From an optimization exercise on the open Yosys and OpenROAD flow, aimed at small area; shortcuts taken in it are not production practice.
RTL that was checked went through simulation tests only; none was proved equivalent to the original.
Some runs may be left out. An edit can pass the tests and still lose a function that they never use.
Function not checked in run 3: the RTL went through the layout flow alone.
The flow treats the clock pin as an ideal source, which a real chip does not have.

$ cat design/flow/design.v
`timescale 1ns / 1ps
   module tick_gen #(  
    parameter INPUT_FREQUENCY =100_000_000, parameter Tick_Hz=1000)
   (
           input clk,
           input reset,
          output reg tick
    ); 
    parameter TICK_COUNT=INPUT_FREQUENCY/Tick_Hz;  
    reg [$clog2(TICK_COUNT)-1:0] r_tick_counter;  
    always@(posedge clk, posedge reset) begin
        if(reset) begin
            tick<=0;
            r_tick_counter<=0;
        end else begin
            if(r_tick_counter==TICK_COUNT-1) begin
                r_tick_counter<=0;
                tick <=1'b1;
            end else begin
                r_tick_counter<=r_tick_counter +1;
                tick<=1'b0;
            end
        end
    end
    endmodule
`timescale 1ns / 1ps
module data_sender(
    input clk,
    input reset,
    input start_trigger,
    input [7:0] send_data,  
    input tx_busy,
    input tx_done,
    output reg tx_start,
    output reg [7:0] tx_data
    );
    reg [6:0] r_send_byte_cnt;
    always@(posedge clk, posedge reset) begin
        if(reset) begin
            tx_start<=1'b0;
            r_send_byte_cnt<=7'd0;
        end else begin
            if(start_trigger && !tx_busy) begin
                tx_start<=1;
                if(r_send_byte_cnt>7'd9) begin  
                    r_send_byte_cnt <=7'd0;
                    tx_data<=send_data;
                end else begin
                    tx_data <= send_data+r_send_byte_cnt;
                    r_send_byte_cnt<=r_send_byte_cnt+1;
                end
            end else begin
                tx_start<=1'b0;
            end
        end
    end
endmodule
`timescale 1ns / 1ps
module uart_tx#(parameter BPS=9600)
(   input clk,
    input reset,
    input [7:0] tx_data,
    input tx_start,
    output reg tx,
    output reg tx_done,
    output reg tx_busy
    );
parameter S_IDLE=2'b00;
parameter S_START=2'b01;
parameter S_DATA_8BITS = 2'b10;
parameter S_STOP_BIT=2'b11;
parameter DIVIDER_CNT = 100_000_000 / BPS;
reg [1:0] r_state;  
reg [3:0] r_bit_cnt;  
reg [7:0] r_data_reg;  
reg [15:0] r_baud_cnt;  
reg r_baud_tick;  
always@(posedge clk, posedge reset) begin
    if(reset) begin
        r_baud_cnt <=0;
        r_baud_tick<=0;
    end else begin
        if(r_baud_cnt>=DIVIDER_CNT-1) begin
            r_baud_cnt<=0;
            r_baud_tick<=1;
        end else begin
            r_baud_cnt<=r_baud_cnt+1;
            r_baud_tick<=0;
        end 
    end 
end
always@(posedge clk, posedge reset) begin
    if(reset) begin
       r_state <=S_IDLE;
       r_bit_cnt <=0;
       r_data_reg<=0;
       tx_done<=0;
       tx_busy<=0;
        tx<=1;  
    end else begin
      case(r_state)
        S_IDLE: begin
            tx_done<=0;
        if(tx_start) begin    
            r_state<=S_START;
            r_data_reg<=tx_data;
            tx_busy<=1'b1;
            r_bit_cnt<=0;
            end
        end
        S_START: begin
          if(r_baud_tick) begin
            tx<=1'b0;  
            r_state <= S_DATA_8BITS;
          end
        end
        S_DATA_8BITS: begin
            if(r_baud_tick) begin
                tx<=r_data_reg[r_bit_cnt];
                if(r_bit_cnt==4'd7) begin
                    r_state <=S_STOP_BIT;
                end else begin
                    r_bit_cnt<=r_bit_cnt+1;
                end
            end
        end
        S_STOP_BIT: begin
            if(r_baud_tick) begin
                tx <= 1'b1;  
                tx_done<=1;  
                tx_busy<=0;
                r_state<=S_IDLE;
            end 
        end
        default: r_state<=S_IDLE;
      endcase
    end 
end
endmodule
`timescale 1ns / 1ps
module uart_rx #(parameter BPS=9600)
(
    input clk,
    input reset,
    input rx,
    output reg [7:0] data_out,
    output reg rx_done
);
    parameter S_IDLE=2'b00;
    parameter S_START_BIT=2'b01;
    parameter S_DATA_8BITS=2'b10;
    parameter S_STOP_BIT=2'b11;
    parameter integer DIVIDER_CNT=100_100_000/(BPS*16);
    reg [1:0] r_state;  
    reg [3:0] r_bit_cnt;  
    reg [7:0] r_data_reg;  
    reg [15:0] r_baud_cnt;  
    reg r_baud_tick;  
    reg [3:0]  r_baud_tick_cnt;  
always@(posedge clk, posedge reset) begin
    if(reset) begin
        r_baud_cnt <=0;
        r_baud_tick<=0;
    end else begin
        if(r_baud_cnt>=DIVIDER_CNT-1) begin
            r_baud_cnt<=0;
            r_baud_tick<=1;
        end else begin
            r_baud_cnt<=r_baud_cnt+1;
            r_baud_tick<=0;
        end 
    end 
end
    always@(posedge clk, posedge reset) begin
    if(reset) begin
       r_state <=S_IDLE;
       r_bit_cnt <=4'd0;
       r_data_reg<=8'b0;
        data_out<=8'b0;
        rx_done<=1'b0;
        r_baud_tick_cnt<=4'd0;
    end else begin
      case(r_state)
        S_IDLE: begin
            rx_done<=1'b0;
        if(!rx) begin     
            r_state<=S_START_BIT;
            r_baud_tick_cnt<=4'd0;
            end
        end
        S_START_BIT: begin
          if(r_baud_tick) begin
            r_baud_tick_cnt<=r_baud_tick_cnt+1;
           if(r_baud_tick_cnt>=4'd7) begin
                 r_state <= S_DATA_8BITS;
                 r_bit_cnt<=4'd0;
                 r_baud_tick_cnt<=4'd0;
           end
          end
        end
        S_DATA_8BITS: begin
            if(r_baud_tick) begin
                r_baud_tick_cnt<=r_baud_tick_cnt+1;
                if(r_baud_tick_cnt>=4'd15) begin
                    r_data_reg[r_bit_cnt]<=rx;
                    r_baud_tick_cnt<=4'd0;
                    if(r_bit_cnt>= 4'd7) begin
                        r_state<=S_STOP_BIT;
                    end else begin
                        r_bit_cnt<=r_bit_cnt+1;
                    end
                end
            end
        end
        S_STOP_BIT: begin
            if(r_baud_tick) begin
            r_baud_tick_cnt<=r_baud_tick_cnt+1;
           if(r_baud_tick_cnt>=4'd15) begin
                 r_state <= S_IDLE;
                data_out<=r_data_reg;
                rx_done<=1'b1;
           end
          end
        end
        default: r_state<=S_IDLE;
      endcase
    end 
end
endmodule
`timescale 1ns / 1ps
module uart_controller(
    input clk,
    input reset,
    input [7:0] send_data,
    input rx,
    output tx,
    output [7:0] rx_data,
    output rx_done
    );
    wire w_tick_1Hz;
    wire w_tx_busy,w_tx_done,w_tx_start;
    wire [7:0] w_tx_data;
   tick_gen #(.INPUT_FREQUENCY(100_000_000), .Tick_Hz(50_000))
  u_tick_gen (
           .clk(clk),
           .reset(reset),
           .tick(w_tick_1Hz)
    ); 
 data_sender u_data_sender(
     .clk(clk),
     .reset(reset),
     .start_trigger(w_tick_1Hz),
     .send_data(send_data), 
     .tx_busy(w_tx_busy),
     .tx_done(w_tx_done),
     .tx_start(w_tx_start),
     .tx_data(w_tx_data)
    );
 uart_tx #(.BPS(1_000_000))
   u_uart_tx (    
    .clk(clk),
     .reset(reset),
     .tx_data(w_tx_data),
     .tx_start(w_tx_start),
      .tx(tx),
      .tx_done(w_tx_done),
      .tx_busy(w_tx_busy)
    );
     uart_rx #(.BPS(1_000_000)) 
     u_uart_rx(
      .clk(clk),
      .reset(reset),
      .rx(rx),
      .data_out(rx_data),
      .rx_done(rx_done)
);
endmodule
`timescale 1ns / 1ps
module controll_tower(
    input clk,
    input reset,
    input [2:0] btn,
    input [7:0] sw,
    input [7:0] rx_data,  
    input rx_done,  
    output reg [15:0] led,
    output [13:0] seg_data
    );
parameter UP_COUNTER=3'b01;  
parameter DOWN_COUNTER=3'b10; 
parameter SLIDE_SW_READ=3'b11;
reg r_prev_btnL;
reg [2:0] r_mode;
reg [19:0] r_counter;  
reg [13:0] r_ms10_counter;  
reg [7:0] cmd_buffer [0:7];
reg [2:0] write_ptr;
reg [15:0] r_led_manual;  
always @(posedge clk, posedge reset) begin
    if(reset) begin
        r_mode <= 0;
        write_ptr <= 0;
        r_led_manual <= 16'h0000;
    end else begin
        if(btn[0] && !r_prev_btnL) begin
            r_mode <= (r_mode == SLIDE_SW_READ) ? UP_COUNTER : r_mode + 1;
        end
        if(rx_done) begin
            if(rx_data == 8'h0A) begin  
                if(cmd_buffer[0]=="L" && cmd_buffer[1]=="E" && cmd_buffer[2]=="D" && cmd_buffer[3]=="O" && cmd_buffer[4]=="N") begin
                    r_led_manual <= 16'h0001;  
                end
                else if(cmd_buffer[0]=="L" && cmd_buffer[1]=="E" && cmd_buffer[2]=="D" && cmd_buffer[3]=="O" && cmd_buffer[4]=="F" && cmd_buffer[5]=="F") begin
                    r_led_manual <= 16'h0000;  
                end
                else if(cmd_buffer[0]=="U" && cmd_buffer[1]=="P") r_mode <= UP_COUNTER;
                else if(cmd_buffer[0]=="D" && cmd_buffer[1]=="N") r_mode <= DOWN_COUNTER;
                write_ptr <= 0;
            end else begin
                cmd_buffer[write_ptr] <= rx_data;
                write_ptr <= write_ptr + 1;  
            end
        end
    end
end
always @(posedge clk) begin
    r_prev_btnL <= btn[0];
end
always @(posedge clk, posedge reset)begin
    if(reset) begin
        r_counter<=0;
        r_ms10_counter<=0;
        led[13:0]<=14'd0;
    end else if(r_mode==UP_COUNTER) begin
            if(r_counter==20'd100-1) begin  
                r_counter <=0;
                if(r_ms10_counter>=9999)  
                r_ms10_counter<=0;
               else r_ms10_counter <= r_ms10_counter +1;
                led[13:0] <=r_ms10_counter;
            end else begin
                r_counter <= r_counter+1;
            end
    end else if(r_mode==DOWN_COUNTER) begin 
        if(r_counter==20'd100-1) begin
            r_counter<=0;
            if(r_ms10_counter==0)
                r_ms10_counter<=9999;
                else begin
                r_ms10_counter <= r_ms10_counter-1;
                end
            led[13:0] <= r_ms10_counter;
        end else begin
            r_counter<=r_counter+1;
        end
    end else begin  
            r_counter <=0;
        r_ms10_counter <=0;
    end
end
always @(*) begin
    case(r_mode)
        UP_COUNTER : begin
            led[15:14]=UP_COUNTER;
        end
        DOWN_COUNTER: begin
             led[15:14]=DOWN_COUNTER;
        end
        SLIDE_SW_READ : begin
            led[15:14]=SLIDE_SW_READ;
        end
        default : 
             led[15:14]=3'b000;
    endcase
end
assign seg_data = (r_mode==UP_COUNTER) ? r_ms10_counter:
                    (r_mode==DOWN_COUNTER) ? r_ms10_counter : sw;
endmodule
`timescale 1ns / 1ps
module top(
    input clk,
    input reset,
    input [2:0] btn,
    input [7:0] sw,
    input RsRx,  
    output RsTx, 
    output [15:0] led,
    output uartTx,  
    output uartRx
    );
wire [7:0] w_rx_data;
wire w_rx_done;
wire [13:0] w_seg_data;
 uart_controller u_uart_controller(
    .clk(clk),
    .reset(reset),
    .send_data(sw), 
    .rx(RsRx),
    .tx(RsTx),
    .rx_data(w_rx_data),
    .rx_done(w_rx_done)
    );
 controll_tower u_controll_tower(
     .clk(clk),
     .reset(reset),
     .btn(btn),
     .sw(sw),
     .rx_data(w_rx_data),  
     .rx_done(w_rx_done),  
     .led(led),
    .seg_data(w_seg_data)
    );
assign uartTx=RsTx;  
assign uartRx=RsRx;
endmodule
$ cat design/flow/run.sh
#!/bin/bash
# synth_recipe.tcl (not shown) runs the flow's synth.tcl, then flattens the netlist and writes it again
# the make line also repeats each setting of config.mk as NAME=value (left out here)
make -C /OpenROAD-flow-scripts/flow DESIGN_CONFIG=/design/flow/config.mk WORK_HOME=/design/flow/orfs CLKGATE_MAP_FILE= SYNTH_SCRIPT=/design/flow/synth_recipe.tcl finish
$ cat design/flow/config.mk
export PLATFORM = sky130hd
export DESIGN_NAME = top
export DESIGN_NICKNAME = top
export VERILOG_FILES = /design/flow/design.v
export SDC_FILE = /design/flow/constraint.sdc
export NUM_CORES = 4
export LEC_CHECK = 0
export CAP_MARGIN = 20
export CORE_MARGIN = 2
export CORE_UTILIZATION = 40
export SLEW_MARGIN = 20
$ cat design/flow/constraint.sdc
create_clock -name core_clock -period 10.0 [get_ports {clk}]
set_input_delay 2.0000 -clock core_clock [delete_from_list [all_inputs] [get_ports {clk}]]
set_output_delay 2.0000 -clock core_clock [all_outputs]
set_load 0.01 [all_outputs]
==> run_1/cell_density.png <==
15 x 15 tiles, from dark purple (low) to yellow (high), 0 to 100% covered.
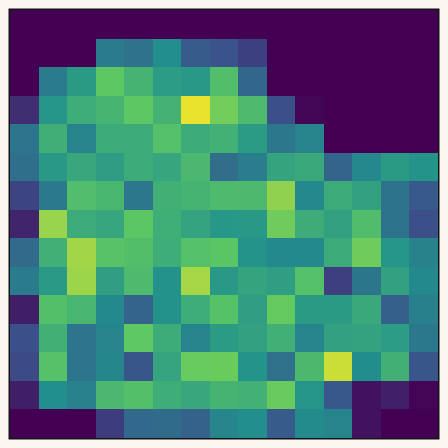
fullest tile = 97%
mean over tiles = 42%
emptiest ninth of the die = upper right
tiles over 75% full = 6.7%
nearly empty tiles = 20%

==> run_1/logic_types.png <==
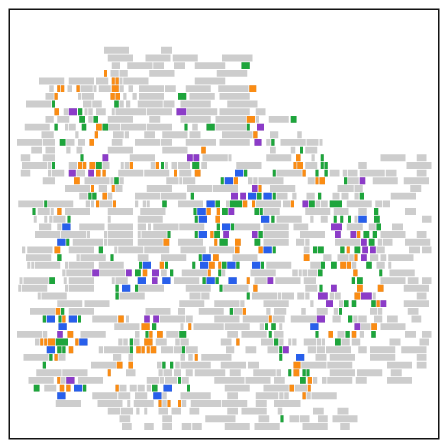
orange -> NAND gates  # cells 116, where widely spread
blue -> XOR/XNOR gates  # cells 35
green -> NOR gates  # cells 148
purple -> AND and OR gates  # cells 41

==> run_1/io_placement.png <==
Pins as bars across the die edge, other pins in grey.
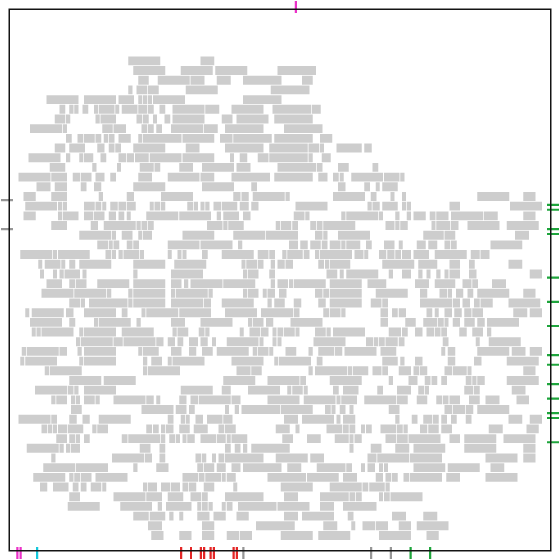
green -> `led`  # pins 16, direction output, edge 14 right, 2 bottom
red -> `sw`  # pins 8, direction input, edge bottom
cyan -> `clk`  # pins 1, direction input, edge bottom
magenta -> `btn`  # pins 3, direction input, edge 2 bottom, 1 top
all pins by edge = 16 bottom, 14 right, 2 left, 1 top

run 1: through the flow:
stage	hold slack [ps]	util [%]
global placement	445.2	43.06
CTS	459.4	46.04
finish	454.3	46.12
detailed placement	449.5	43.09
global route	493.0	46.12
floorplan	425.1	-
run 1: cell usage after synthesis (4+ instances only):
cell and instances:
a21oi_1 21, nand2_1 54, o31ai_1 5, nand3_1 32, nand4_1 14, and3_1 8
and2_1 5, a221oi_1 6, o22ai_1 6, o21ai_0 51, nor2_1 84, a22o_1 5
mux2_2 37, buf_2 10, inv_1 42, nor2b_1 8, or4_1 7, or3_1 8
o2bb2ai_1 7, clkbuf_1 18, nor4_1 13, nor4b_1 4, a21o_1 4, dfrtp_1 150
a31oi_1 4, ha_1 41, nor3_1 32, edfxtp_1 24, xor2_1 19, xnor2_1 16
nand2b_1 9, a211oi_1 5, or2_2 4, nand3b_1 4
run 1: logic make-up after synthesis:
kind of cell / after synthesis / share of synthesized area (%)
multiplexers: 42 / 5.640
adder cells (fa/ha/maj): 42 / 6.114
other: 1 / 0.04301
buffers and inverters: 75 / 3.674
AND/OR/NAND/NOR: 305 / 17.90
XOR/XNOR: 35 / 3.516
AO/OA/AOI/OAI: 147 / 11.27
flip-flops: 176 / 51.85
run 1: worst max-delay path by stage:
stage | start | endpoint | slack [ps]
2_1_floorplan | reset | u_controll_tower.led[0] | 3940
3_3_place_gp | RsRx | uartRx | 4850
3_5_place_dp | RsRx | uartRx | 4850
4_1_cts | RsRx | uartRx | 4850
5_1_grt | RsRx | uartRx | 4810
6_report | RsRx | uartRx | 4870
run 1: area by class of cell:
type                            instances  share of cell area (%)
Sequential cell                       176                   45.33
Multi-Input combinational cell        592                   39.64
Clock buffer                           17                   4.266
Tap cell                              280                   3.513
Timing Repair Buffer                   35                   3.501
Clock inverter                         15                   2.120
Inverter                               42                   1.631
==> impl_summary.log, run 1 <==
[metrics] result of the run: timing/DRC/antenna clean
[metrics] number of antenna violations at the first check in global routing: 0
[metrics] most flop-heavy register: u_controll_tower.r_counter
[metrics] Worst Hold End: u_uart_controller.u_uart_tx.r_baud_cnt[0]
[metrics] Global Route met3 Usage: roughly 3.1%
[metrics] fillers: between 2k and 2.5k
[metrics] Final Max Slew Viols: 0
[metrics] via count: 5994
[metrics] TritonCTS Buffers: 17
[metrics] class of the tightest hold or removal check: reg2reg
[metrics] post_cts resized: 0
[metrics] Final Routed Wirelength: ~16000 um
[metrics] DPL Wire Length: about 11000 um
[metrics] global-route total usage across every layer: around 15%
[metrics] Synth area leaders: dfrtp_1 43%, edfxtp_1 8.3%, ha_1 5.9%
[metrics] Synth async-reset ratio: between 80 and 90%
[metrics] minimum clock period after layout: approximately 5100 ps
[metrics] initial cell density of the core: between 40% and 50%
[metrics] most area-hungry cell type in the Yosys netlist: dfrtp_1
[metrics] max-cap viol count: 0
[metrics] beginning of the worst hold path: u_uart_controller.u_uart_tx.r_baud_cnt[0]
[metrics] final critical-path setup slack: between 4000 and 5000 ps
[metrics] crit path DAT: between 3000 and 4000 ps
[metrics] highest-count cells in the layout ignoring fill and taps: 150 x dfrtp_1, 84 x nor2_1, 54 x nand2_1
[metrics] wire length of the first global-routing pass: between 20000 and 30000 um
[metrics] peak clock frequency supported by timing: between 150 and 200 MHz
[metrics] met2 wire len: around 7400 um
[metrics] number of clock sinks seen by CTS: approximately 180
[metrics] met3 wire length: 448 um
[metrics] fraction of final layout cells sized beyond drive strength 1: a little over a tenth
[metrics] most common library cell in the layout ignoring fill and taps: dfrtp_1
[metrics] summed negative setup slack over all endpoints: 0 ps
[metrics] cell repeated most along the worst path: clkdlybuf4s50_1
[metrics] final estimated routing congestion in global placement: 0.8237
[metrics] deepest level of the CTS H-tree: 4
[metrics] multi-input combinational cell area: ~4000 um^2
[metrics] capturing point of the worst reg2reg path: u_controll_tower.r_ms10_counter[3]
[metrics] Cell Area, Placed: roughly 9300 um^2
[metrics] cell count after placement: around 1.1k
[metrics] number of failing setup endpoints in the final timing report: 0
[metrics] depth of the worst hold-timing path: 1
[metrics] core area: ~22000 um^2
[metrics] Cell Rows: 54
[metrics] number of remaining DRC errors: 0
[metrics] commonest register cell after synthesis: dfrtp_1
[metrics] fraction of met1 tracks used by global routing: just over 20%
[metrics] number of antenna cells inserted: 0
[metrics] element type at the critical path start: input pin
[metrics] WP buf/inv: 2
[metrics] area used by sequential logic in the layout: 4521 um^2
[metrics] critical path class: in2out
[metrics] final cycle utilization of the critical path: slightly above 50%
[metrics] Clock transition at path regs: around 70 ps
[metrics] crit-path cells: clkdlybuf4s50_1 -> clkdlybuf4s50_1
[metrics] largest net degree at the start of global routing: about 80
[metrics] clock root buffer: clkbuf_16
[metrics] clock tree from TritonCTS: done
[metrics] number of cells on the worst reg-to-reg path: 6
[metrics] required time of the worst setup path: roughly 8000 ps
[metrics] Worst Max-Slew Pin Slew: between 700 and 800 ps
[metrics] wire per inst: 13.78 um
[metrics] top cell type's share of synthesized area: between 40 and 50%
## Run 2: what changed since run 1
==> design/flow/design.v (replaced) <==
`timescale 1ns / 1ps
module top(
    input clk,
    input reset,
    input [2:0] btn,
    input [7:0] sw,
    input RsRx,
    output RsTx,
    output [15:0] led,
    output uartTx,
    output uartRx
    );
reg [6:0] l;
reg [4:0] g;
reg       first_done;    
reg [1:0] m3;            
wire l_end = (l == 7'd99);
always @(posedge clk, posedge reset) begin
    if (reset) begin
        l <= 7'd99;
        g <= 5'd5;
        first_done <= 1'b0;
        m3 <= 2'd0;
    end else begin
        l <= l_end ? 7'd0 : l + 7'd1;
        if (l_end) g <= (g == 5'd19) ? 5'd0 : g + 5'd1;
        first_done <= first_done | g[4];
        m3 <= (m3 == 2'd2) ? 2'd0 : m3 + 2'd1;
    end
end
reg [3:0] k;           
reg [7:0] d;           
wire load = first_done & l_end & (g == 5'd5);
always @(posedge clk, posedge reset) begin
    if (reset) k <= 4'd0;
    else if (load) k <= (k == 4'd10) ? 4'd0 : k + 4'd1;
end
always @(posedge clk) begin
    if (load) d <= sw + ((k == 4'd10) ? 4'd0 : k);
end
wire tx_low = first_done & ((g == 5'd7) | (g[3] & ~g[4] & ~d[g[2:0]]));
assign RsTx = ~tx_low;
assign uartTx = RsTx;
assign uartRx = RsRx;
reg [3:0] p;
reg [3:0] t;
reg m_a, m_b, m_nl;    
wire rx_tick = l[0] & (m3 == 2'd0);
wire rx_idle = p[3] & ~p[2] & p[0];
wire rx_done = (p == 4'd9);
reg [2:0] ptr;
wire ptr0 = (ptr == 3'd0);
wire [2:0] i = p[2:0];
wire [7:0] c_u = 8'h55, c_d = 8'h44, c_p = 8'h50, c_n = 8'h4E, c_nl = 8'h0A;
wire e_a  = ptr0 ? c_u[i] : c_p[i];
wire e_b  = ptr0 ? c_d[i] : c_n[i];
wire e_nl = c_nl[i];
wire sample = ~rx_idle & rx_tick & (t == 4'd15) & ~p[3];
always @(posedge clk, posedge reset) begin
    if (reset) p <= 4'd11;
    else if (rx_idle) p <= {1'b1, ~RsRx, 2'b11};
    else if (rx_tick && t == 4'd15) p <= p + 4'd1;
end
always @(posedge clk) begin
    if (rx_idle) t <= 4'd8;
    else if (rx_tick) t <= t + 4'd1;
end
always @(posedge clk) begin
    if (rx_idle) begin
        m_a <= 1'b1; m_b <= 1'b1; m_nl <= 1'b1;
    end else if (sample) begin
        m_a <= m_a & (RsRx == e_a);
        m_b <= m_b & (RsRx == e_b);
        m_nl <= m_nl & (RsRx == e_nl);
    end
end
reg b0u, b0d, b1p, b1n;
always @(posedge clk, posedge reset) begin
    if (reset) ptr <= 3'd0;
    else if (rx_done) ptr <= m_nl ? 3'd0 : ptr + 3'd1;
end
always @(posedge clk) begin
    if (rx_done && !m_nl && ptr == 3'd0) begin b0u <= m_a; b0d <= m_b; end
    if (rx_done && !m_nl && ptr == 3'd1) begin b1p <= m_a; b1n <= m_b; end
end
wire cmd_up = rx_done & m_nl & b0u & b1p;
wire cmd_dn = rx_done & m_nl & b0d & b1n;
reg prev_btn;
always @(posedge clk) prev_btn <= btn[0];
wire btn_edge = btn[0] & ~prev_btn;
reg [1:0] mode;
always @(posedge clk, posedge reset) begin
    if (reset) mode <= 2'd0;
    else if (cmd_up) mode <= 2'd1;
    else if (cmd_dn) mode <= 2'd2;
    else if (btn_edge) mode <= (mode == 2'd3) ? 2'd1 : mode + 2'd1;
end
reg [6:0] q;
reg zf, dn;
reg [13:0] cnt_led;
wire counting = mode[0] ^ mode[1];
wire step = counting & (q == 7'd99);
always @(posedge clk, posedge reset) begin
    if (reset) begin
        q <= 7'd0;
        zf <= 1'b1;
        cnt_led <= 14'd0;
    end else if (!counting) begin
        q <= 7'd0;
        zf <= 1'b1;
    end else if (step) begin
        q <= 7'd0;
        zf <= 1'b0;
        cnt_led <= zf ? 14'd0 :
                   dn ? ((cnt_led == 14'd0) ? 14'd9999 : cnt_led - 14'd1) :
                        ((cnt_led == 14'd9999) ? 14'd0 : cnt_led + 14'd1);
    end else begin
        q <= q + 7'd1;
    end
end
always @(posedge clk) if (step) dn <= mode[1];
assign led = {mode, cnt_led};
endmodule
==> run_2/placement.png <==
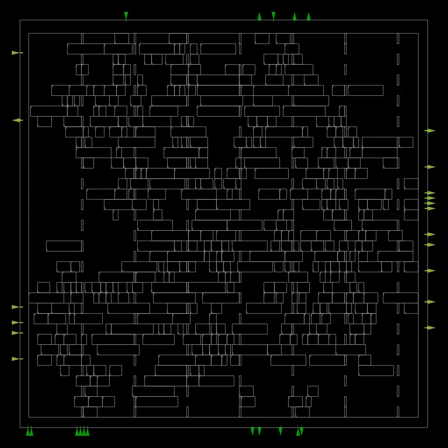
Cell Rows: 37
final cell count without fillers: 586
fraction of area in registers: 38.05%
number of well-tap cells placed: 136
count of sequential standard cells: 71

==> run_2/sizes.png <==
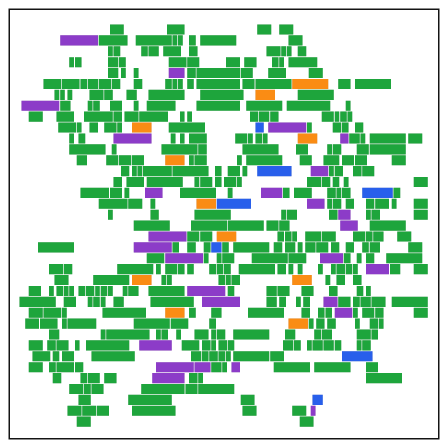
blue -> _3 and _4 cells  # cells 7
green -> _0 and _1 cells  # cells 405
purple -> _2 cells  # cells 27
orange -> _6 and larger  # cells 11

==> run 2 against run 1 <==
  * Sequential share of layout area decreased by 7.3 points
  * Synthesized cell count decreased by 48%
  * Final cell count decreased by 49%
  * Largest cell class is now multi-input combinational cells
  * Register-to-register slack got worse by 120 ps
  * Sequential cell count decreased by 105
  * Die area decreased by 50%
  * First-iteration DRC count decreased by 36%
  * Wire length decreased by 48%
  * Worst hold slack improved by 6.4 ps
  * Fmax decreased by 1.5%
==> impl_summary.log, run 2 <==
[metrics] result of the run: timing/DRC/antenna clean
[metrics] dominant cell by count in the synthesized netlist: dfrtp_1
[metrics] number of remaining DRC errors: 0 (unchanged)
[metrics] detailed-route vias per instance: ~5.5
[metrics] Synth async-reset ratio: 70.42% (-15 points)
[metrics] class of the tightest hold or removal check: reg2reg
[metrics] TritonCTS Buffers: 9 (-8)
[metrics] number of antenna cells inserted: 0 (unchanged)
[metrics] peak clock frequency supported by timing: 191.9 MHz (-1.5%)
[metrics] number of warnings printed during yosys synthesis: 1
[metrics] total iterations of the first detailed-routing run: 4
[metrics] clock tree from TritonCTS: done
[metrics] element type at the critical path start: input pin
[metrics] Top Family by Delay on Critical Path: buffers and inverters
[metrics] initial cell density of the core: 41.19% (+0.86 points)
[metrics] Synth top cells by count: 40 x dfrtp_1, 32 x nand2_1, 31 x nor2_1, 26 x inv_1, 22 x o21ai_0
[metrics] global-route total usage across every layer: 15.85% (+0.73 points)
[metrics] hold_ws: 460.7 ps (+6.436 ps)
[metrics] EDFF count, synth: 13
[metrics] cell repeated most along the worst path: clkdlybuf4s50_1
[metrics] die area: around 11000 um^2
[metrics] setup repair after global routing missed its margin: no
[metrics] fillers: 982 (-52%)
[metrics] final estimated routing congestion in global placement: 0.8740 (+6.1%)
[metrics] required time of the worst setup path: 8000 ps (about the same)
[metrics] top cell type's share of synthesized area: 23.65% (-19 points)
[metrics] final instance area: around 4800 um^2
[metrics] max-cap viol count: 0 (unchanged)
[metrics] number of clock sinks seen by CTS: 71 (-60%)
[metrics] highest-count cells in the layout ignoring fill and taps: 40 x dfrtp_1, 32 x nand2_1, 31 x nor2_1
[metrics] DPL Wire Length: 5738 um (-47%)
[metrics] deepest level of the CTS H-tree: 3 (-1)
[metrics] crit-path cells: clkdlybuf4s50_1 -> clkdlybuf4s50_1
[metrics] crit-path max cell delay: between 600 and 700 ps
[metrics] max FFs per register: 14
[metrics] via count: 3236 (-46%)
[metrics] most area-hungry cell type in the Yosys netlist: dfrtp_1
[metrics] clock root buffer: clkbuf_8
[metrics] cell area after synthesis: 4233 um^2
[metrics] Cell Area, Placed: 4581 um^2 (-51%)
[metrics] most flop-heavy register: cnt_led
[metrics] fraction of final layout cells sized beyond drive strength 1: 10.00% (-0.83 points)
[metrics] Final Routed Wirelength: 8273 um (-48%)
[metrics] most common library cell in the layout ignoring fill and taps: dfrtp_1
[metrics] post_cts resized: 0 (unchanged)
[metrics] Final Max Slew Viols: 0 (unchanged)
[metrics] core area: 10280 um^2 (-52%)
[metrics] number of antenna violations at the first check in global routing: 0 (unchanged)
[metrics] critical path class: in2out
[metrics] largest net degree at the start of global routing: 51 (-38%)
[metrics] crit path DAT: 3210 ps (+80 ps)
[metrics] commonest register cell after synthesis: dfrtp_1
[metrics] wire length of the first global-routing pass: 14500 um (-48%)
[metrics] Synth area leaders: dfrtp_1 24%, edfxtp_1 9.2%, dfstp_2 6.2%
[metrics] WP buf/inv: 2 (unchanged)
[metrics] wire per inst: 14.12 um (+2.5%)
[metrics] number of failing setup endpoints in the final timing report: 0 (unchanged)
[metrics] Worst Max-Slew Pin Slew: 800.3 ps (+16.56 ps)
[metrics] final cycle utilization of the critical path: 52.12% (+0.78 points)
[metrics] Clock transition at path regs: 70 ps (about the same)
==> run_2/worst_path.png <==
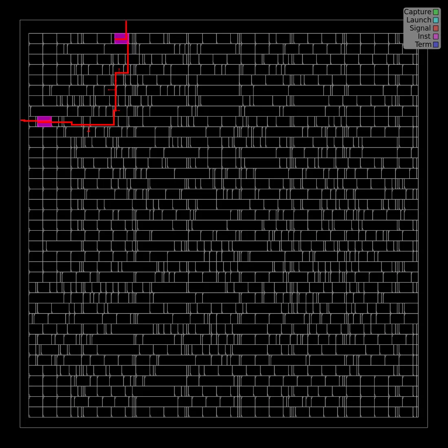
minimum clock period after layout: 5212 ps
core occupancy in the finished layout: 46.40%
summed negative setup slack over all endpoints: 0 ps
final critical-path setup slack: 4788 ps

==> run_2/io_placement.png <==
Pins as bars across the die edge, other pins in grey.
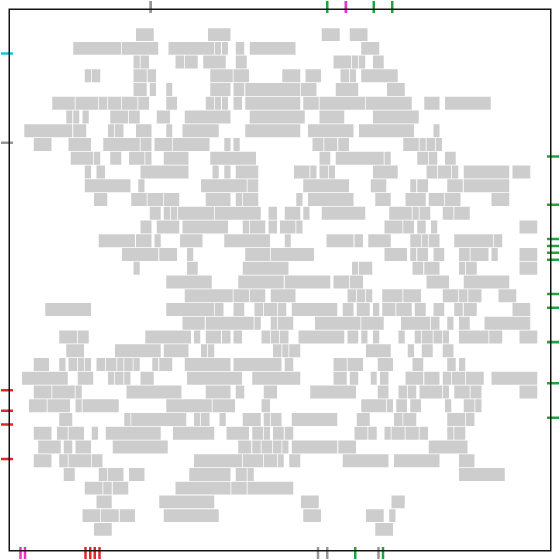
magenta -> `btn`  # pins 3, direction input, edge 2 bottom, 1 top
green -> `led`  # pins 16, direction output, edge 11 right, 3 top, 2 bottom
cyan -> `clk`  # pins 1, direction input, edge left
all pins by edge = 11 bottom, 11 right, 6 left, 5 top

-- run 2: cell types whose count changed in the layout (fill, tap and decap cells not counted), moves of 10 or more --
cell,previous run,this run
mux2_2,37,2
nand2_1,54,32
dfrtp_1,150,40
xor2_1,19,5
conb_1,21,0
nor3_1,32,8
clkbuf_8,0,10
ha_1,41,19
clkbuf_16,17,1
nor2_1,84,31
o21ai_0,51,22
inv_1,41,25
nand3_1,32,16
edfxtp_1,24,13
-- run 2: final timing paths --
kind	startpoint	endpoint	slack, ps	depth (start not counted)
worst max register to register	l[0]	k[3]	7090	8
worst min-delay path	q[0]	q[0]	460	1
max in group asynchronous	reset	l[3]	7400	3
min in group asynchronous	reset	cnt_led[12]	2150	3
worst max-delay path	RsRx	uartRx	4790	2
worst min register to register	q[0]	q[0]	460	1
-- run 2: cells by family (layout without fill, tap and decap cells) --
kind of cell / Yosys count / count (layout) / share of synthesized area, %
AOI/OAI and AO/OA: 92 / 92 / 15.55
xor gates and xnor gates: 24 / 24 / 4.966
adders and majority gates: 20 / 20 / 6.089
buffers and inverters: 53 / 74 / 5.468
DFF: 71 / 71 / 42.86
muxes: 8 / 8 / 2.542
and+or+nand+nor: 161 / 161 / 22.52
-- run 2: per-layer routing --
layer	track usage, %	share of wire, %
met1	20.48	48
met3	4.559	3.7
met5	0	0
met2	25.25	47
met4	5.937	1.9
-- run 2: stage by stage --
step,setup WS [ps],utilization [%],cells
finish,4788,46.40,586
global route,4757,46.40,586
CTS,4789,46.40,586
detailed placement,4801,44.57,570
global placement,4798,44.57,570
floorplan,5881,-,429
-- run 2: cell type report --
type / count / area [um^2] / share of cell area (%)
Multi-Input combinational cell: 305 / 2187 / 45.87
Clock inverter: 2 / 13.76 / 0.2886
Tap cell: 136 / 170.2 / 3.569
Clock buffer: 14 / 173.9 / 3.647
Inverter: 27 / 101.3 / 2.125
Timing Repair Buffer: 31 / 307.8 / 6.455
Sequential cell: 71 / 1814 / 38.05
-- run 2: worst reg2reg max path, stage by stage (launching register included) --
cell and delay [ps]:
dfstp_2 560, ha_1 260, nand3_1 120, nor2b_1 620
nand3_1 290, inv_1 350, and2_1 220, o21ai_0 90
a221o_1 300
## Run 3: what changed since run 2
--- a/design/flow/design.v
+++ b/design/flow/design.v
@@ -13,39 +13,48 @@
 reg [6:0] l;
 reg [4:0] g;
 reg       first_done;    
-reg [1:0] m3;            
-wire l_end = (l == 7'd99);
+reg [2:0] j6;            
+wire l_end = (l == 7'd14);
 always @(posedge clk, posedge reset) begin
     if (reset) begin
-        l <= 7'd99;
+        l <= 7'd14;
         g <= 5'd5;
         first_done <= 1'b0;
-        m3 <= 2'd0;
+        j6 <= 3'd0;
     end else begin
-        l <= l_end ? 7'd0 : l + 7'd1;
+        l <= {l[5:0], ~(l[6] ^ l[5] ^ l_end)};
         if (l_end) g <= (g == 5'd19) ? 5'd0 : g + 5'd1;
         first_done <= first_done | g[4];
-        m3 <= (m3 == 2'd2) ? 2'd0 : m3 + 2'd1;
+        j6 <= {j6[1:0], ~j6[2]};
     end
 end
 reg [3:0] k;           
 reg [7:0] d;           
+reg       cy;          
 wire load = first_done & l_end & (g == 5'd5);
+wire k_inc = first_done & l_end & (g == 5'd15);    
+wire [3:0] addend = {k[3] & ~k[1], k[2], k[1] & ~k[3], k[0]};
 always @(posedge clk, posedge reset) begin
     if (reset) k <= 4'd0;
-    else if (load) k <= (k == 4'd10) ? 4'd0 : k + 4'd1;
+    else if (k_inc) k <= (k == 4'd10) ? 4'd0 : k + 4'd1;
 end
 always @(posedge clk) begin
-    if (load) d <= sw + ((k == 4'd10) ? 4'd0 : k);
+    if (load) d <= sw;
 end
-wire tx_low = first_done & ((g == 5'd7) | (g[3] & ~g[4] & ~d[g[2:0]]));
+wire a_bit = ~g[2] & addend[g[1:0]];
+wire d_bit = d[g[2:0]];
+wire s_bit = d_bit ^ a_bit ^ cy;
+always @(posedge clk) begin
+    if (l_end) cy <= g[3] & ((d_bit & a_bit) | (d_bit & cy) | (a_bit & cy));
+end
+wire tx_low = first_done & ((g == 5'd7) | (g[3] & ~g[4] & ~s_bit));
 assign RsTx = ~tx_low;
 assign uartTx = RsTx;
 assign uartRx = RsRx;
 reg [3:0] p;
 reg [3:0] t;
 reg m_a, m_b, m_nl;    
-wire rx_tick = l[0] & (m3 == 2'd0);
+wire rx_tick = ~j6[2] & ~j6[0];
 wire rx_idle = p[3] & ~p[2] & p[0];
 wire rx_done = (p == 4'd9);
 reg [2:0] ptr;
@@ -99,23 +108,27 @@
 reg zf, dn;
 reg [13:0] cnt_led;
 wire counting = mode[0] ^ mode[1];
-wire step = counting & (q == 7'd99);
+wire step = counting & (q == 7'd75);
+wire [14:0] c;
+assign c[0] = step & ~zf;
+genvar gi;
+generate for (gi = 0; gi < 14; gi = gi + 1) begin : g_ch
+    assign c[gi+1] = c[gi] & (cnt_led[gi] ^ dn);
+end endgenerate
+wire up_wrap = ~dn & (&{cnt_led[13], cnt_led[10:8], cnt_led[3:0]});
+wire clr = step & (zf | up_wrap);
+wire dn_wrap = c[14];
+localparam [13:0] K9999 = 14'd9999;
 always @(posedge clk, posedge reset) begin
     if (reset) begin
         q <= 7'd0;
         zf <= 1'b1;
         cnt_led <= 14'd0;
-    end else if (!counting) begin
-        q <= 7'd0;
-        zf <= 1'b1;
-    end else if (step) begin
-        q <= 7'd0;
-        zf <= 1'b0;
-        cnt_led <= zf ? 14'd0 :
-                   dn ? ((cnt_led == 14'd0) ? 14'd9999 : cnt_led - 14'd1) :
-                        ((cnt_led == 14'd9999) ? 14'd0 : cnt_led + 14'd1);
     end else begin
-        q <= q + 7'd1;
+        cnt_led <= (cnt_led ^ c[13:0]) & {14{~clr}} & (K9999 | {14{~dn_wrap}});
+        q <= (counting & ~step) ? {q[5:0], ~(q[6] ^ q[5])} : 7'd0;
+        if (!counting) zf <= 1'b1;
+        else if (step) zf <= 1'b0;
     end
 end
 always @(posedge clk) if (step) dn <= mode[1];
==> design/flow/flow/run.sh (new file) <==
#!/bin/bash
# Standard layout with smaller port buffers and a clock tree without dummy loads.
export BUFFER_PORTS_ARGS="-buffer_cell sky130_fd_sc_hd__buf_1"
export CTS_ARGS="-sink_clustering_enable -repair_clock_nets -dont_use_dummy_load -buf_list sky130_fd_sc_hd__clkbuf_4"
bash standard.sh > standard.log 2>&1
==> design/flow/standard.sh (new file) <==
#!/bin/bash
# synth_recipe.tcl (not shown) runs the flow's synth.tcl, then flattens the netlist and writes it again
# the make line also repeats each setting of config.mk as NAME=value (left out here)
make -C /OpenROAD-flow-scripts/flow DESIGN_CONFIG=/design/flow/config.mk WORK_HOME=/design/flow/orfs CLKGATE_MAP_FILE= SYNTH_SCRIPT=/design/flow/synth_recipe.tcl "${@:-finish}"
removed: design/flow/run.sh
==> run 3 against run 2 <==
  * Still clean on timing, DRC and antenna
  * Sequential share of layout area up 12 points
  * Cell area down 21%
  * Register-to-register slack better by 290 ps
  * Critical path depth up 4
  * First-iteration DRC count down 62%
  * Synthesized cell count down 26%
==> impl_summary.log, run 3 <==
[metrics] result of the run: timing/DRC/antenna clean
[metrics] crit path DAT: 2790 ps (-420 ps)
[metrics] max FFs per register: 14 (unchanged)
[metrics] required time of the worst setup path: 8000 ps (about the same)
[metrics] largest net degree at the start of global routing: 52 (+2.0%)
[metrics] launch point of the worst path: g[0]
[metrics] beginning of the worst hold path: l[2]
[metrics] core occupancy in the finished layout: 43.51% (-2.9 points)
[metrics] Cell Rows: 34 (-8.1%)
[metrics] Worst Max-Slew Pin Slew: 877.7 ps (+77.40 ps)
[metrics] reg-to-reg startpoint: dn
[metrics] DPL Wire Length: 4104 um (-28%)
[metrics] hold_ws: 338.8 ps (-121.9 ps)
[metrics] fillers: 836 (-15%)
[metrics] total iterations of the first detailed-routing run: 4 (unchanged)
[metrics] top cell type's share of synthesized area: 29.91% (+6.3 points)
[metrics] number of clock sinks seen by CTS: 73 (+2.8%)
[metrics] multi-input combinational cell area: 1513 um^2 (-31%)
[metrics] crit-path max FO: 10
[metrics] capturing point of the worst reg2reg path: cnt_led[6]
[metrics] dominant cell by count in the synthesized netlist: dfrtp_1
[metrics] critical path capture point type: output pin
[metrics] Skew-Pair Late Insertion Delay: slightly above 400 ps
[metrics] final estimated routing congestion in global placement: 0.7489 (-14%)
[metrics] Reg2Reg Setup Slack: 7380 ps (+290 ps)
[metrics] number of global-route vias before repair: approximately 2.2k
[metrics] clock root buffer: clkbuf_4
[metrics] cell area after synthesis: 3513 um^2 (-17%)
[metrics] post_cts resized: 0 (unchanged)
[metrics] class of the tightest hold or removal check: reg2reg
[metrics] Clock transition at path regs: 120 ps (+50 ps)
[metrics] critical path class: reg2out
[metrics] number of warnings printed during yosys synthesis: 1 (unchanged)
[metrics] number of cells on the worst reg-to-reg path: 5 (-3)
[metrics] global-route total usage across every layer: 13.14% (-2.7 points)
[metrics] max-cap viol count: 0 (unchanged)
[metrics] deepest level of the CTS H-tree: 3 (unchanged)
[metrics] most flop-heavy register: cnt_led
[metrics] Synth top cells by count: 42 x dfrtp_1, 34 x nor2_1, 17 x nand2_1, 15 x inv_1, 14 x edfxtp_1
[metrics] final cycle utilization of the critical path: 47.93% (-4.2 points)
[metrics] summed negative setup slack over all endpoints: 0 ps (unchanged)
[metrics] wire length of the first global-routing pass: 10080 um (-30%)
[metrics] highest-count cells in the layout ignoring fill and taps: 42 x dfrtp_1, 34 x nor2_1, 30 x buf_1
[metrics] number of failing setup endpoints in the final timing report: 0 (unchanged)
[metrics] peak clock frequency supported by timing: 208.6 MHz (+8.7%)
[metrics] 1st-iter DRT viols: 73
[metrics] die area: 9549 um^2 (-16%)
[metrics] most common library cell in the layout ignoring fill and taps: dfrtp_1
[metrics] area used by sequential logic in the layout: 1868 um^2 (+3.0%)
[metrics] via count: 2324 (-28%)
[metrics] setup repair after global routing missed its margin: no
[metrics] commonest register cell after synthesis: dfrtp_1
[metrics] Final Routed Wirelength: 5927 um (-28%)
[metrics] Worst Hold End: l[3]
[metrics] number of antenna cells inserted: 0 (unchanged)
[metrics] EDFF count, synth: 14 (+1)
[metrics] number of antenna violations at the first check in global routing: 0 (unchanged)
[metrics] input/output buffers: 30
[metrics] number of remaining DRC errors: 0 (unchanged)
[metrics] Synth area leaders: dfrtp_1 30%, edfxtp_1 12%, dfstp_2 6.7%
[metrics] element type at the critical path start: register
[metrics] fraction of final layout cells sized beyond drive strength 1: 9.357% (-0.64 points)
run 3: cell types whose count changed in the layout (fill, tap and decap cells not counted), moves of 7 or more:
cell | before | now
nand3_1 | 16 | 5
buf_1 | 0 | 30
nand2_1 | 32 | 17
clkbuf_8 | 10 | 0
clkdlybuf4s50_1 | 30 | 0
a21o_1 | 8 | 0
o21ai_0 | 22 | 10
ha_1 | 19 | 12
inv_1 | 25 | 14
clkbuf_4 | 0 | 9
run 3: area by class of cell:
type                    count  share of cell area, %
clock buffers               9                  1.798
inverters                  16                  1.632
multi-input cells         214                  40.26
flip-flops and latches     73                  49.72
well taps                 108                  3.596
repair buffers             30                  2.997
run 3: critical path, cell delays in order (launching register included):
cell     delay [ps]
dfstp_2         670
mux4_2          540
mux2_2          300
fa_1            480
mux2i_1         150
nand3_1         120
buf_1           140
run 3: metrics by stage:
step	cell area, um^2	instances	worst slack [ps]
after global routing	3757	450	5064
after floorplan	3513	318	5475
after CTS	3756	450	5145
after global placement	3689	441	5569
final	3757	450	5207
after detailed placement	3689	441	5566
run 3: worst max path at each step:
| stage | end | slack, ps | cells past startpoint |
|---|---|---|---|
| global route | uartTx | 5060 | 6 |
| detailed placement | uartRx | 5570 | 2 |
| finish | RsTx | 5210 | 6 |
| CTS | RsTx | 5140 | 6 |
| floorplan | uartTx | 5480 | 7 |
| global placement | uartRx | 5570 | 2 |
run 3: cell families (layout without fill, tap and decap cells):
kind of cell    count (synthesis)  count (layout)  synth area share, %
xor+xnor                       23              23                5.734
simple gates                  118             118                19.27
mux                             9               9                3.525
fa+ha+maj                      13              13                4.843
buf+inv                        31              55                3.774
compound gates                 51              51                9.687
flops                          73              73                53.17
run 3: layer usage:
metal  GRT usage [%]  vias up  wire [um]
li1                -     1171          -
met1           17.53     1109       2955
met2           20.00       32       2656
met3           2.590       12        171
met4           7.692        0        145
met5               0        -          0
==> run_3/io_placement.png <==
Pins as bars across the die edge, other pins in grey.
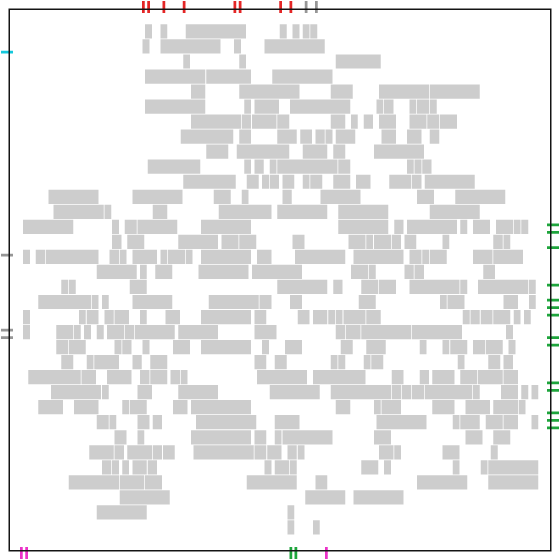
cyan -> `clk`  # pins 1, direction input, edge left
green -> `led`  # pins 16, direction output, edge 14 right, 2 bottom
magenta -> `btn`  # pins 3, direction input, edge bottom

==> run_3/cell_density.png <==
10 x 10 tiles, from dark purple (low) to yellow (high), 0 to 100% covered.
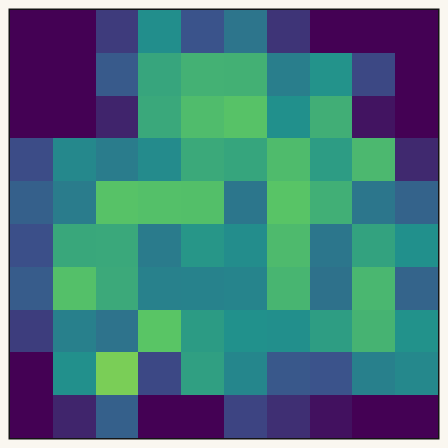
tiles over 75% full = 1.0%
fullest tile = 79%
emptiest ninth of the die = upper left

==> run_3/worst_path.png <==
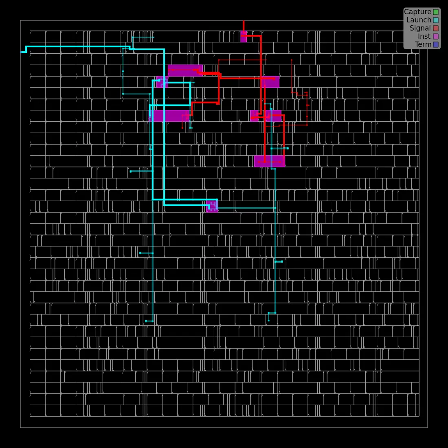
minimum clock period after layout: 4793 ps
final critical-path setup slack: 5207 ps
final cell count without fillers: 450

==> run_3/sizes.png <==
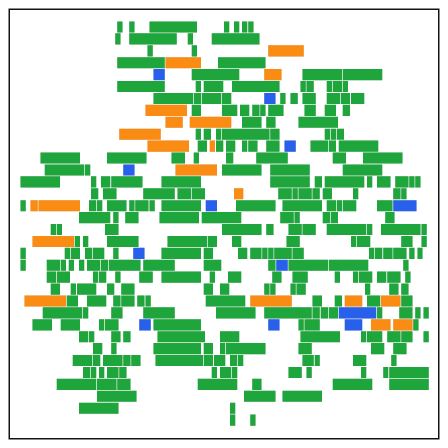
green -> _0 and _1 cells  # cells 310
blue -> _3 and _4 cells  # cells 12
orange -> _2 cells  # cells 20

## Run 4: what changed since run 3
--- a/design/flow/design.v
+++ b/design/flow/design.v
@@ -120,16 +120,13 @@
 wire dn_wrap = c[14];
 localparam [13:0] K9999 = 14'd9999;
 always @(posedge clk, posedge reset) begin
-    if (reset) begin
-        q <= 7'd0;
-        zf <= 1'b1;
-        cnt_led <= 14'd0;
-    end else begin
-        cnt_led <= (cnt_led ^ c[13:0]) & {14{~clr}} & (K9999 | {14{~dn_wrap}});
-        q <= (counting & ~step) ? {q[5:0], ~(q[6] ^ q[5])} : 7'd0;
-        if (!counting) zf <= 1'b1;
-        else if (step) zf <= 1'b0;
-    end
+    if (reset) cnt_led <= 14'd0;
+    else cnt_led <= (cnt_led ^ c[13:0]) & {14{~clr}} & (K9999 | {14{~dn_wrap}});
+end
+always @(posedge clk) begin
+    q <= (counting & ~step) ? {q[5:0], ~(q[6] ^ q[5])} : 7'd0;
+    if (!counting) zf <= 1'b1;
+    else if (step) zf <= 1'b0;
 end
 always @(posedge clk) if (step) dn <= mode[1];
 assign led = {mode, cnt_led};
==> design/flow/flow/run.sh (replaced) <==
#!/bin/bash
export BUFFER_PORTS_ARGS="-buffer_cell sky130_fd_sc_hd__buf_1"
export CTS_ARGS="-sink_clustering_enable -repair_clock_nets -dont_use_dummy_load -buf_list sky130_fd_sc_hd__clkbuf_8 -sink_clustering_size 30 -sink_clustering_max_diameter 200"
bash standard.sh > standard.log 2>&1
==> run_4/placement.png <==
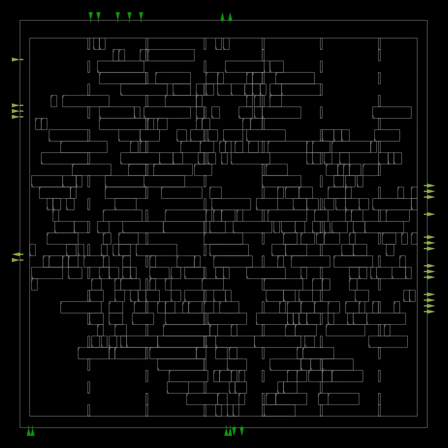
count of sequential standard cells: 73
fraction of area in registers: 48.52%

==> run_4/io_placement.png <==
Pins as bars across the die edge, other pins in grey.
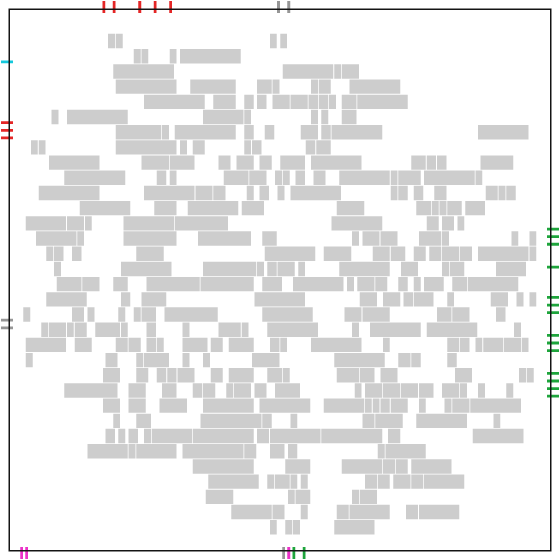
green -> `led`  # pins 16, direction output, edge 14 right, 2 bottom
magenta -> `btn`  # pins 3, direction input, edge bottom
cyan -> `clk`  # pins 1, direction input, edge left
all pins by edge = 14 right, 7 top, 6 left, 6 bottom

==> run_4/sizes.png <==
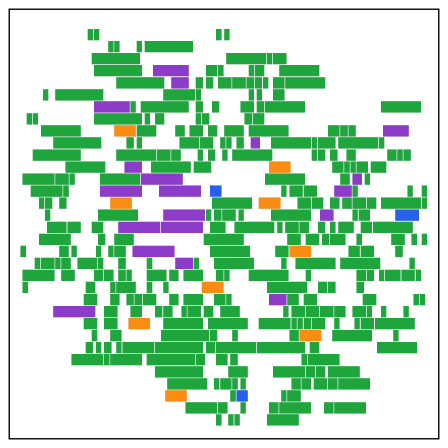
blue -> _3 and _4 cells  # cells 3
orange -> _6 and larger  # cells 9
purple -> _2 cells  # cells 19
green -> _0 and _1 cells  # cells 315

==> run_4/logic_types.png <==
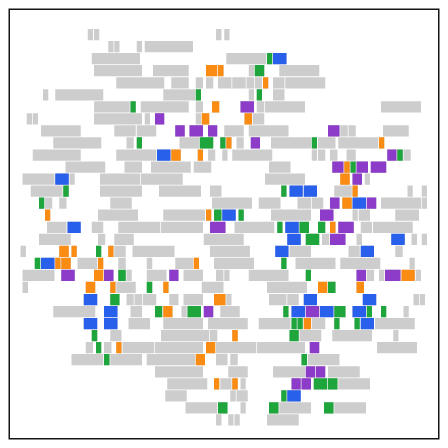
green -> NOR gates  # cells 49
purple -> AND and OR gates  # cells 30
blue -> XOR/XNOR gates  # cells 25
orange -> NAND gates  # cells 40

==> run 4 against run 3 <==
  * Still clean
  * Synthesized cell count decreased by 0.31%
  * Die area decreased by 2.1%
  * Worst hold slack improved by 17 ps
  * Largest cell class unchanged
  * Highest routed layer unchanged
==> impl_summary.log, run 4 <==
[metrics] 1st-iter DRT viols: 108 (+48%)
[metrics] global-route total usage across every layer: 13.78% (+0.64 points)
[metrics] commonest register cell after synthesis: dfrtp_1
[metrics] Synth top cells by count: 35 x dfrtp_1, 31 x nor2_1, 21 x nand2_1, 17 x xnor2_1, 16 x dfxtp_1
[metrics] Slowest-stage cell, CP: dfstp_2
[metrics] DPL Wire Length: 4097 um (-0.17%)
[metrics] Synth area leaders: dfrtp_1 25%, edfxtp_1 12%, dfxtp_1 9.3%
[metrics] summed negative setup slack over all endpoints: 0 ps (unchanged)
[metrics] cell area after synthesis: 3436 um^2 (-2.2%)
[metrics] maximum count of clock buffers along a single path: 2
[metrics] Cell Rows: 33 (-2.9%)
[metrics] WP depth: 6 (unchanged)
[metrics] class of the tightest hold or removal check: reg2reg
[metrics] initial cell density of the core: 41.61%
[metrics] number of antenna cells inserted: 0 (unchanged)
[metrics] final estimated routing congestion in global placement: 0.7953 (+6.2%)
[metrics] input/output buffers: 30 (unchanged)
[metrics] total overflow reported by the global router: 0
[metrics] number of cells on the worst reg-to-reg path: 7 (+2)
[metrics] core occupancy in the finished layout: 45.59% (+2.1 points)
[metrics] crit-path max cell delay: 660 ps (about the same)
[metrics] Top Family by Delay on Critical Path: multiplexers
[metrics] critical path class: reg2out
[metrics] max-cap viol count: 0 (unchanged)
[metrics] max FFs per register: 14 (unchanged)
[metrics] clock root buffer: clkbuf_8
[metrics] number of antenna violations at the first check in global routing: 0 (unchanged)
[metrics] most flop-heavy register: cnt_led
[metrics] core area: a little over 8000 um^2
[metrics] number of clock sinks seen by CTS: 73 (unchanged)
[metrics] detailed-route vias per instance: between 5 and 6
[metrics] crit-path cells: mux4_2 -> mux2_2 -> fa_1 -> o21ai_0 -> nand3_1 -> buf_1
[metrics] Worst Max-Slew Pin Slew: 839.2 ps (-38.47 ps)
[metrics] minimum clock period after layout: 4676 ps (-117.1 ps)
[metrics] crit path DAT: 2680 ps (-110 ps)
[metrics] gate count of the mapped netlist: 317
[metrics] deepest level of the CTS H-tree: 3 (unchanged)
[metrics] post_cts resized: 0 (unchanged)
[metrics] wire per inst: around 13 um
[metrics] setup repair bufs after CTS: 0
[metrics] depth of the worst hold-timing path: 0
[metrics] Final Max Slew Viols: 0
[metrics] slew margin rel.: around 44%
[metrics] setup repair after global routing missed its margin: no
[metrics] met2 wire len: 2652 um (-0.15%)
[metrics] via count: 2340 (+0.69%)
[metrics] result of the run: timing/DRC/antenna clean
[metrics] number of remaining DRC errors: 0 (unchanged)
[metrics] Worst Skew: about 20 ps
[metrics] highest routing layer actually used: met4
[metrics] most area-hungry cell type in the Yosys netlist: dfrtp_1
[metrics] die area: 9347 um^2 (-2.1%)
[metrics] most common library cell in the layout ignoring fill and taps: dfrtp_1
[metrics] WP buf/inv: 1 (unchanged)
[metrics] top cell type's share of synthesized area: 25.49% (-4.4 points)
[metrics] final cycle utilization of the critical path: 46.76% (-1.2 points)
[metrics] met3 wire length: 200 um (+17%)
[metrics] TritonCTS Buffers: 9
[metrics] number of warnings printed during yosys synthesis: 1 (unchanged)
[metrics] critical path capture point type: output pin
[metrics] wire length of the first global-routing pass: 10450 um (+3.7%)
[metrics] crit-path max FO: 11 (+1)
[metrics] Clock transition at path regs: 60 ps (-60 ps)
[metrics] area growth from synthesis to layout: 9.578%
[metrics] required time of the worst setup path: 8000 ps (about the same)
[metrics] Die X-Extent: ~97 um
[metrics] fraction of final layout cells sized beyond drive strength 1: 8.960% (-0.40 points)
[metrics] largest net degree at the start of global routing: 44 (-15%)
[metrics] Synth async-reset ratio: 58.90%
[metrics] chip height: between 90 and 100 um
[metrics] number of global-route vias before repair: 2262 (+0.94%)
[metrics] total of flip-flops plus latches after synthesis: 73
[metrics] Skew-Pair Late Insertion Delay: 340 ps (-70 ps)
[metrics] element type at the critical path start: register
[metrics] Final Routed Wirelength: 5897 um (-0.51%)
[metrics] peak clock frequency supported by timing: 213.9 MHz (+2.5%)
[metrics] number of failing setup endpoints in the final timing report: 0 (unchanged)
[metrics] Metal-1 WL: 2951 um (-0.14%)
[metrics] highest-count cells in the layout ignoring fill and taps: 35 x dfrtp_1, 31 x nor2_1, 30 x buf_1
[metrics] EDFF count, synth: 14 (unchanged)
[metrics] dominant cell by count in the synthesized netlist: dfrtp_1
[metrics] hold-fix buffer count after cts: 0
[metrics] number of top-level design ports: 33
[metrics] Regs by FF count: cnt_led (14), d (8)
[metrics] total iterations of the first detailed-routing run: 4 (unchanged)
[metrics] fillers: 805 (-3.7%)
[metrics] Final Hold Fails: 0
-- run 4: cell types whose count changed in the layout (fill, tap and decap cells not counted), sizes merged, moves of 4 or more --
cell   previous run  this run
dfxtp             8        16
dfrtp            42        35
a31oi             5         1
mux2              4         8
nand2            17        21
xnor2            13        17
-- run 4: worst reg2reg max path, delay by kind of cell (launching register included) --
family          cells  cell delay, ps
flops               1             380
compound gates      2             620
fa+ha+maj           1             390
buf+inv             1              50
simple gates        3            1210
-- run 4: cell families (layout without fill, tap and decap cells) --
logic type | after synthesis | in the layout | share of synthesized area [%]
simple gates | 119 | 119 | 19.01
flops | 73 | 73 | 53.17
compound gates | 50 | 50 | 9.251
buf+inv | 27 | 56 | 3.204
xor+xnor | 25 | 25 | 6.373
fa+ha+maj | 13 | 13 | 4.953
mux | 10 | 10 | 4.042
-- run 4: cell type report --
type                            count  area [um^2]  share of cell area, %
Inverter                           15        56.30                  1.496
Sequential cell                    73         1827                  48.52
Multi-Input combinational cell    217         1499                  39.81
Clock buffer                        9        123.9                  3.290
Tap cell                          105        131.4                  3.490
Timing Repair Buffer               32        127.6                  3.390
-- run 4: final timing paths --
check,start,end,slack [ps]
setup / recovery,g[0],RsTx,5320
hold reg to reg,l[2],l[3],360
min in group asynchronous,reset,g[3],1760
max in group asynchronous,reset,l[2],7850
hold / removal,l[2],l[3],360
setup reg to reg,mode[1],cnt_led[7],7290
-- run 4: per-stage QoR --
stage | hold WS, ps | setup WS (ps) | area [um^2] | instances
floorplan | 331.2 | 5456 | 3436 | 317
global placement | 334.8 | 5566 | 3641 | 442
detailed placement | 346.4 | 5546 | 3641 | 442
CTS | 357.3 | 5258 | 3765 | 451
global route | 356.6 | 5121 | 3765 | 451
finish | 356.1 | 5324 | 3765 | 451
-- run 4: layer usage --
| layer | up-vias | GRT usage [%] |
|---|---|---|
| met5 | - | 0 |
| met4 | 0 | 7.259 |
| met3 | 6 | 3.324 |
| met2 | 37 | 21.05 |
| met1 | 1117 | 18.19 |
| li1 | 1180 | - |
==> run_4/cell_density.png <==
10 x 10 tiles, from dark purple (low) to yellow (high), 0 to 100% covered.
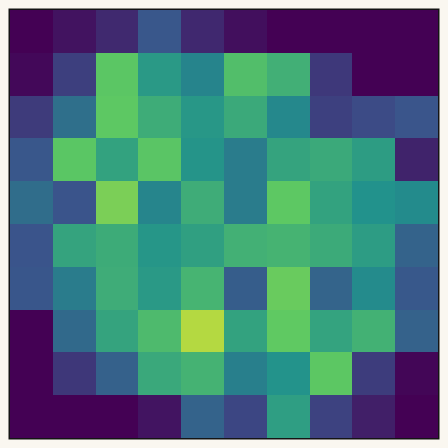

## Run 5: what changed since run 4
==> design/flow/flow/run.sh (replaced) <==
#!/bin/bash
export BUFFER_PORTS_ARGS="-buffer_cell sky130_fd_sc_hd__buf_1"
export CTS_ARGS="-sink_clustering_enable -repair_clock_nets -dont_use_dummy_load -buf_list sky130_fd_sc_hd__clkbuf_16 -sink_clustering_size 80 -sink_clustering_max_diameter 500"
bash standard.sh > standard.log 2>&1
==> run_5/cell_density.png <==
10 x 10 tiles, from dark purple (low) to yellow (high), 0 to 100% covered.
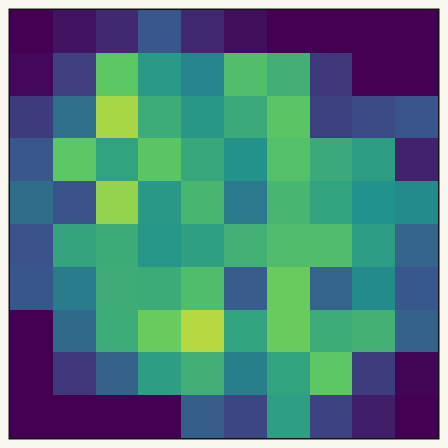
tiles over 75% full = 6.0%
fullest tile = 88%
emptiest ninth of the die = upper right

==> run_5/logic_types.png <==
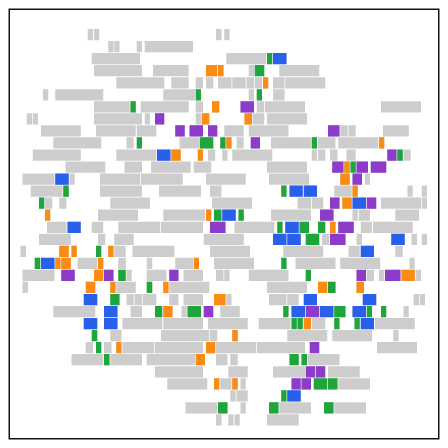
green -> NOR gates  # cells 49
blue -> XOR/XNOR gates  # cells 25
purple -> AND and OR gates  # cells 30
orange -> NAND gates  # cells 40

==> run 5 against run 4 <==
  * First-iteration DRC count is 4.6% higher
  * Global-route usage shrank 0.29 points
  * Critical path depth stayed put
  * Wire length fell by 1.2%
  * Register-to-register slack hardly changed
  * Die area did not move
  * Sequential cell count stayed put
  * Final cell count is the same
  * Highest routed layer unchanged
==> impl_summary.log, run 5 <==
[metrics] result of the run: timing/DRC/antenna clean
[metrics] number of antenna cells inserted: 0 (unchanged)
[metrics] Top Family by Delay on Critical Path: multiplexers
[metrics] Slowest-stage cell, CP: dfstp_2
[metrics] input/output buffers: 30 (unchanged)
[metrics] number of antenna violations at the first check in global routing: 0 (unchanged)
[metrics] crit-path cells: mux4_2 -> mux2_2 -> fa_1 -> o21ai_0 -> nand3_1 -> buf_1
[metrics] cell count after placement: 442 (unchanged)
[metrics] summed negative setup slack over all endpoints: 0 ps (unchanged)
[metrics] number of remaining DRC errors: 0 (unchanged)
[metrics] EDFF count, synth: 14 (unchanged)
[metrics] number of top-level design ports: 33 (unchanged)
[metrics] element type at the critical path start: register
[metrics] via count: 2321 (-0.81%)
[metrics] commonest register cell after synthesis: dfrtp_1
[metrics] required time of the worst setup path: 8000 ps (about the same)
[metrics] total of flip-flops plus latches after synthesis: 73 (unchanged)
[metrics] setup repair bufs after CTS: 0 (unchanged)
[metrics] launch point of the worst path: g[0]
[metrics] Final Max Slew Viols: 0 (unchanged)
[metrics] Worst Skew: 15.16 ps (-4.874 ps)
[metrics] crit-path max FO: 11 (unchanged)
[metrics] Worst Max-Slew Pin Slew: 844.8 ps (+5.584 ps)
[metrics] WP buf/inv: 1 (unchanged)
[metrics] Final Hold Fails: 0 (unchanged)
[metrics] Die X-Extent: 96.68 um (unchanged)
[metrics] area growth from synthesis to layout: 12.53%
[metrics] slew margin rel.: 43.62% (-0.37 points)
[metrics] critical path class: reg2out
[metrics] wire per inst: 12.92 um (-1.2%)
[metrics] number of clock sinks seen by CTS: 73 (unchanged)
[metrics] critical path capture point type: output pin
[metrics] peak clock frequency supported by timing: 214.4 MHz (+0.23%)
[metrics] Synth top cells by count: 35 x dfrtp_1, 31 x nor2_1, 21 x nand2_1, 17 x xnor2_1, 16 x dfxtp_1
[metrics] number of global-route vias before repair: 2264 (+0.088%)
[metrics] cell area after synthesis: 3436 um^2 (unchanged)
[metrics] dominant cell by count in the synthesized netlist: dfrtp_1
[metrics] minimum setup slack after placement: 5546 ps (unchanged)
[metrics] total overflow reported by the global router: 0 (unchanged)
[metrics] wire length of the first global-routing pass: 10380 um (-0.66%)
[metrics] top cell type's share of synthesized area: 25.49% (unchanged)
[metrics] clock root buffer: clkbuf_16
[metrics] hold-fix buffer count after cts: 0 (unchanged)
[metrics] Synth area leaders: dfrtp_1 25%, edfxtp_1 12%, dfxtp_1 9.3%
[metrics] class of the tightest hold or removal check: reg2reg
[metrics] die area: 9347 um^2 (unchanged)
[metrics] crit path DAT: 2670 ps (about the same)
[metrics] post_cts resized: 0 (unchanged)
[metrics] final estimated routing congestion in global placement: 0.7953 (unchanged)
[metrics] fraction of final layout cells sized beyond drive strength 1: 8.960% (unchanged)
[metrics] setup repair after global routing missed its margin: no
[metrics] DPL Wire Length: 4097 um (unchanged)
[metrics] most area-hungry cell type in the Yosys netlist: dfrtp_1
[metrics] Synth async-reset ratio: 58.90% (unchanged)
[metrics] max FFs per register: 14 (unchanged)
[metrics] Clock transition at path regs: 50 ps (about the same)
[metrics] area used by sequential logic in the layout: 1827 um^2 (unchanged)
[metrics] detailed-route vias per instance: 5.146 (-0.81%)
[metrics] final cycle utilization of the critical path: 46.65% (-0.11 points)
[metrics] beginning of the worst hold path: l[2]
[metrics] Skew-Pair Late Insertion Delay: 320 ps (-20 ps)
[metrics] hold_ws: 355.0 ps (-1.124 ps)
[metrics] Regs by FF count: cnt_led (14), d (8)
[metrics] TritonCTS Buffers: 9 (unchanged)
[metrics] 1st-iter DRT viols: 113 (+4.6%)
[metrics] reg-to-reg startpoint: mode[1]
[metrics] multi-input combinational cell area: 1499 um^2 (unchanged)
[metrics] maximum count of clock buffers along a single path: 2 (unchanged)
==> run_5/placement.png <==
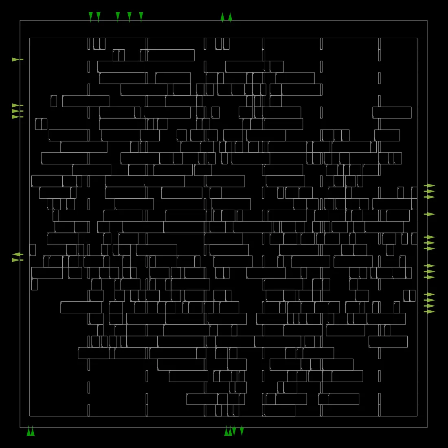
Cell Rows: 33
core area: 8258 um^2
core occupancy in the finished layout: 46.82%
fillers: 792
final cell count without fillers: 451

==> run_5/worst_path.png <==
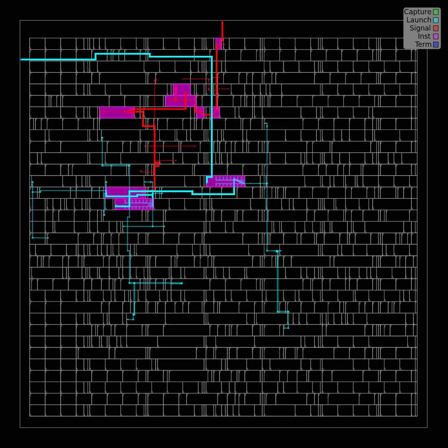
minimum clock period after layout: 4665 ps
final critical-path setup slack: 5335 ps

run 5: final timing paths:
check	cells after the start	to	slack, ps
setup reg to reg	7	cnt_led[7]	7280
hold / removal	0	l[3]	350
max in group asynchronous	3	l[2]	7830
setup / recovery	6	RsTx	5330
hold reg to reg	0	l[3]	350
min in group asynchronous	3	g[3]	1780
run 5: worst register-to-register path: cells and delay by family, from the launching register on:
kind            cells  cell delay, ps
flops               1             370
buf+inv             1              50
fa+ha+maj           1             390
compound gates      2             610
simple gates        3            1210
run 5: cell type report:
class	count	area share, %
Timing Repair Buffer	32	3.301
Clock buffer	9	5.825
Multi-Input combinational cell	217	38.77
Inverter	15	1.456
Tap cell	105	3.398
Sequential cell	73	47.25
run 5: metrics by stage:
stage | utilization, % | area, um^2
2_1_floorplan | - | 3436
3_3_place_gp | 44.09 | 3641
3_5_place_dp | 44.09 | 3641
4_1_cts | 46.82 | 3866
5_1_grt | 46.82 | 3866
6_report | 46.82 | 3866
run 5: logic make-up (layout without fill, tap and decap cells):
| family | count (synthesis) | after routing | share of synthesized area [%] |
|---|---|---|---|
| AOI/OAI and AO/OA | 50 | 50 | 9.251 |
| xor gates and xnor gates | 25 | 25 | 6.373 |
| adders and majority gates | 13 | 13 | 4.953 |
| buffers and inverters | 27 | 56 | 3.204 |
| DFF | 73 | 73 | 53.17 |
| muxes | 10 | 10 | 4.042 |
| and+or+nand+nor | 119 | 119 | 19.01 |
run 5: metal layers:
metal / part of all wire (%) / GRT usage (%)
met2: 46 / 21.15
met1: 51 / 18.05
met5: 0 / 0
met3: 3.0 / 3.179
met4: 0.86 / 5.525
## Run 6: what changed since run 5
==> design/flow/flow/run.sh (replaced) <==
#!/bin/bash
# Standard layout with buf_1 port buffers and a clock tree without dummy loads.
export BUFFER_PORTS_ARGS="-buffer_cell sky130_fd_sc_hd__buf_1"
export CTS_ARGS="-sink_clustering_enable -repair_clock_nets -dont_use_dummy_load -buf_list {sky130_fd_sc_hd__clkbuf_2 sky130_fd_sc_hd__clkbuf_4 sky130_fd_sc_hd__clkbuf_8}"
bash standard.sh > standard.log 2>&1
==> run 6 against run 5 <==
  * Sequential share of layout area up 1.3 points
  * Cell area shrank 2.6%
==> impl_summary.log, run 6 <==
[metrics] commonest register cell after synthesis: dfrtp_1
[metrics] crit-path cells: mux4_2 -> mux2_2 -> fa_1 -> o21ai_0 -> nand3_1 -> buf_1
[metrics] cell count after placement: 442 (unchanged)
[metrics] area growth from synthesis to layout: 9.578%
[metrics] Slowest-stage cell, CP: dfstp_2
[metrics] clock root buffer: clkbuf_8
[metrics] Die X-Extent: 96.68 um (unchanged)
[metrics] total overflow reported by the global router: 0 (unchanged)
[metrics] setup repair after global routing missed its margin: no
[metrics] element type at the critical path start: register
[metrics] hold_ws: 356.1 ps (+1.124 ps)
[metrics] maximum count of clock buffers along a single path: 2 (unchanged)
[metrics] Top Family by Delay on Critical Path: multiplexers
[metrics] crit path DAT: 2680 ps (about the same)
[metrics] number of antenna cells inserted: 0 (unchanged)
[metrics] cell area after synthesis: 3436 um^2 (unchanged)
[metrics] Cell Rows: 33 (unchanged)
[metrics] number of clock sinks seen by CTS: 73 (unchanged)
[metrics] Synth async-reset ratio: 58.90% (unchanged)
[metrics] critical path class: reg2out
[metrics] TritonCTS Buffers: 9 (unchanged)
[metrics] 1st-iter DRT viols: 108 (-4.4%)
[metrics] EDFF count, synth: 14 (unchanged)
[metrics] max FFs per register: 14 (unchanged)
[metrics] number of global-route vias before repair: 2262 (-0.088%)
[metrics] DPL Wire Length: 4097 um (unchanged)
[metrics] number of antenna violations at the first check in global routing: 0 (unchanged)
[metrics] Clock transition at path regs: 60 ps (about the same)
[metrics] peak clock frequency supported by timing: 213.9 MHz (-0.23%)
[metrics] critical path capture point type: output pin
[metrics] post_cts resized: 0 (unchanged)
[metrics] Synth top cells by count: 35 x dfrtp_1, 31 x nor2_1, 21 x nand2_1, 17 x xnor2_1, 16 x dfxtp_1
[metrics] summed negative setup slack over all endpoints: 0 ps (unchanged)
[metrics] most area-hungry cell type in the Yosys netlist: dfrtp_1
[metrics] final instance area: 3765 um^2 (-2.6%)
[metrics] Worst Skew: 20.03 ps (+4.874 ps)
[metrics] via count: 2340 (+0.82%)
[metrics] required time of the worst setup path: 8000 ps (about the same)
[metrics] result of the run: timing/DRC/antenna clean
[metrics] final cell count without fillers: 451 (unchanged)
[metrics] Skew-Pair Late Insertion Delay: 340 ps (+20 ps)
[metrics] final estimated routing congestion in global placement: 0.7953 (unchanged)
[metrics] slew margin rel.: 44.00% (+0.37 points)
[metrics] wire length of the first global-routing pass: 10450 um (+0.66%)
[metrics] Worst Max-Slew Pin Slew: 839.2 ps (-5.584 ps)
[metrics] Final Max Slew Viols: 0 (unchanged)
[metrics] wire per inst: 13.08 um (+1.2%)
[metrics] fraction of final layout cells sized beyond drive strength 1: 8.960% (unchanged)
[metrics] crit-path max FO: 11 (unchanged)
[metrics] WP buf/inv: 1 (unchanged)
[metrics] hold-fix buffer count after cts: 0 (unchanged)
[metrics] detailed-route vias per instance: 5.188 (+0.82%)
[metrics] class of the tightest hold or removal check: reg2reg
[metrics] input/output buffers: 30 (unchanged)
[metrics] number of top-level design ports: 33 (unchanged)
[metrics] Cell Area, Placed: 3641 um^2 (unchanged)
[metrics] Regs by FF count: cnt_led (14), d (8)
## run 6: per-layer routing
layer	wire (um)	track usage [%]
met5	0	0
met4	92	7.259
met3	200	3.324
met2	2652	21.05
met1	2951	18.19
## run 6: kinds of logic (layout without fill, tap and decap cells)
group | Yosys count | count (layout) | synth area share [%]
buffers and inverters | 27 | 56 | 3.204
flip-flops | 73 | 73 | 53.17
AND/OR/NAND/NOR | 119 | 119 | 19.01
XOR/XNOR | 25 | 25 | 6.373
adder cells (fa/ha/maj) | 13 | 13 | 4.953
AO/OA/AOI/OAI | 50 | 50 | 9.251
multiplexers | 10 | 10 | 4.042
## run 6: per-stage QoR
| stage | util, % | setup slack, ps |
|---|---|---|
| detailed placement | 44.09 | 5546 |
| CTS | 45.59 | 5258 |
| finish | 45.59 | 5324 |
| global route | 45.59 | 5121 |
| global placement | 44.09 | 5566 |
| floorplan | - | 5456 |
## run 6: area by class of cell
class	instances	area (um^2)
well taps	105	131.4
multi-input cells	217	1499
flip-flops and latches	73	1827
repair buffers	32	127.6
fillers	805	4493
inverters	15	56.30
clock buffers	9	123.9
## run 6: worst reg2reg max path, cell delays in order (launching register included)
cell and delay (ps):
dfrtp_1 380, inv_1 50, ha_1 390, nor2_1 210
o2111ai_1 430, or2_0 470, or4_1 530, a41oi_2 190
## run 6: worst paths after layout
check                           startpoint          to  slack [ps]  cells past startpoint
worst max-delay path                  g[0]        RsTx        5320                      6
worst min-delay path                  l[2]        l[3]         360                      0
worst max register to register     mode[1]  cnt_led[7]        7290                      7
worst min register to register        l[2]        l[3]         360                      0
max in group asynchronous            reset        l[2]        7850                      3
min in group asynchronous            reset        g[3]        1760                      3
==> run_6/worst_path.png <==
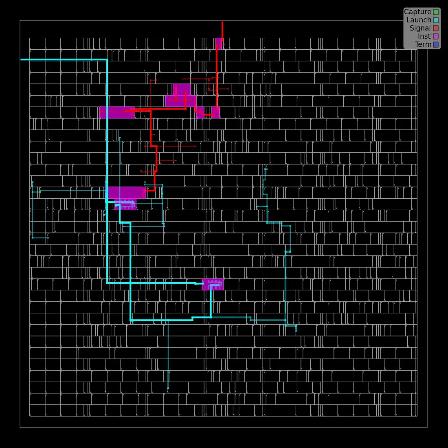
core occupancy in the finished layout: 45.59%
final critical-path setup slack: 5324 ps

## Run 7: what changed since run 6
==> design/flow/flow/run.sh (replaced) <==
#!/bin/bash
# Standard layout with buf_1 port buffers and a clock tree of clkbuf_4 without dummy loads.
export BUFFER_PORTS_ARGS="-buffer_cell sky130_fd_sc_hd__buf_1"
export CTS_ARGS="-sink_clustering_enable -repair_clock_nets -dont_use_dummy_load -buf_list sky130_fd_sc_hd__clkbuf_4 -sink_clustering_size 10"
bash standard.sh > standard.log 2>&1
--- a/design/flow/config.mk
+++ b/design/flow/config.mk
@@ -7,5 +7,6 @@
 export LEC_CHECK = 0
 export CAP_MARGIN = 20
 export CORE_MARGIN = 2
-export CORE_UTILIZATION = 40
+export CORE_UTILIZATION = 70
+export PLACE_DENSITY = 0.8
 export SLEW_MARGIN = 20
==> run 7 against run 6 <==
  * Non-clock buffer count did not move
  * Final cell count shrank 8.4%
  * Worst hold slack gained 12 ps
  * Highest routed layer unchanged
  * Global-route usage rose by 9.4 points
  * Largest cell class unchanged
  * Worst setup slack worse by 74 ps
  * Register-to-register slack got worse by 60 ps
  * Sequential share of layout area rose by 1.4 points
  * Fmax down 1.6%
  * Wire length shrank 6.1%
==> impl_summary.log, run 7 <==
[metrics] number of failing setup endpoints in the final timing report: 0
[metrics] Synth async-reset ratio: 58.90% (unchanged)
[metrics] fraction of final layout cells sized beyond drive strength 1: 8.960% (unchanged)
[metrics] capturing point of the worst reg2reg path: cnt_led[7]
[metrics] Cell Rows: 25 (-24%)
[metrics] cell area after synthesis: 3436 um^2 (unchanged)
[metrics] result of the run: timing/DRC/antenna clean
[metrics] final instance area: 3661 um^2 (-2.8%)
[metrics] 1st-iter DRT viols: 95 (-12%)
[metrics] number of global-route vias before repair: 2212 (-2.2%)
[metrics] TritonCTS Buffers: 9 (unchanged)
[metrics] max FFs per register: 14 (unchanged)
[metrics] Synth top cells by count: 35 x dfrtp_1, 31 x nor2_1, 21 x nand2_1, 17 x xnor2_1, 16 x dfxtp_1
[metrics] element type at the critical path start: register
[metrics] Worst Max-Slew Pin Slew: 808.4 ps (-30.84 ps)
[metrics] Slowest-stage cell, CP: dfstp_2
[metrics] crit-path max FO: 11 (unchanged)
[metrics] clock root buffer: clkbuf_4
[metrics] Clock transition at path regs: 80 ps (+20 ps)
[metrics] Top Family by Delay on Critical Path: multiplexers
[metrics] class of the tightest hold or removal check: reg2reg
[metrics] WP buf/inv: 1 (unchanged)
[metrics] via count: 2367 (+1.2%)
[metrics] Detail Route Antenna Nets: 0
[metrics] Worst Hold End: l[3]
[metrics] final estimated routing congestion in global placement: 0.8691 (+9.3%)
[metrics] required time of the worst setup path: 8000 ps (about the same)
[metrics] wire length of the first global-routing pass: 9632 um (-7.9%)
[metrics] Final Max Slew Viols: 0 (unchanged)
[metrics] EDFF count, synth: 14 (unchanged)
[metrics] wire per inst: 13.40 um (+2.5%)
[metrics] total overflow reported by the global router: 0 (unchanged)
[metrics] reg-to-reg startpoint: mode[1]
[metrics] most common library cell in the layout ignoring fill and taps: dfrtp_1
[metrics] most area-hungry cell type in the Yosys netlist: dfrtp_1
[metrics] number of antenna violations at the first check in global routing: 0 (unchanged)
[metrics] core area: roughly 4700 um^2
[metrics] slew margin rel.: 46.06% (+2.1 points)
[metrics] Reg2Reg Setup Slack: 7230 ps (-60 ps)
[metrics] number of cells on the worst reg-to-reg path: 7 (unchanged)
[metrics] Worst Skew: 33.98 ps (+13.94 ps)
[metrics] critical path capture point type: output pin
[metrics] Synth area leaders: dfrtp_1 25%, edfxtp_1 12%, dfxtp_1 9.3%
[metrics] number of top-level design ports: 33 (unchanged)
[metrics] detailed-route vias per instance: 5.731 (+10%)
[metrics] post_cts resized: 0 (unchanged)
[metrics] setup repair after global routing missed its margin: no
[metrics] crit path DAT: 2750 ps (+70 ps)
[metrics] peak clock frequency supported by timing: 210.5 MHz (-1.6%)
[metrics] summed negative setup slack over all endpoints: 0 ps (unchanged)
[metrics] crit-path cells: mux4_2 -> mux2_2 -> fa_1 -> o21ai_0 -> nand3_1 -> buf_1
[metrics] Regs by FF count: cnt_led (14), d (8)
[metrics] critical path class: reg2out
[metrics] commonest register cell after synthesis: dfrtp_1
[metrics] Skew-Pair Late Insertion Delay: 400 ps (+60 ps)
[metrics] depth of the worst hold-timing path: 0 (unchanged)
[metrics] minimum setup slack after placement: 5564 ps (+18.01 ps)
[metrics] number of clock sinks seen by CTS: 73 (unchanged)
[metrics] maximum count of clock buffers along a single path: 2 (unchanged)
[run 7: cell families (layout without fill, tap and decap cells)]
| kind of cell | after synthesis | count (layout) | share of synthesized area (%) |
|---|---|---|---|
| AO/OA/AOI/OAI | 50 | 50 | 9.251 |
| XOR/XNOR | 25 | 25 | 6.373 |
| adder cells (fa/ha/maj) | 13 | 13 | 4.953 |
| buffers and inverters | 27 | 56 | 3.204 |
| flip-flops | 73 | 73 | 53.17 |
| multiplexers | 10 | 10 | 4.042 |
| AND/OR/NAND/NOR | 119 | 119 | 19.01 |
[run 7: area by class of cell]
type                            count  area, um^2  area share, %
Tap cell                           67       83.83          2.290
Multi-Input combinational cell    217        1499          40.94
Inverter                           15       56.30          1.538
Timing Repair Buffer               32       127.6          3.486
Sequential cell                    73        1827          49.90
Clock buffer                        9       67.56          1.846
[run 7: how the worst max path moves through the flow]
stage | startpoint | to | slack (ps) | cells past startpoint
final | g[0] | RsTx | 5250 | 6
after detailed placement | RsRx | uartRx | 5560 | 2
after floorplan | g[0] | uartTx | 5460 | 7
after global placement | RsRx | uartRx | 5570 | 2
after global routing | g[0] | RsTx | 5130 | 6
after CTS | g[0] | RsTx | 5220 | 6
[run 7: layer usage]
metal | track usage, % | part of all wire [%]
met2 | 37.30 | 49
met1 | 29.85 | 46
met4 | 11.31 | 1.2
met5 | 0 | 0
met3 | 5.420 | 3.5
[run 7: stage by stage]
stage	cells	hold WS, ps
after detailed placement	404	343.3
after floorplan	317	331.2
after global routing	413	370.8
final	413	368.0
after global placement	404	335.6
after CTS	413	366.5
[run 7: worst reg2reg max path: stages, from the launching register on]
cell,delay (ps)
dfrtp_1,400
inv_1,60
ha_1,380
nor2_1,250
o2111ai_1,430
or2_0,460
or4_1,530
a41oi_2,180
==> run_7/placement.png <==
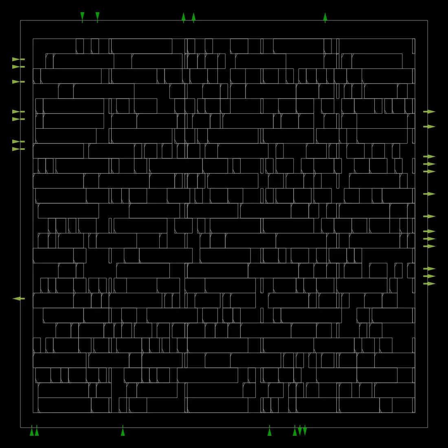
fillers: 324
fraction of area in registers: 49.90%
core occupancy in the finished layout: 77.51%
number of well-tap cells placed: 67

==> run_7/worst_path.png <==
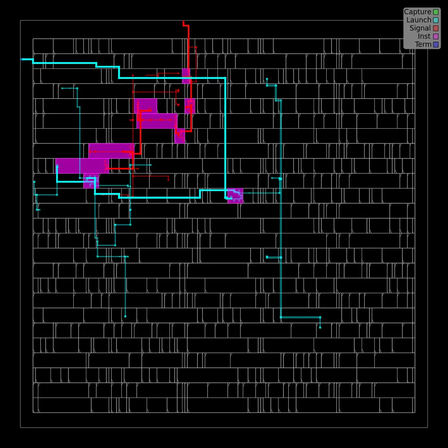
final critical-path setup slack: 5250 ps
minimum clock period after layout: 4750 ps
final cell count without fillers: 413

==> run_7/io_placement.png <==
Pins as bars across the die edge, other pins in grey.
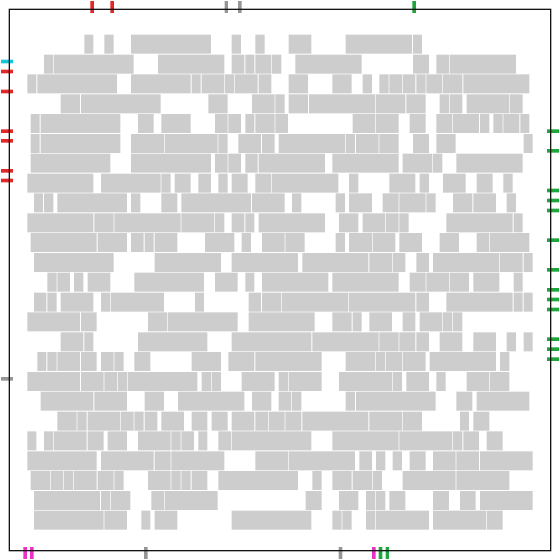
cyan -> `clk`  # pins 1, direction input, edge left
green -> `led`  # pins 16, direction output, edge 13 right, 2 bottom, 1 top
magenta -> `btn`  # pins 3, direction input, edge bottom

==> run_7/sizes.png <==
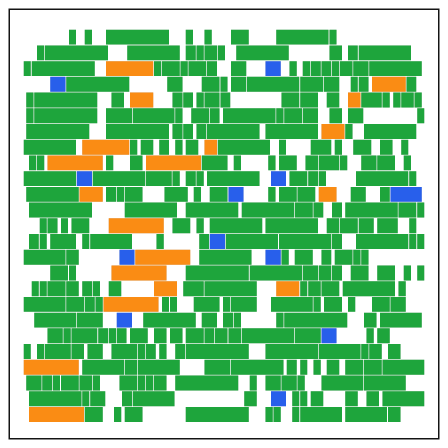
green -> _0 and _1 cells  # cells 315
blue -> _3 and _4 cells  # cells 12
orange -> _2 cells  # cells 19

## Run 8: what changed since run 7
--- a/design/flow/config.mk
+++ b/design/flow/config.mk
@@ -7,6 +7,6 @@
 export LEC_CHECK = 0
 export CAP_MARGIN = 20
 export CORE_MARGIN = 2
-export CORE_UTILIZATION = 70
-export PLACE_DENSITY = 0.8
+export CORE_UTILIZATION = 60
+export PLACE_DENSITY = 0.7
 export SLEW_MARGIN = 20
==> run_8/logic_types.png <==
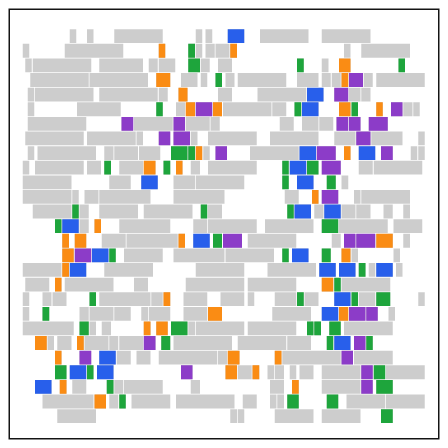
blue -> XOR/XNOR gates  # cells 25
purple -> AND and OR gates  # cells 30
orange -> NAND gates  # cells 40, where widely spread
green -> NOR gates  # cells 49, where widely spread

==> run_8/worst_path.png <==
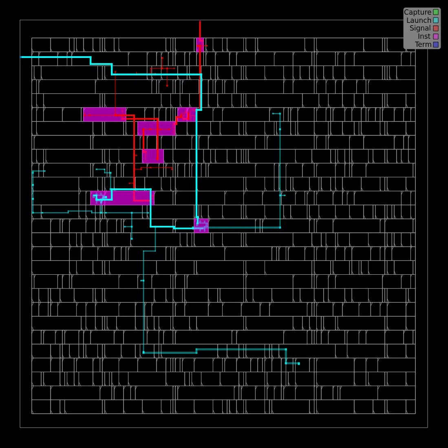
final critical-path setup slack: 5295 ps
minimum clock period after layout: 4705 ps

==> run 8 against run 7 <==
  * Still clean
  * Clock-buffer cell count is the same
  * Die area up 16%
  * Global-route usage fell by 3.6 points
  * First-iteration DRC count fell by 27%
  * Final cell count rose by 1.2%
  * Register-to-register slack barely moved
  * Critical endpoint unchanged
==> impl_summary.log, run 8 <==
[metrics] fraction of final layout cells sized beyond drive strength 1: 8.960% (unchanged)
[metrics] Skew-Pair Late Insertion Delay: 390 ps (about the same)
[metrics] commonest register cell after synthesis: dfrtp_1
[metrics] crit-path cells: mux4_2 -> mux2_2 -> fa_1 -> o21ai_0 -> nand3_1 -> buf_1
[metrics] number of antenna violations at the first check in global routing: 0 (unchanged)
[metrics] Clock transition at path regs: 90 ps (about the same)
[metrics] required time of the worst setup path: 8000 ps (about the same)
[metrics] Worst Max-Slew Pin Slew: 836.2 ps (+27.87 ps)
[metrics] area growth from synthesis to layout: 6.737%
[metrics] distinct cell type count after synthesis: 56
[metrics] Reg2Reg Setup Slack: 7240 ps (about the same)
[metrics] Final Routed Wirelength: between 5000 and 6000 um
[metrics] number of failing setup endpoints in the final timing report: 0 (unchanged)
[metrics] EDFF count, synth: 14 (unchanged)
[metrics] Slowest-stage cell, CP: dfstp_2
[metrics] final instance area: 3667 um^2 (+0.17%)
[metrics] DPL Wire Length: ~3900 um
[metrics] total overflow reported by the global router: 0 (unchanged)
[metrics] most area-hungry cell type in the Yosys netlist: dfrtp_1
[metrics] core area: 5507 um^2 (+17%)
[metrics] class of the tightest hold or removal check: reg2reg
[metrics] peak clock frequency supported by timing: 212.5 MHz (+0.95%)
[metrics] critical path capture point type: output pin
[metrics] detailed-route vias per instance: 5.517 (-3.7%)
[metrics] die area: roughly 6300 um^2
[metrics] summed negative setup slack over all endpoints: 0 ps (unchanged)
[metrics] via count: 2306 (-2.6%)
[metrics] TritonCTS Buffers: 9 (unchanged)
[metrics] setup repair after global routing missed its margin: no
[metrics] Cell Rows: 27 (+8.0%)
[metrics] clock root buffer: clkbuf_4
[metrics] wire per inst: 13.39 um (-0.14%)
[metrics] maximum count of clock buffers along a single path: 2 (unchanged)
[metrics] crit-path max FO: 11 (unchanged)
[metrics] Regs by FF count: cnt_led (14), d (8)
[metrics] Seq/Total Area, Yosys: between 50% and 60%
[metrics] Worst Skew: 29.46 ps (-4.519 ps)
[metrics] post_cts resized: 0 (unchanged)
[metrics] max FFs per register: 14 (unchanged)
[metrics] synthesized area per cell: approximately 11 um^2
[metrics] 1st-iter DRT viols: 69 (-27%)
[metrics] wire length of the first global-routing pass: 9604 um (-0.29%)
[metrics] critical path class: reg2out
[metrics] number of top-level design ports: 33 (unchanged)
[metrics] Final Max Slew Viols: 0 (unchanged)
[metrics] Synth area leaders: dfrtp_1 25%, edfxtp_1 12%, dfxtp_1 9.3%
[metrics] result of the run: timing/DRC/antenna clean
[metrics] final estimated routing congestion in global placement: 0.8097 (-6.8%)
[metrics] cell area after synthesis: 3436 um^2 (unchanged)
[metrics] most common library cell in the layout ignoring fill and taps: dfrtp_1
[metrics] clock tree from TritonCTS: done
[metrics] Synth top cells by count: 35 x dfrtp_1, 31 x nor2_1, 21 x nand2_1, 17 x xnor2_1, 16 x dfxtp_1
[metrics] Synth async-reset ratio: 58.90% (unchanged)
[metrics] slew margin rel.: 44.20% (-1.9 points)
[metrics] number of remaining DRC errors: 0
[metrics] crit path DAT: 2710 ps (-40 ps)
[metrics] total of flip-flops plus latches after synthesis: 73
[metrics] minimum setup slack after placement: 5582 ps (+18.30 ps)
[metrics] input/output buffers: 30
[metrics] element type at the critical path start: register
[metrics] number of global-route vias before repair: 2159 (-2.4%)
[metrics] Detail Route Antenna Nets: 0 (unchanged)
[metrics] number of clock sinks seen by CTS: 73 (unchanged)
==> run_8/cell_density.png <==
8 x 8 tiles, from dark purple (low) to yellow (high), 0 to 100% covered.
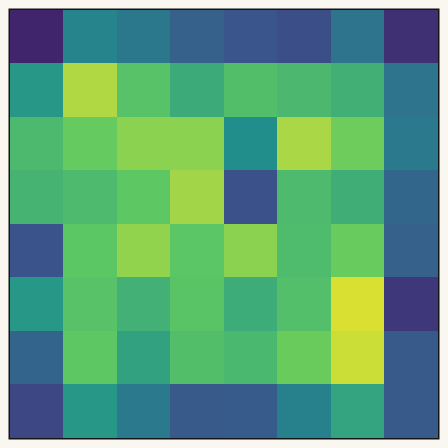
fullest tile = 95%
tiles over 75% full = 20%
mean over tiles = 56%

==> run_8/sizes.png <==
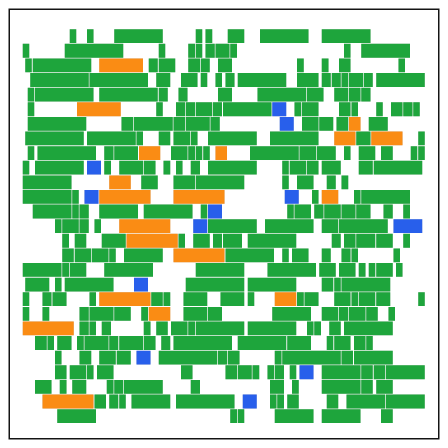
green -> _0 and _1 cells  # cells 315
orange -> _2 cells  # cells 19
blue -> _3 and _4 cells  # cells 12

[run 8: changes by cell type in the layout (fill, tap and decap cells not counted)]
cell      before  now
inv_1         15   14
clkinv_1       0    1
[run 8: critical path, delay by kind of cell (launching register included)]
| family | cells | cell delay [ps] |
|---|---|---|
| multiplexers | 2 | 820 |
| adder cells (fa/ha/maj) | 1 | 460 |
| AND/OR/NAND/NOR | 1 | 110 |
| AO/OA/AOI/OAI | 1 | 150 |
| buffers and inverters | 1 | 140 |
| flip-flops | 1 | 660 |
[run 8: final timing paths]
check                        start         end  cells after the start
min reg2reg                   l[2]        l[3]                      0
max                           g[0]        RsTx                      6
max reg2reg                mode[1]  cnt_led[7]                      7
min                           l[2]        l[3]                      0
max in group asynchronous    reset        g[0]                      3
min in group asynchronous    reset     mode[1]                      3
[run 8: metrics by stage]
| stage | utilization [%] | instances | hold slack (ps) |
|---|---|---|---|
| 2_1_floorplan | - | 317 | 331.2 |
| 3_3_place_gp | 65.37 | 409 | 333.4 |
| 3_5_place_dp | 65.37 | 409 | 341.8 |
| 4_1_cts | 66.60 | 418 | 357.6 |
| 5_1_grt | 66.60 | 418 | 371.4 |
| 6_report | 66.60 | 418 | 352.7 |
[run 8: cell type report]
cell class | instances | area (um^2)
Clock buffer | 9 | 67.56
Fill cell | 438 | 1839
Inverter | 15 | 56.30
Multi-Input combinational cell | 217 | 1499
Sequential cell | 73 | 1827
Tap cell | 72 | 90.09
Timing Repair Buffer | 32 | 127.6
[run 8: kinds of logic (layout without fill, tap and decap cells)]
| logic type | count (synthesis) | count (layout) | share of synthesized area, % |
|---|---|---|---|
| AND/OR/NAND/NOR | 119 | 119 | 19.01 |
| adder cells (fa/ha/maj) | 13 | 13 | 4.953 |
| multiplexers | 10 | 10 | 4.042 |
| XOR/XNOR | 25 | 25 | 6.373 |
| AO/OA/AOI/OAI | 50 | 50 | 9.251 |
| flip-flops | 73 | 73 | 53.17 |
| buffers and inverters | 27 | 56 | 3.204 |
[run 8: metal layers]
metal	part of all wire (%)	wire, um	track usage [%]
met3	4.1	231	3.733
met2	47	2609	30.50
met4	1.0	58	9.828
met5	0	0	0
met1	48	2695	26.23
## Run 9: what changed since run 8
==> design/flow/flow/run.sh (replaced) <==
#!/bin/bash
# Standard ORFS layout (standard.sh) with these changes:
#  - synthesis maps logic with an area-oriented ABC script (flow/abc_area.script,
#    used through ABC_AREA=1 from a local copy of the ORFS scripts folder);
#    registers and the rest of synthesis are unchanged;
#  - port buffers are sky130_fd_sc_hd__buf_1;
#  - the clock tree is built from clkbuf_8 without dummy loads, then each clock
#    buffer is downsized while flip-flop clock slews stay under 110 ps (flow/post_cts.tcl).
set -euo pipefail
rm -rf orfs_scripts
cp -r "$FLOW_HOME/scripts" orfs_scripts
cp flow/abc_area.script orfs_scripts/abc_area.script
export SCRIPTS_DIR="$PWD/orfs_scripts"
export BUFFER_PORTS_ARGS="-buffer_cell sky130_fd_sc_hd__buf_1"
export CTS_ARGS="-sink_clustering_enable -repair_clock_nets -dont_use_dummy_load -buf_list sky130_fd_sc_hd__clkbuf_8"
export POST_CTS_TCL="$PWD/flow/post_cts.tcl"
bash standard.sh > standard.log 2>&1
==> design/flow/flow/abc_area.script (new file) <==
strash
balance
rewrite
refactor
balance
rewrite
rewrite -z
balance
refactor -z
rewrite -z
balance
dch -f
amap
strash
dch -f
amap
strash
dch -f
amap
topo
==> design/flow/flow/post_cts.tcl (new file) <==
# Downsize clock-tree buffers (leaves first, then the root) to the smallest
# clkbuf that keeps every flip-flop clock pin's slew under the limit below,
# measured with placement parasitics.
set clk_slew_limit 0.11
set clk_sizes {sky130_fd_sc_hd__clkbuf_2 sky130_fd_sc_hd__clkbuf_4 sky130_fd_sc_hd__clkbuf_8 sky130_fd_sc_hd__clkbuf_16}

proc worst_ff_clk_slew {} {
  set worst 0
  foreach p [get_pins -hierarchical */CLK] {
    set s [get_property $p slew_max]
    if {$s > $worst} { set worst $s }
  }
  return $worst
}

proc clk_buf_rank { name } {
  set i [lsearch -exact $::clk_sizes $name]
  return $i
}

estimate_parasitics -placement
puts "post_cts: worst flip-flop clock slew before downsizing [worst_ff_clk_slew]"
set bufs {}
foreach inst [get_cells clkbuf_*] {
  set n [get_property $inst name]
  if {[string match clkbuf_0_* $n]} { set bufs [concat $bufs [list $n]] } else { set bufs [concat [list $n] $bufs] }
}
foreach n $bufs {
  set orig [get_property [get_cells $n] ref_name]
  set r [clk_buf_rank $orig]
  if {$r < 0} continue
  for {set k 0} {$k < $r} {incr k} {
    set c [lindex $clk_sizes $k]
    replace_cell $n $c
    estimate_parasitics -placement
    if {[worst_ff_clk_slew] <= $clk_slew_limit} {
      puts "post_cts: $n $orig -> $c"
      break
    }
    replace_cell $n $orig
    estimate_parasitics -placement
  }
}
puts "post_cts: worst flip-flop clock slew after downsizing [worst_ff_clk_slew]"
detailed_placement
estimate_parasitics -placement
==> design/flow/config.mk (replaced) <==
export PLATFORM = sky130hd
export DESIGN_NAME = top
export DESIGN_NICKNAME = top
export VERILOG_FILES = /design/flow/design.v
export SDC_FILE = /design/flow/constraint.sdc
export NUM_CORES = 4
export LEC_CHECK = 0
export ABC_AREA = 1
export CAP_MARGIN = 20
export CORE_MARGIN = 2
export CORE_UTILIZATION = 50
export SLEW_MARGIN = 20
==> run 9 against run 8 <==
  * The run now fails in clock tree synthesis (4_1_cts)
  * Area after synthesis down 6.3%
  * Synthesized cell count increased by 4.4%
==> impl_summary.log, run 9 <==
[metrics] final estimated routing congestion in global placement: 0.8239 (+1.8%)
[metrics] number of top-level design ports: 33 (unchanged)
[metrics] dominant cell by count in the synthesized netlist: nor2_1
[metrics] input/output buffers: 30 (unchanged)
[metrics] Synth area leaders: dfrtp_1 27%, edfxtp_1 13%, dfxtp_1 10%
[metrics] Seq/Total Area, Yosys: 56.77% (+3.6 points)
[metrics] Synth async-reset ratio: 58.90% (unchanged)
[metrics] most area-hungry cell type in the Yosys netlist: dfrtp_1
[metrics] total of flip-flops plus latches after synthesis: 73 (unchanged)
[metrics] Stop stage: clock tree synthesis (4_1_cts)
[metrics] number of clock sinks seen by CTS: 73 (unchanged)
[metrics] result of the run: did not finish
[metrics] Cell Rows: 29 (+7.4%)
[metrics] top cell type's share of synthesized area: between 20% and 30%
[metrics] distinct cell type count after synthesis: 36 (-36%)
[metrics] Die X-Extent: 84.23 um
[metrics] commonest register cell after synthesis: dfrtp_1
[metrics] gate count of the mapped netlist: around 330
[metrics] synthesized area per cell: 9.722 um^2 (-10%)
[metrics] number of warnings printed during yosys synthesis: 1
[metrics] chip height: 84.23 um
[metrics] cell area after synthesis: 3218 um^2 (-6.3%)
[metrics] EDFF count, synth: 14 (unchanged)
[metrics] initial cell density of the core: about half
[metrics] error text reported by the tool: Error: cts.tcl, 90 can't read "::clk_sizes": no such variable
[metrics] Synth top cells by count: 60 x nor2_1, 55 x clkinv_1, 35 x dfrtp_1, 20 x o21ai_0, 18 x nand2_1
[metrics] DPL Wire Length: 3997 um (+1.4%)
[run 9: cells by family after synthesis]
logic type / Yosys count / share of synthesized area (%)
simple gates: 108 / 14.70
compound gates: 80 / 16.37
flops: 73 / 56.77
buf+inv: 57 / 6.882
fa+ha+maj: 13 / 5.288
[run 9: how the worst max path moves through the flow]
stage	from	end
3_5_place_dp	RsRx	uartRx
2_1_floorplan	RsRx	uartRx
3_3_place_gp	RsRx	uartRx
[run 9: per-stage QoR]
stage	area [um^2]	std cells	util, %	setup WS [ps]
2_1_floorplan	3218	331	-	5881
3_5_place_dp	3427	438	54.59	5586
3_3_place_gp	3427	438	54.59	5587
## Run 10: what changed since run 9
--- a/design/flow/flow/post_cts.tcl
+++ b/design/flow/flow/post_cts.tcl
@@ -1,8 +1,8 @@
 # Downsize clock-tree buffers (leaves first, then the root) to the smallest
 # clkbuf that keeps every flip-flop clock pin's slew under the limit below,
 # measured with placement parasitics.
-set clk_slew_limit 0.11
-set clk_sizes {sky130_fd_sc_hd__clkbuf_2 sky130_fd_sc_hd__clkbuf_4 sky130_fd_sc_hd__clkbuf_8 sky130_fd_sc_hd__clkbuf_16}
+set ::clk_slew_limit 0.11
+set ::clk_sizes {sky130_fd_sc_hd__clkbuf_2 sky130_fd_sc_hd__clkbuf_4 sky130_fd_sc_hd__clkbuf_8 sky130_fd_sc_hd__clkbuf_16}
 
 proc worst_ff_clk_slew {} {
   set worst 0
@@ -30,10 +30,10 @@
   set r [clk_buf_rank $orig]
   if {$r < 0} continue
   for {set k 0} {$k < $r} {incr k} {
-    set c [lindex $clk_sizes $k]
+    set c [lindex $::clk_sizes $k]
     replace_cell $n $c
     estimate_parasitics -placement
-    if {[worst_ff_clk_slew] <= $clk_slew_limit} {
+    if {[worst_ff_clk_slew] <= $::clk_slew_limit} {
       puts "post_cts: $n $orig -> $c"
       break
     }
==> run 10 against run 9 <==
  * Now clean on timing, DRC and antenna
  * Area after synthesis unchanged
  * Synthesized cell count is the same
==> impl_summary.log, run 10 <==
[metrics] top cell type's share of synthesized area: 27.22% (unchanged)
[metrics] Cell Rows: 29 (unchanged)
[metrics] depth of the worst hold-timing path: 0
[metrics] EDFF count, synth: 14 (unchanged)
[metrics] critical path capture point type: output pin
[metrics] dominant combinational cell family by area after synthesis: compound AO/OA/AOI/OAI gates
[metrics] number of global-route vias before repair: approximately 2.1k
[metrics] commonest register cell after synthesis: dfrtp_1
[metrics] most common library cell in the layout ignoring fill and taps: nor2_1
[metrics] Clock transition at path regs: roughly 80 ps
[metrics] final estimated routing congestion in global placement: 0.8239 (unchanged)
[metrics] core area: 6277 um^2
[metrics] Final Net Count: about 400
[metrics] input/output buffers: 30 (unchanged)
[metrics] area fraction in compound gates after synthesis: 16.37% (unchanged)
[metrics] result of the run: timing/DRC/antenna clean
[metrics] number of clock sinks seen by CTS: 73 (unchanged)
[metrics] xor and xnor area share after synthesis: 0% (unchanged)
[metrics] number of top-level design ports: 33 (unchanged)
[metrics] distinct cell type count after synthesis: 36 (unchanged)
[metrics] slew margin rel.: 48.32%
[metrics] crit-path max cell delay: roughly 630 ps
[metrics] most area-hungry cell type in the Yosys netlist: dfrtp_1
[metrics] largest net degree at the start of global routing: 34
[metrics] gate count of the mapped netlist: 331 (unchanged)
[metrics] Seq/Total Area, Yosys: 56.77% (unchanged)
[metrics] Synth area leaders: dfrtp_1 27%, edfxtp_1 13%, dfxtp_1 10%
[metrics] mux contribution to synthesized area: 0% (unchanged)
[metrics] total of flip-flops plus latches after synthesis: 73 (unchanged)
[metrics] chip height: 84.23 um (unchanged)
[metrics] Detail Route Antenna Nets: 0
[metrics] fraction of the mapped netlist area in adder cells: 5.288% (unchanged)
[metrics] Synth async-reset ratio: 58.90% (unchanged)
[metrics] number of warnings printed during yosys synthesis: 1 (unchanged)
[metrics] synthesized area per cell: 9.722 um^2 (unchanged)
[metrics] DPL Wire Length: 3997 um (unchanged)
[metrics] WP buf/inv: 2
[metrics] simple-gate portion of the synthesized area: 14.70% (unchanged)
[metrics] cell area after synthesis: 3218 um^2 (unchanged)
[metrics] initial cell density of the core: 51.27% (unchanged)
[metrics] max FFs per register: 14
[metrics] Die X-Extent: 84.23 um (unchanged)
[metrics] Final Hold Fails: 0
[metrics] dominant cell by count in the synthesized netlist: nor2_1
-- run 10: cell counts after synthesis --
No cell type changed its count.
-- run 10: cell type report --
class                   instances  share of cell area (%)
flip-flops and latches         73                   52.12
repair buffers                 32                   3.642
multi-input cells             201                   33.38
well taps                      77                   2.749
inverters                      55                   5.891
clock buffers                   9                   2.213
-- run 10: worst reg2reg max path, stage by stage (launching register included) --
cell and delay (ps):
dfxtp_1 320, clkinv_1 70, nor4_1 420, clkinv_1 190
nor4_1 560, o21ai_0 310, nor2_1 260, clkinv_1 110
nor2_1 190, clkinv_1 110, nor2_1 200, o221ai_1 190
nor2_1 270, o221ai_1 220, o21ai_0 660, a211oi_1 110
-- run 10: per-stage QoR --
step | setup slack, ps | cells | hold slack, ps | utilization, % | instance area (um^2)
6_report | 5431 | 447 | 359.9 | 55.83 | 3505
5_1_grt | 5114 | 447 | 359.9 | 55.83 | 3505
3_5_place_dp | 5586 | 438 | 347.1 | 54.59 | 3427
3_3_place_gp | 5587 | 438 | 335.9 | 54.59 | 3427
2_1_floorplan | 5881 | 331 | 331.2 | - | 3218
-- run 10: logic make-up after synthesis --
group                    count (synthesis)
AO/OA/AOI/OAI                           80
adder cells (fa/ha/maj)                 13
buffers and inverters                   57
flip-flops                              73
AND/OR/NAND/NOR                        108
-- run 10: layer usage --
metal / vias up / routed length [um] / GRT usage [%] / share of wire [%]
met1: 1060 / 2708 / 21.87 / 50
met5: - / 0 / 0 / 0
met4: 0 / 44 / 8.651 / 0.81
met2: 41 / 2507 / 24.96 / 46
li1: 1229 / - / - / -
met3: 4 / 195 / 5.113 / 3.6
-- run 10: final timing paths --
check / from / endpoint / slack, ps
max: g[0] / RsTx / 5430
min: l[1] / l[2] / 360
max reg2reg: q[0] / cnt_led[12] / 5680
min reg2reg: l[1] / l[2] / 360
max in group asynchronous: reset / l[1] / 7770
min in group asynchronous: reset / cnt_led[7] / 1440
==> run_10/logic_types.png <==
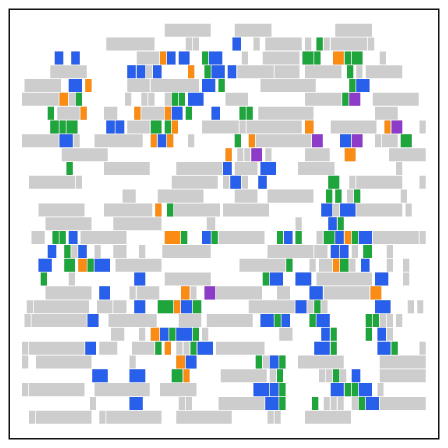
orange -> NAND gates  # cells 28, where widely spread
blue -> inverting AOI/OAI gates  # cells 75, where widely spread
green -> NOR gates  # cells 74, where widely spread
purple -> AND and OR gates  # cells 6

==> run_10/io_placement.png <==
Pins as bars across the die edge, other pins in grey.
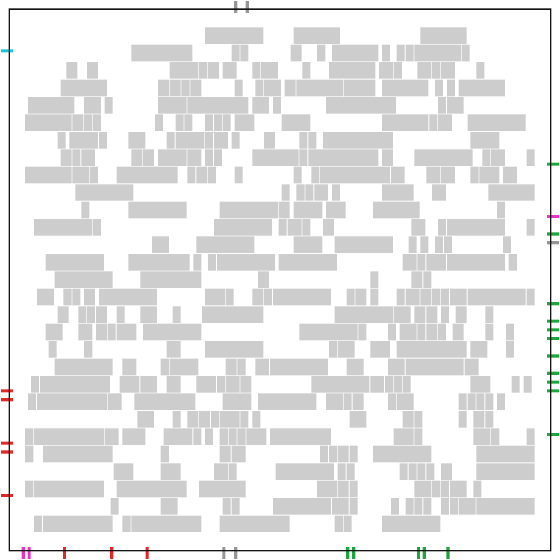
green -> `led`  # pins 16, direction output, edge 11 right, 5 bottom
cyan -> `clk`  # pins 1, direction input, edge left
magenta -> `btn`  # pins 3, direction input, edge 2 bottom, 1 right
all pins by edge = 13 right, 12 bottom, 6 left, 2 top

==> run_10/cell_density.png <==
8 x 8 tiles, from dark purple (low) to yellow (high), 0 to 100% covered.
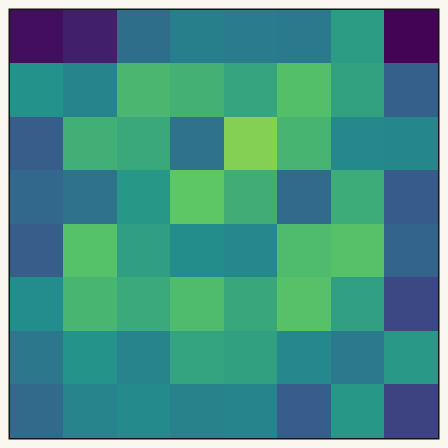
fullest tile = 81%
tiles over 75% full = 1.6%
nearly empty tiles = 1.6%

==> run_10/sizes.png <==
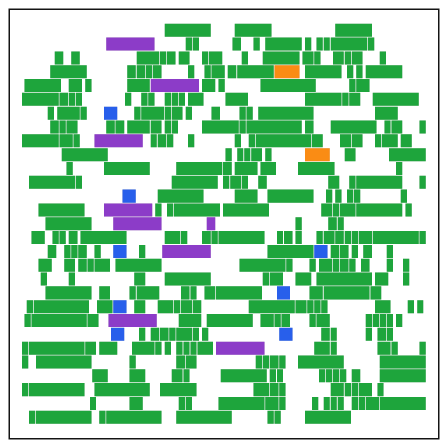
purple -> _2 cells  # cells 9
blue -> _3 and _4 cells  # cells 8
orange -> _6 and larger  # cells 2
green -> _0 and _1 cells  # cells 351

## Run 11: what changed since run 10
--- a/design/flow/design.v
+++ b/design/flow/design.v
@@ -23,7 +23,7 @@
         j6 <= 3'd0;
     end else begin
         l <= {l[5:0], ~(l[6] ^ l[5] ^ l_end)};
-        if (l_end) g <= (g == 5'd19) ? 5'd0 : g + 5'd1;
+        g <= (l_end & (g == 5'd19)) ? 5'd0 : g + {4'd0, l_end};
         first_done <= first_done | g[4];
         j6 <= {j6[1:0], ~j6[2]};
     end
@@ -64,11 +64,11 @@
 wire e_a  = ptr0 ? c_u[i] : c_p[i];
 wire e_b  = ptr0 ? c_d[i] : c_n[i];
 wire e_nl = c_nl[i];
-wire sample = ~rx_idle & rx_tick & (t == 4'd15) & ~p[3];
+wire sample = rx_tick & (&t) & ~p[3];
 always @(posedge clk, posedge reset) begin
     if (reset) p <= 4'd11;
     else if (rx_idle) p <= {1'b1, ~RsRx, 2'b11};
-    else if (rx_tick && t == 4'd15) p <= p + 4'd1;
+    else if (rx_tick) p <= p + {3'd0, &t};
 end
 always @(posedge clk) begin
     if (rx_idle) t <= 4'd8;
@@ -86,7 +86,7 @@
 reg b0u, b0d, b1p, b1n;
 always @(posedge clk, posedge reset) begin
     if (reset) ptr <= 3'd0;
-    else if (rx_done) ptr <= m_nl ? 3'd0 : ptr + 3'd1;
+    else ptr <= (rx_done & m_nl) ? 3'd0 : ptr + {2'd0, rx_done};
 end
 always @(posedge clk) begin
     if (rx_done && !m_nl && ptr == 3'd0) begin b0u <= m_a; b0d <= m_b; end
==> run_11/logic_types.png <==
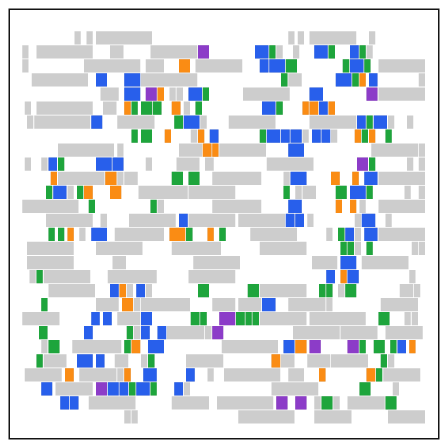
blue -> inverting AOI/OAI gates  # cells 67, where widely spread
orange -> NAND gates  # cells 36, where widely spread
purple -> AND and OR gates  # cells 11
green -> NOR gates  # cells 69, where widely spread

==> run_11/cell_density.png <==
8 x 8 tiles, from dark purple (low) to yellow (high), 0 to 100% covered.
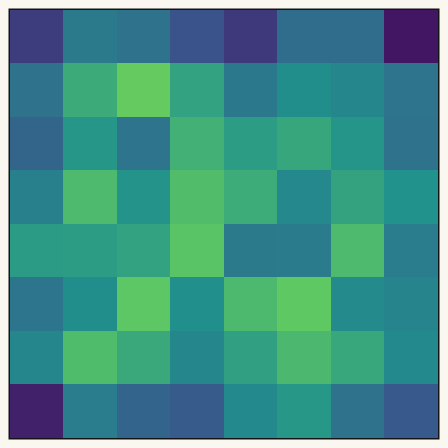
densest ninth of the die = centre
emptiest ninth of the die = upper right
fullest tile = 76%

==> run 11 against run 10 <==
  * Still clean on timing, DRC and antenna
  * Via count is 2.1% lower
  * Synthesized cell count down 6.3%
  * Worst setup slack got worse by 240 ps
  * Clock-buffer cell count unchanged
  * Critical path depth did not move
  * Cell area fell by 3.2%
  * Die area down 3.1%
  * Final cell count decreased by 5.1%
  * Worst hold slack better by 3.3 ps
  * Highest routed layer unchanged
==> impl_summary.log, run 11 <==
[metrics] core area: 5956 um^2 (-5.1%)
[metrics] simple-gate portion of the synthesized area: 17.28% (+2.6 points)
[metrics] Final Net Count: 374 (-6.3%)
[metrics] largest net degree at the start of global routing: 44 (+29%)
[metrics] Synth area leaders: dfrtp_1 28%, edfxtp_1 13%, dfxtp_1 10%
[metrics] critical path capture point type: output pin
[metrics] top cell type's share of synthesized area: 28.12% (+0.91 points)
[metrics] die area: 6876 um^2
[metrics] number of top-level design ports: 33 (unchanged)
[metrics] total of flip-flops plus latches after synthesis: 73 (unchanged)
[metrics] DPL Wire Length: 3892 um (-2.6%)
[metrics] Final Hold Fails: 0 (unchanged)
[metrics] Detail Route Antenna Nets: 0 (unchanged)
[metrics] reg-to-reg startpoint: dn
[metrics] dominant combinational cell family by area after synthesis: simple AND/OR/NAND/NOR gates
[metrics] fraction of final layout cells sized beyond drive strength 1: between 5 and 6%
[metrics] max FFs per register: 14 (unchanged)
[metrics] dominant cell by count in the synthesized netlist: nor2_1
[metrics] final instance area: 3392 um^2 (-3.2%)
[metrics] Cell Rows: 28 (-3.4%)
[metrics] final estimated routing congestion in global placement: 0.7661 (-7.0%)
[metrics] number of warnings printed during yosys synthesis: 1 (unchanged)
[metrics] most flop-heavy register: cnt_led
[metrics] area fraction in compound gates after synthesis: 14.91% (-1.5 points)
[metrics] gate count of the mapped netlist: 310 (-6.3%)
[metrics] initial cell density of the core: 52.29% (+1.0 points)
[metrics] most area-hungry cell type in the Yosys netlist: dfrtp_1
[metrics] number of clock sinks seen by CTS: 73 (unchanged)
[metrics] input/output buffers: 30 (unchanged)
[metrics] EDFF count, synth: 14 (unchanged)
[metrics] Die X-Extent: 82.92 um (-1.5%)
[metrics] Synth async-reset ratio: 58.90% (unchanged)
[metrics] required time of the worst setup path: roughly 8000 ps
[metrics] Cell Area, Placed: 3321 um^2 (-3.1%)
[metrics] xor and xnor area share after synthesis: 0% (unchanged)
[metrics] slew margin rel.: 32.48% (-16 points)
[metrics] commonest register cell after synthesis: dfrtp_1
[metrics] number of global-route vias before repair: 2177 (+2.3%)
[metrics] mux contribution to synthesized area: 0% (unchanged)
[metrics] hold_ws: 363.2 ps (+3.329 ps)
[metrics] Clock transition at path regs: 90 ps (about the same)
[metrics] fillers: 544
[metrics] fraction of the mapped netlist area in adder cells: 3.857% (-1.4 points)
[metrics] chip height: 82.92 um (-1.5%)
[metrics] Skew-Pair Late Insertion Delay: about 500 ps
[metrics] summed negative setup slack over all endpoints: 0 ps
[metrics] via count: 2285
[metrics] beginning of the worst hold path: j6[1]
[metrics] Seq/Total Area, Yosys: 58.66% (+1.9 points)
[metrics] distinct cell type count after synthesis: 37 (+2.8%)
[metrics] launch point of the worst path: g[1]
[metrics] number of antenna violations at the first check in global routing: 0
[metrics] most common library cell in the layout ignoring fill and taps: nor2_1
[metrics] synthesized area per cell: 10.05 um^2 (+3.3%)
[metrics] result of the run: timing/DRC/antenna clean
[metrics] cell area after synthesis: 3114 um^2 (-3.2%)
==> run_11/worst_path.png <==
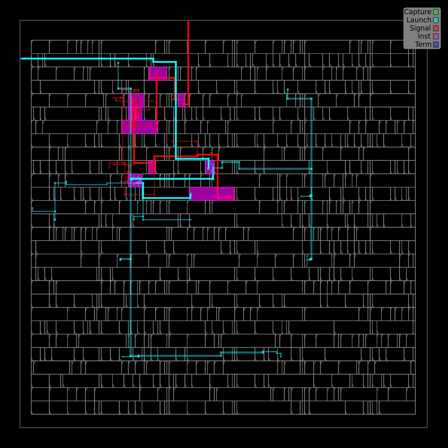
final cell count without fillers: 424
final critical-path setup slack: 5189 ps
core occupancy in the finished layout: 56.95%
minimum clock period after layout: 4811 ps

==> run_11/sizes.png <==
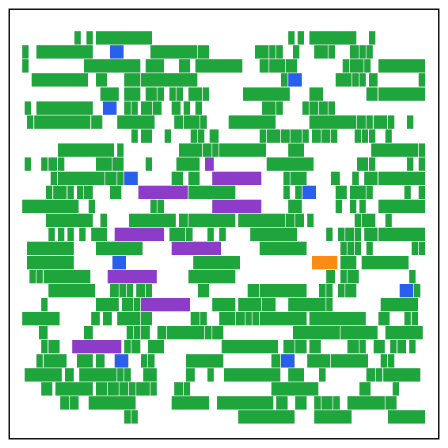
purple -> _2 cells  # cells 9
green -> _0 and _1 cells  # cells 330
blue -> _3 and _4 cells  # cells 9
orange -> _6 and larger  # cells 1

## run 11: final cells by class
class / instances / area, um^2 / share of cell area, %
clock buffer: 9 / 71.32 / 2.103
timing repair buffer: 32 / 127.6 / 3.762
tap: 75 / 93.84 / 2.767
multi-input combinational: 195 / 1122 / 33.09
inverter: 40 / 150.1 / 4.426
sequential: 73 / 1827 / 53.85
## run 11: final timing paths
check,end,slack [ps],cells past startpoint
min,j6[2],360,0
min reg2reg,j6[2],360,0
max,uartTx,5190,7
min in group asynchronous,cnt_led[5],1590,3
max in group asynchronous,g[0],8020,3
max reg2reg,cnt_led[6],5460,15
## run 11: critical path, cell delays in order, from the launching register on
cell      delay (ps)
dfrtp_1          510
clkinv_1         230
nand2_1          130
nor2_1            50
o41ai_1          440
fa_1             480
o32a_1           360
buf_1            140
## run 11: per-stage QoR
stage / cells / utilization [%] / setup slack [ps]
finish: 424 / 56.95 / 5189
global placement: 415 / 55.76 / 5539
detailed placement: 415 / 55.76 / 5498
global route: 424 / 56.95 / 4946
floorplan: 310 / - / 5871
## run 11: layer usage
metal  up-vias  track usage (%)  wire length, um
li1       1174                -                -
met1      1063            21.70             2544
met2        38            27.57             2548
met3        10            5.268              192
met4         0            7.303              106
met5         -                0                0
## run 11: cell families (layout without fill, tap and decap cells)
| family | Yosys count | count (layout) |
|---|---|---|
| buffers and inverters | 42 | 81 |
| flip-flops | 73 | 73 |
| adder cells (fa/ha/maj) | 9 | 9 |
| AO/OA/AOI/OAI | 70 | 70 |
| AND/OR/NAND/NOR | 116 | 116 |
## Run 12: what changed since run 11
--- a/design/flow/design.v
+++ b/design/flow/design.v
@@ -12,30 +12,31 @@
     );
 reg [6:0] l;
 reg [4:0] g;
-reg       first_done;    
 reg [2:0] j6;            
 wire l_end = (l == 7'd14);
+wire g19 = g[4] & g[1] & g[0];
+wire g5  = ~g[3] & g[2] & ~g[1] & g[0];
+wire g7  = ~g[3] & g[2] & g[1] & g[0];
+wire g15 = g[3] & g[2] & g[1] & g[0];
 always @(posedge clk, posedge reset) begin
     if (reset) begin
         l <= 7'd14;
         g <= 5'd5;
-        first_done <= 1'b0;
         j6 <= 3'd0;
     end else begin
         l <= {l[5:0], ~(l[6] ^ l[5] ^ l_end)};
-        g <= (l_end & (g == 5'd19)) ? 5'd0 : g + {4'd0, l_end};
-        first_done <= first_done | g[4];
+        g <= (l_end & g19) ? 5'd0 : g + {4'd0, l_end};
         j6 <= {j6[1:0], ~j6[2]};
     end
 end
-reg [3:0] k;           
+reg [3:0] k;
 reg [7:0] d;           
 reg       cy;          
-wire load = first_done & l_end & (g == 5'd5);
-wire k_inc = first_done & l_end & (g == 5'd15);    
+wire load = l_end & g5;
+wire k_inc = l_end & g15;    
 wire [3:0] addend = {k[3] & ~k[1], k[2], k[1] & ~k[3], k[0]};
 always @(posedge clk, posedge reset) begin
-    if (reset) k <= 4'd0;
+    if (reset) k <= 4'd15;
     else if (k_inc) k <= (k == 4'd10) ? 4'd0 : k + 4'd1;
 end
 always @(posedge clk) begin
@@ -47,7 +48,7 @@
 always @(posedge clk) begin
     if (l_end) cy <= g[3] & ((d_bit & a_bit) | (d_bit & cy) | (a_bit & cy));
 end
-wire tx_low = first_done & ((g == 5'd7) | (g[3] & ~g[4] & ~s_bit));
+wire tx_low = ~(k[3] & k[2]) & (g7 | (g[3] & ~s_bit));    
 assign RsTx = ~tx_low;
 assign uartTx = RsTx;
 assign uartRx = RsRx;
@@ -56,7 +57,7 @@
 reg m_a, m_b, m_nl;    
 wire rx_tick = ~j6[2] & ~j6[0];
 wire rx_idle = p[3] & ~p[2] & p[0];
-wire rx_done = (p == 4'd9);
+wire rx_done = p[3] & ~p[1] & p[0];    
 reg [2:0] ptr;
 wire ptr0 = (ptr == 3'd0);
 wire [2:0] i = p[2:0];
--- a/design/flow/config.mk
+++ b/design/flow/config.mk
@@ -8,5 +8,6 @@
 export ABC_AREA = 1
 export CAP_MARGIN = 20
 export CORE_MARGIN = 2
-export CORE_UTILIZATION = 50
+export CORE_UTILIZATION = 70
+export PLACE_DENSITY = 0.8
 export SLEW_MARGIN = 20
==> run_12/worst_path.png <==
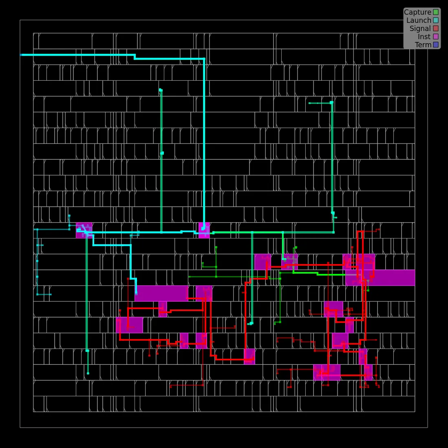
minimum clock period after layout: 4825 ps
core occupancy in the finished layout: 77.21%
final cell count without fillers: 390

==> run_12/cell_density.png <==
7 x 7 tiles, from dark purple (low) to yellow (high), 0 to 100% covered.
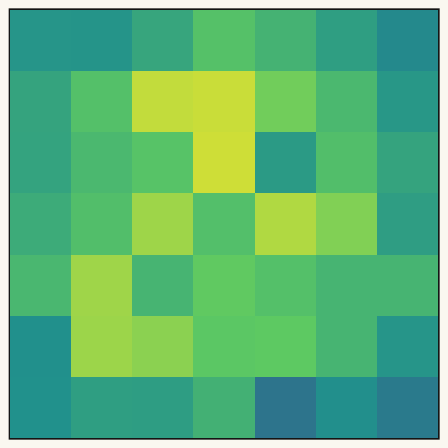
tiles over 75% full = 22%
mean over tiles = 66%
fullest tile = 93%

==> run 12 against run 11 <==
  * Critical path depth grew 10
  * Sequential share of layout area grew 0.64 points
  * Fmax shrank 0.28%
  * Sequential cell count shrank 1
  * Non-clock buffer count shrank 1
  * Synthesized cell count shrank 3.2%
  * Highest routed layer unchanged
==> impl_summary.log, run 12 <==
[metrics] area used by sequential logic in the layout: 1807 um^2 (-1.1%)
[metrics] DPL Wire Length: 3733 um (-4.1%)
[metrics] summed negative setup slack over all endpoints: 0 ps (unchanged)
[metrics] chip height: 70.27 um (-15%)
[metrics] number of antenna violations at the first check in global routing: 0 (unchanged)
[metrics] dominant cell by count in the synthesized netlist: nor2_1
[metrics] top cell type's share of synthesized area: 24.42% (-3.7 points)
[metrics] result of the run: timing/DRC/antenna clean
[metrics] number of global-route vias before repair: 2201 (+1.1%)
[metrics] via count: 2302 (+0.74%)
[metrics] cell repeated most along the worst path: clkinv_1
[metrics] hold_ws: 326.8 ps (-36.38 ps)
[metrics] reg-to-reg startpoint: mode[1]
[metrics] beginning of the worst hold path: j6[1]
[metrics] Slowest-stage cell, CP: a2111oi_0
[metrics] final estimated routing congestion in global placement: 0.8178 (+6.7%)
[metrics] cell count after placement: 381 (-8.2%)
[metrics] Synth async-reset ratio: 58.33% (-0.57 points)
[metrics] crit-path cells: clkinv_1 -> ha_1 -> nor2_1 -> o21ai_0 -> a211oi_1 -> o21ai_0 -> a211oi_1 -> clkinv_1 -> a211oi_1 -> clkinv_1 -> a2111oi_0 -> o221ai_1 -> nor2_1 -> clkinv_1 -> nor2_1 -> a21o_1 -> a221oi_1
[metrics] multi-input combinational cell area: 1099 um^2 (-2.1%)
[metrics] Synth area leaders: dfrtp_1 24%, edfxtp_1 14%, dfxtp_1 10%
[metrics] largest net degree at the start of global routing: 43 (-2.3%)
[metrics] EDFF count, synth: 14 (unchanged)
==> run_12/sizes.png <==
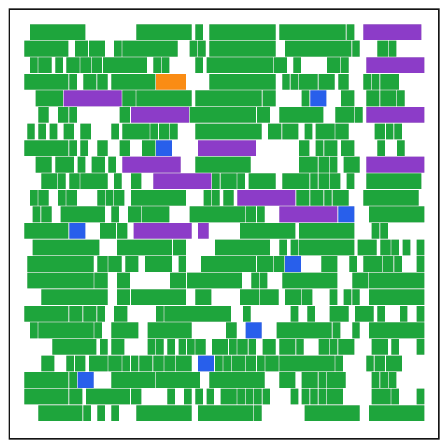
orange -> _6 and larger  # cells 1
blue -> _3 and _4 cells  # cells 8
green -> _0 and _1 cells  # cells 316
purple -> _2 cells  # cells 13

==> run_12/placement.png <==
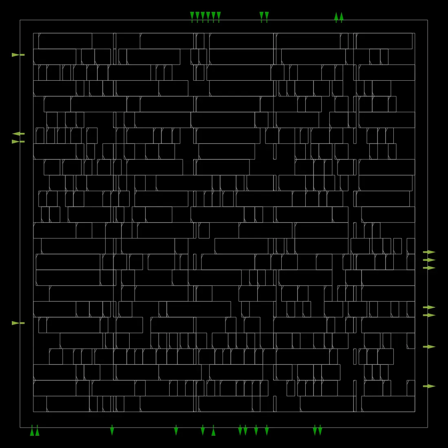
fillers: 307
number of well-tap cells placed: 52
core area: 4294 um^2
fraction of area in registers: 54.49%
count of sequential standard cells: 72

-- run 12: cell types whose count changed in the layout (fill, tap and decap cells not counted), sizes merged, moves of 2 or more --
cell / previous run / this run
nand2: 21 / 9
a211oi: 13 / 18
dfrtp: 35 / 30
dfstp: 8 / 12
a22oi: 2 / 4
nor2: 49 / 47
or2: 6 / 4
-- run 12: how the worst max path moves through the flow --
stage | startpoint | to | slack [ps] | depth (start not counted)
2_1_floorplan | g[0] | uartTx | 5840 | 8
3_3_place_gp | mode[1] | cnt_led[5] | 5300 | 17
3_5_place_dp | mode[1] | cnt_led[5] | 5270 | 17
5_1_grt | mode[1] | cnt_led[5] | 4650 | 17
6_report | mode[1] | cnt_led[5] | 5180 | 17
-- run 12: per-stage QoR --
step | util [%]
after floorplan | -
after global placement | 75.55
after detailed placement | 75.55
after global routing | 77.21
final | 77.21
-- run 12: cell type report --
type	instances	area share [%]
Multi-Input combinational cell	185	33.13
Tap cell	52	1.962
Sequential cell	72	54.49
Timing Repair Buffer	31	3.623
Inverter	41	4.642
Clock buffer	9	2.151
-- run 12: cell families (layout without fill, tap and decap cells) --
logic type	count (synthesis)	after routing	share of synthesized area [%]
simple gates	100	100	15.30
compound gates	76	76	16.52
flops	72	72	58.77
buf+inv	43	81	5.494
fa+ha+maj	9	9	3.907
-- run 12: critical path, delay by kind of cell, from the launching register on --
family | cells | cell delay, ps
AO/OA/AOI/OAI | 9 | 2780
AND/OR/NAND/NOR | 3 | 630
buffers and inverters | 4 | 550
flip-flops | 1 | 390
adder cells (fa/ha/maj) | 1 | 330
-- run 12: metal layers --
layer  track usage (%)  wire (um)  vias up  share of wire (%)
li1                  -          -     1150                  -
met1             31.98       2430     1080                 47
met2             37.32       2482       57                 48
met3             4.473        195       15                3.7
met4             13.46        114        0                2.2
met5                 0          0        -                  0

afterwards: timing with drivers on the ports:
Ports are ideal in the flow. The routed layouts listed here were re-timed in OpenROAD.
Step 1 sets driving cells, clkbuf_16 on the clock port and buf_2 on the other inputs (assumed; they add their load-dependent delay and slew).
Step 2 adds t to the input delays and takes it off the output delays; t is the mean of the earliest and latest rising clock arrival at the registers after step 1. Input paths then give back, and output paths get back, about the clock's delay inside the block.
a / b / c = ideal ports / drivers / drivers and shift; a / b = the first two.
run | t, ns | setup slack, ns | worst setup path after step 2 | clock arrival spread, ns | slew at the worst register clock pin (ns)
run 1 | 0.465 | 4.866 / 4.843 / 4.843 | input to output | 0.014 / 0.014 | 0.08 / 0.08
run 2 | 0.366 | 4.788 / 4.764 / 4.764 | input to output | 0.015 / 0.015 | 0.08 / 0.08
run 3 | 0.426 | 5.207 / 5.180 / 5.556 | input to output | 0.029 / 0.029 | 0.12 / 0.12
run 4 | 0.363 | 5.324 / 5.291 / 5.529 | input to output | 0.021 / 0.020 | 0.08 / 0.08
run 5 | 0.350 | 5.335 / 5.300 / 5.529 | input to output | 0.015 / 0.016 | 0.06 / 0.06
run 6 | 0.363 | 5.324 / 5.291 / 5.529 | input to output | 0.021 / 0.020 | 0.08 / 0.08
run 7 | 0.412 | 5.250 / 5.224 / 5.549 | input to output | 0.034 / 0.034 | 0.12 / 0.12
run 8 | 0.402 | 5.295 / 5.268 / 5.556 | input to output | 0.030 / 0.030 | 0.12 / 0.12
run 10 | 0.468 | 5.431 / 5.405 / 5.567 | input to output | 0.032 / 0.032 | 0.10 / 0.10
run 11 | 0.508 | 5.189 / 5.164 / 5.460 | register to register | 0.026 / 0.026 | 0.10 / 0.10
run 12 | 0.467 | 5.175 / 5.172 / 5.175 | register to register | 0.033 / 0.033 | 0.10 / 0.10
After both steps setup and hold are still met in every run listed. For run 2, which loses most, drivers alone change the setup slack by -0.024 ns; drivers and shift together by -0.024 ns.
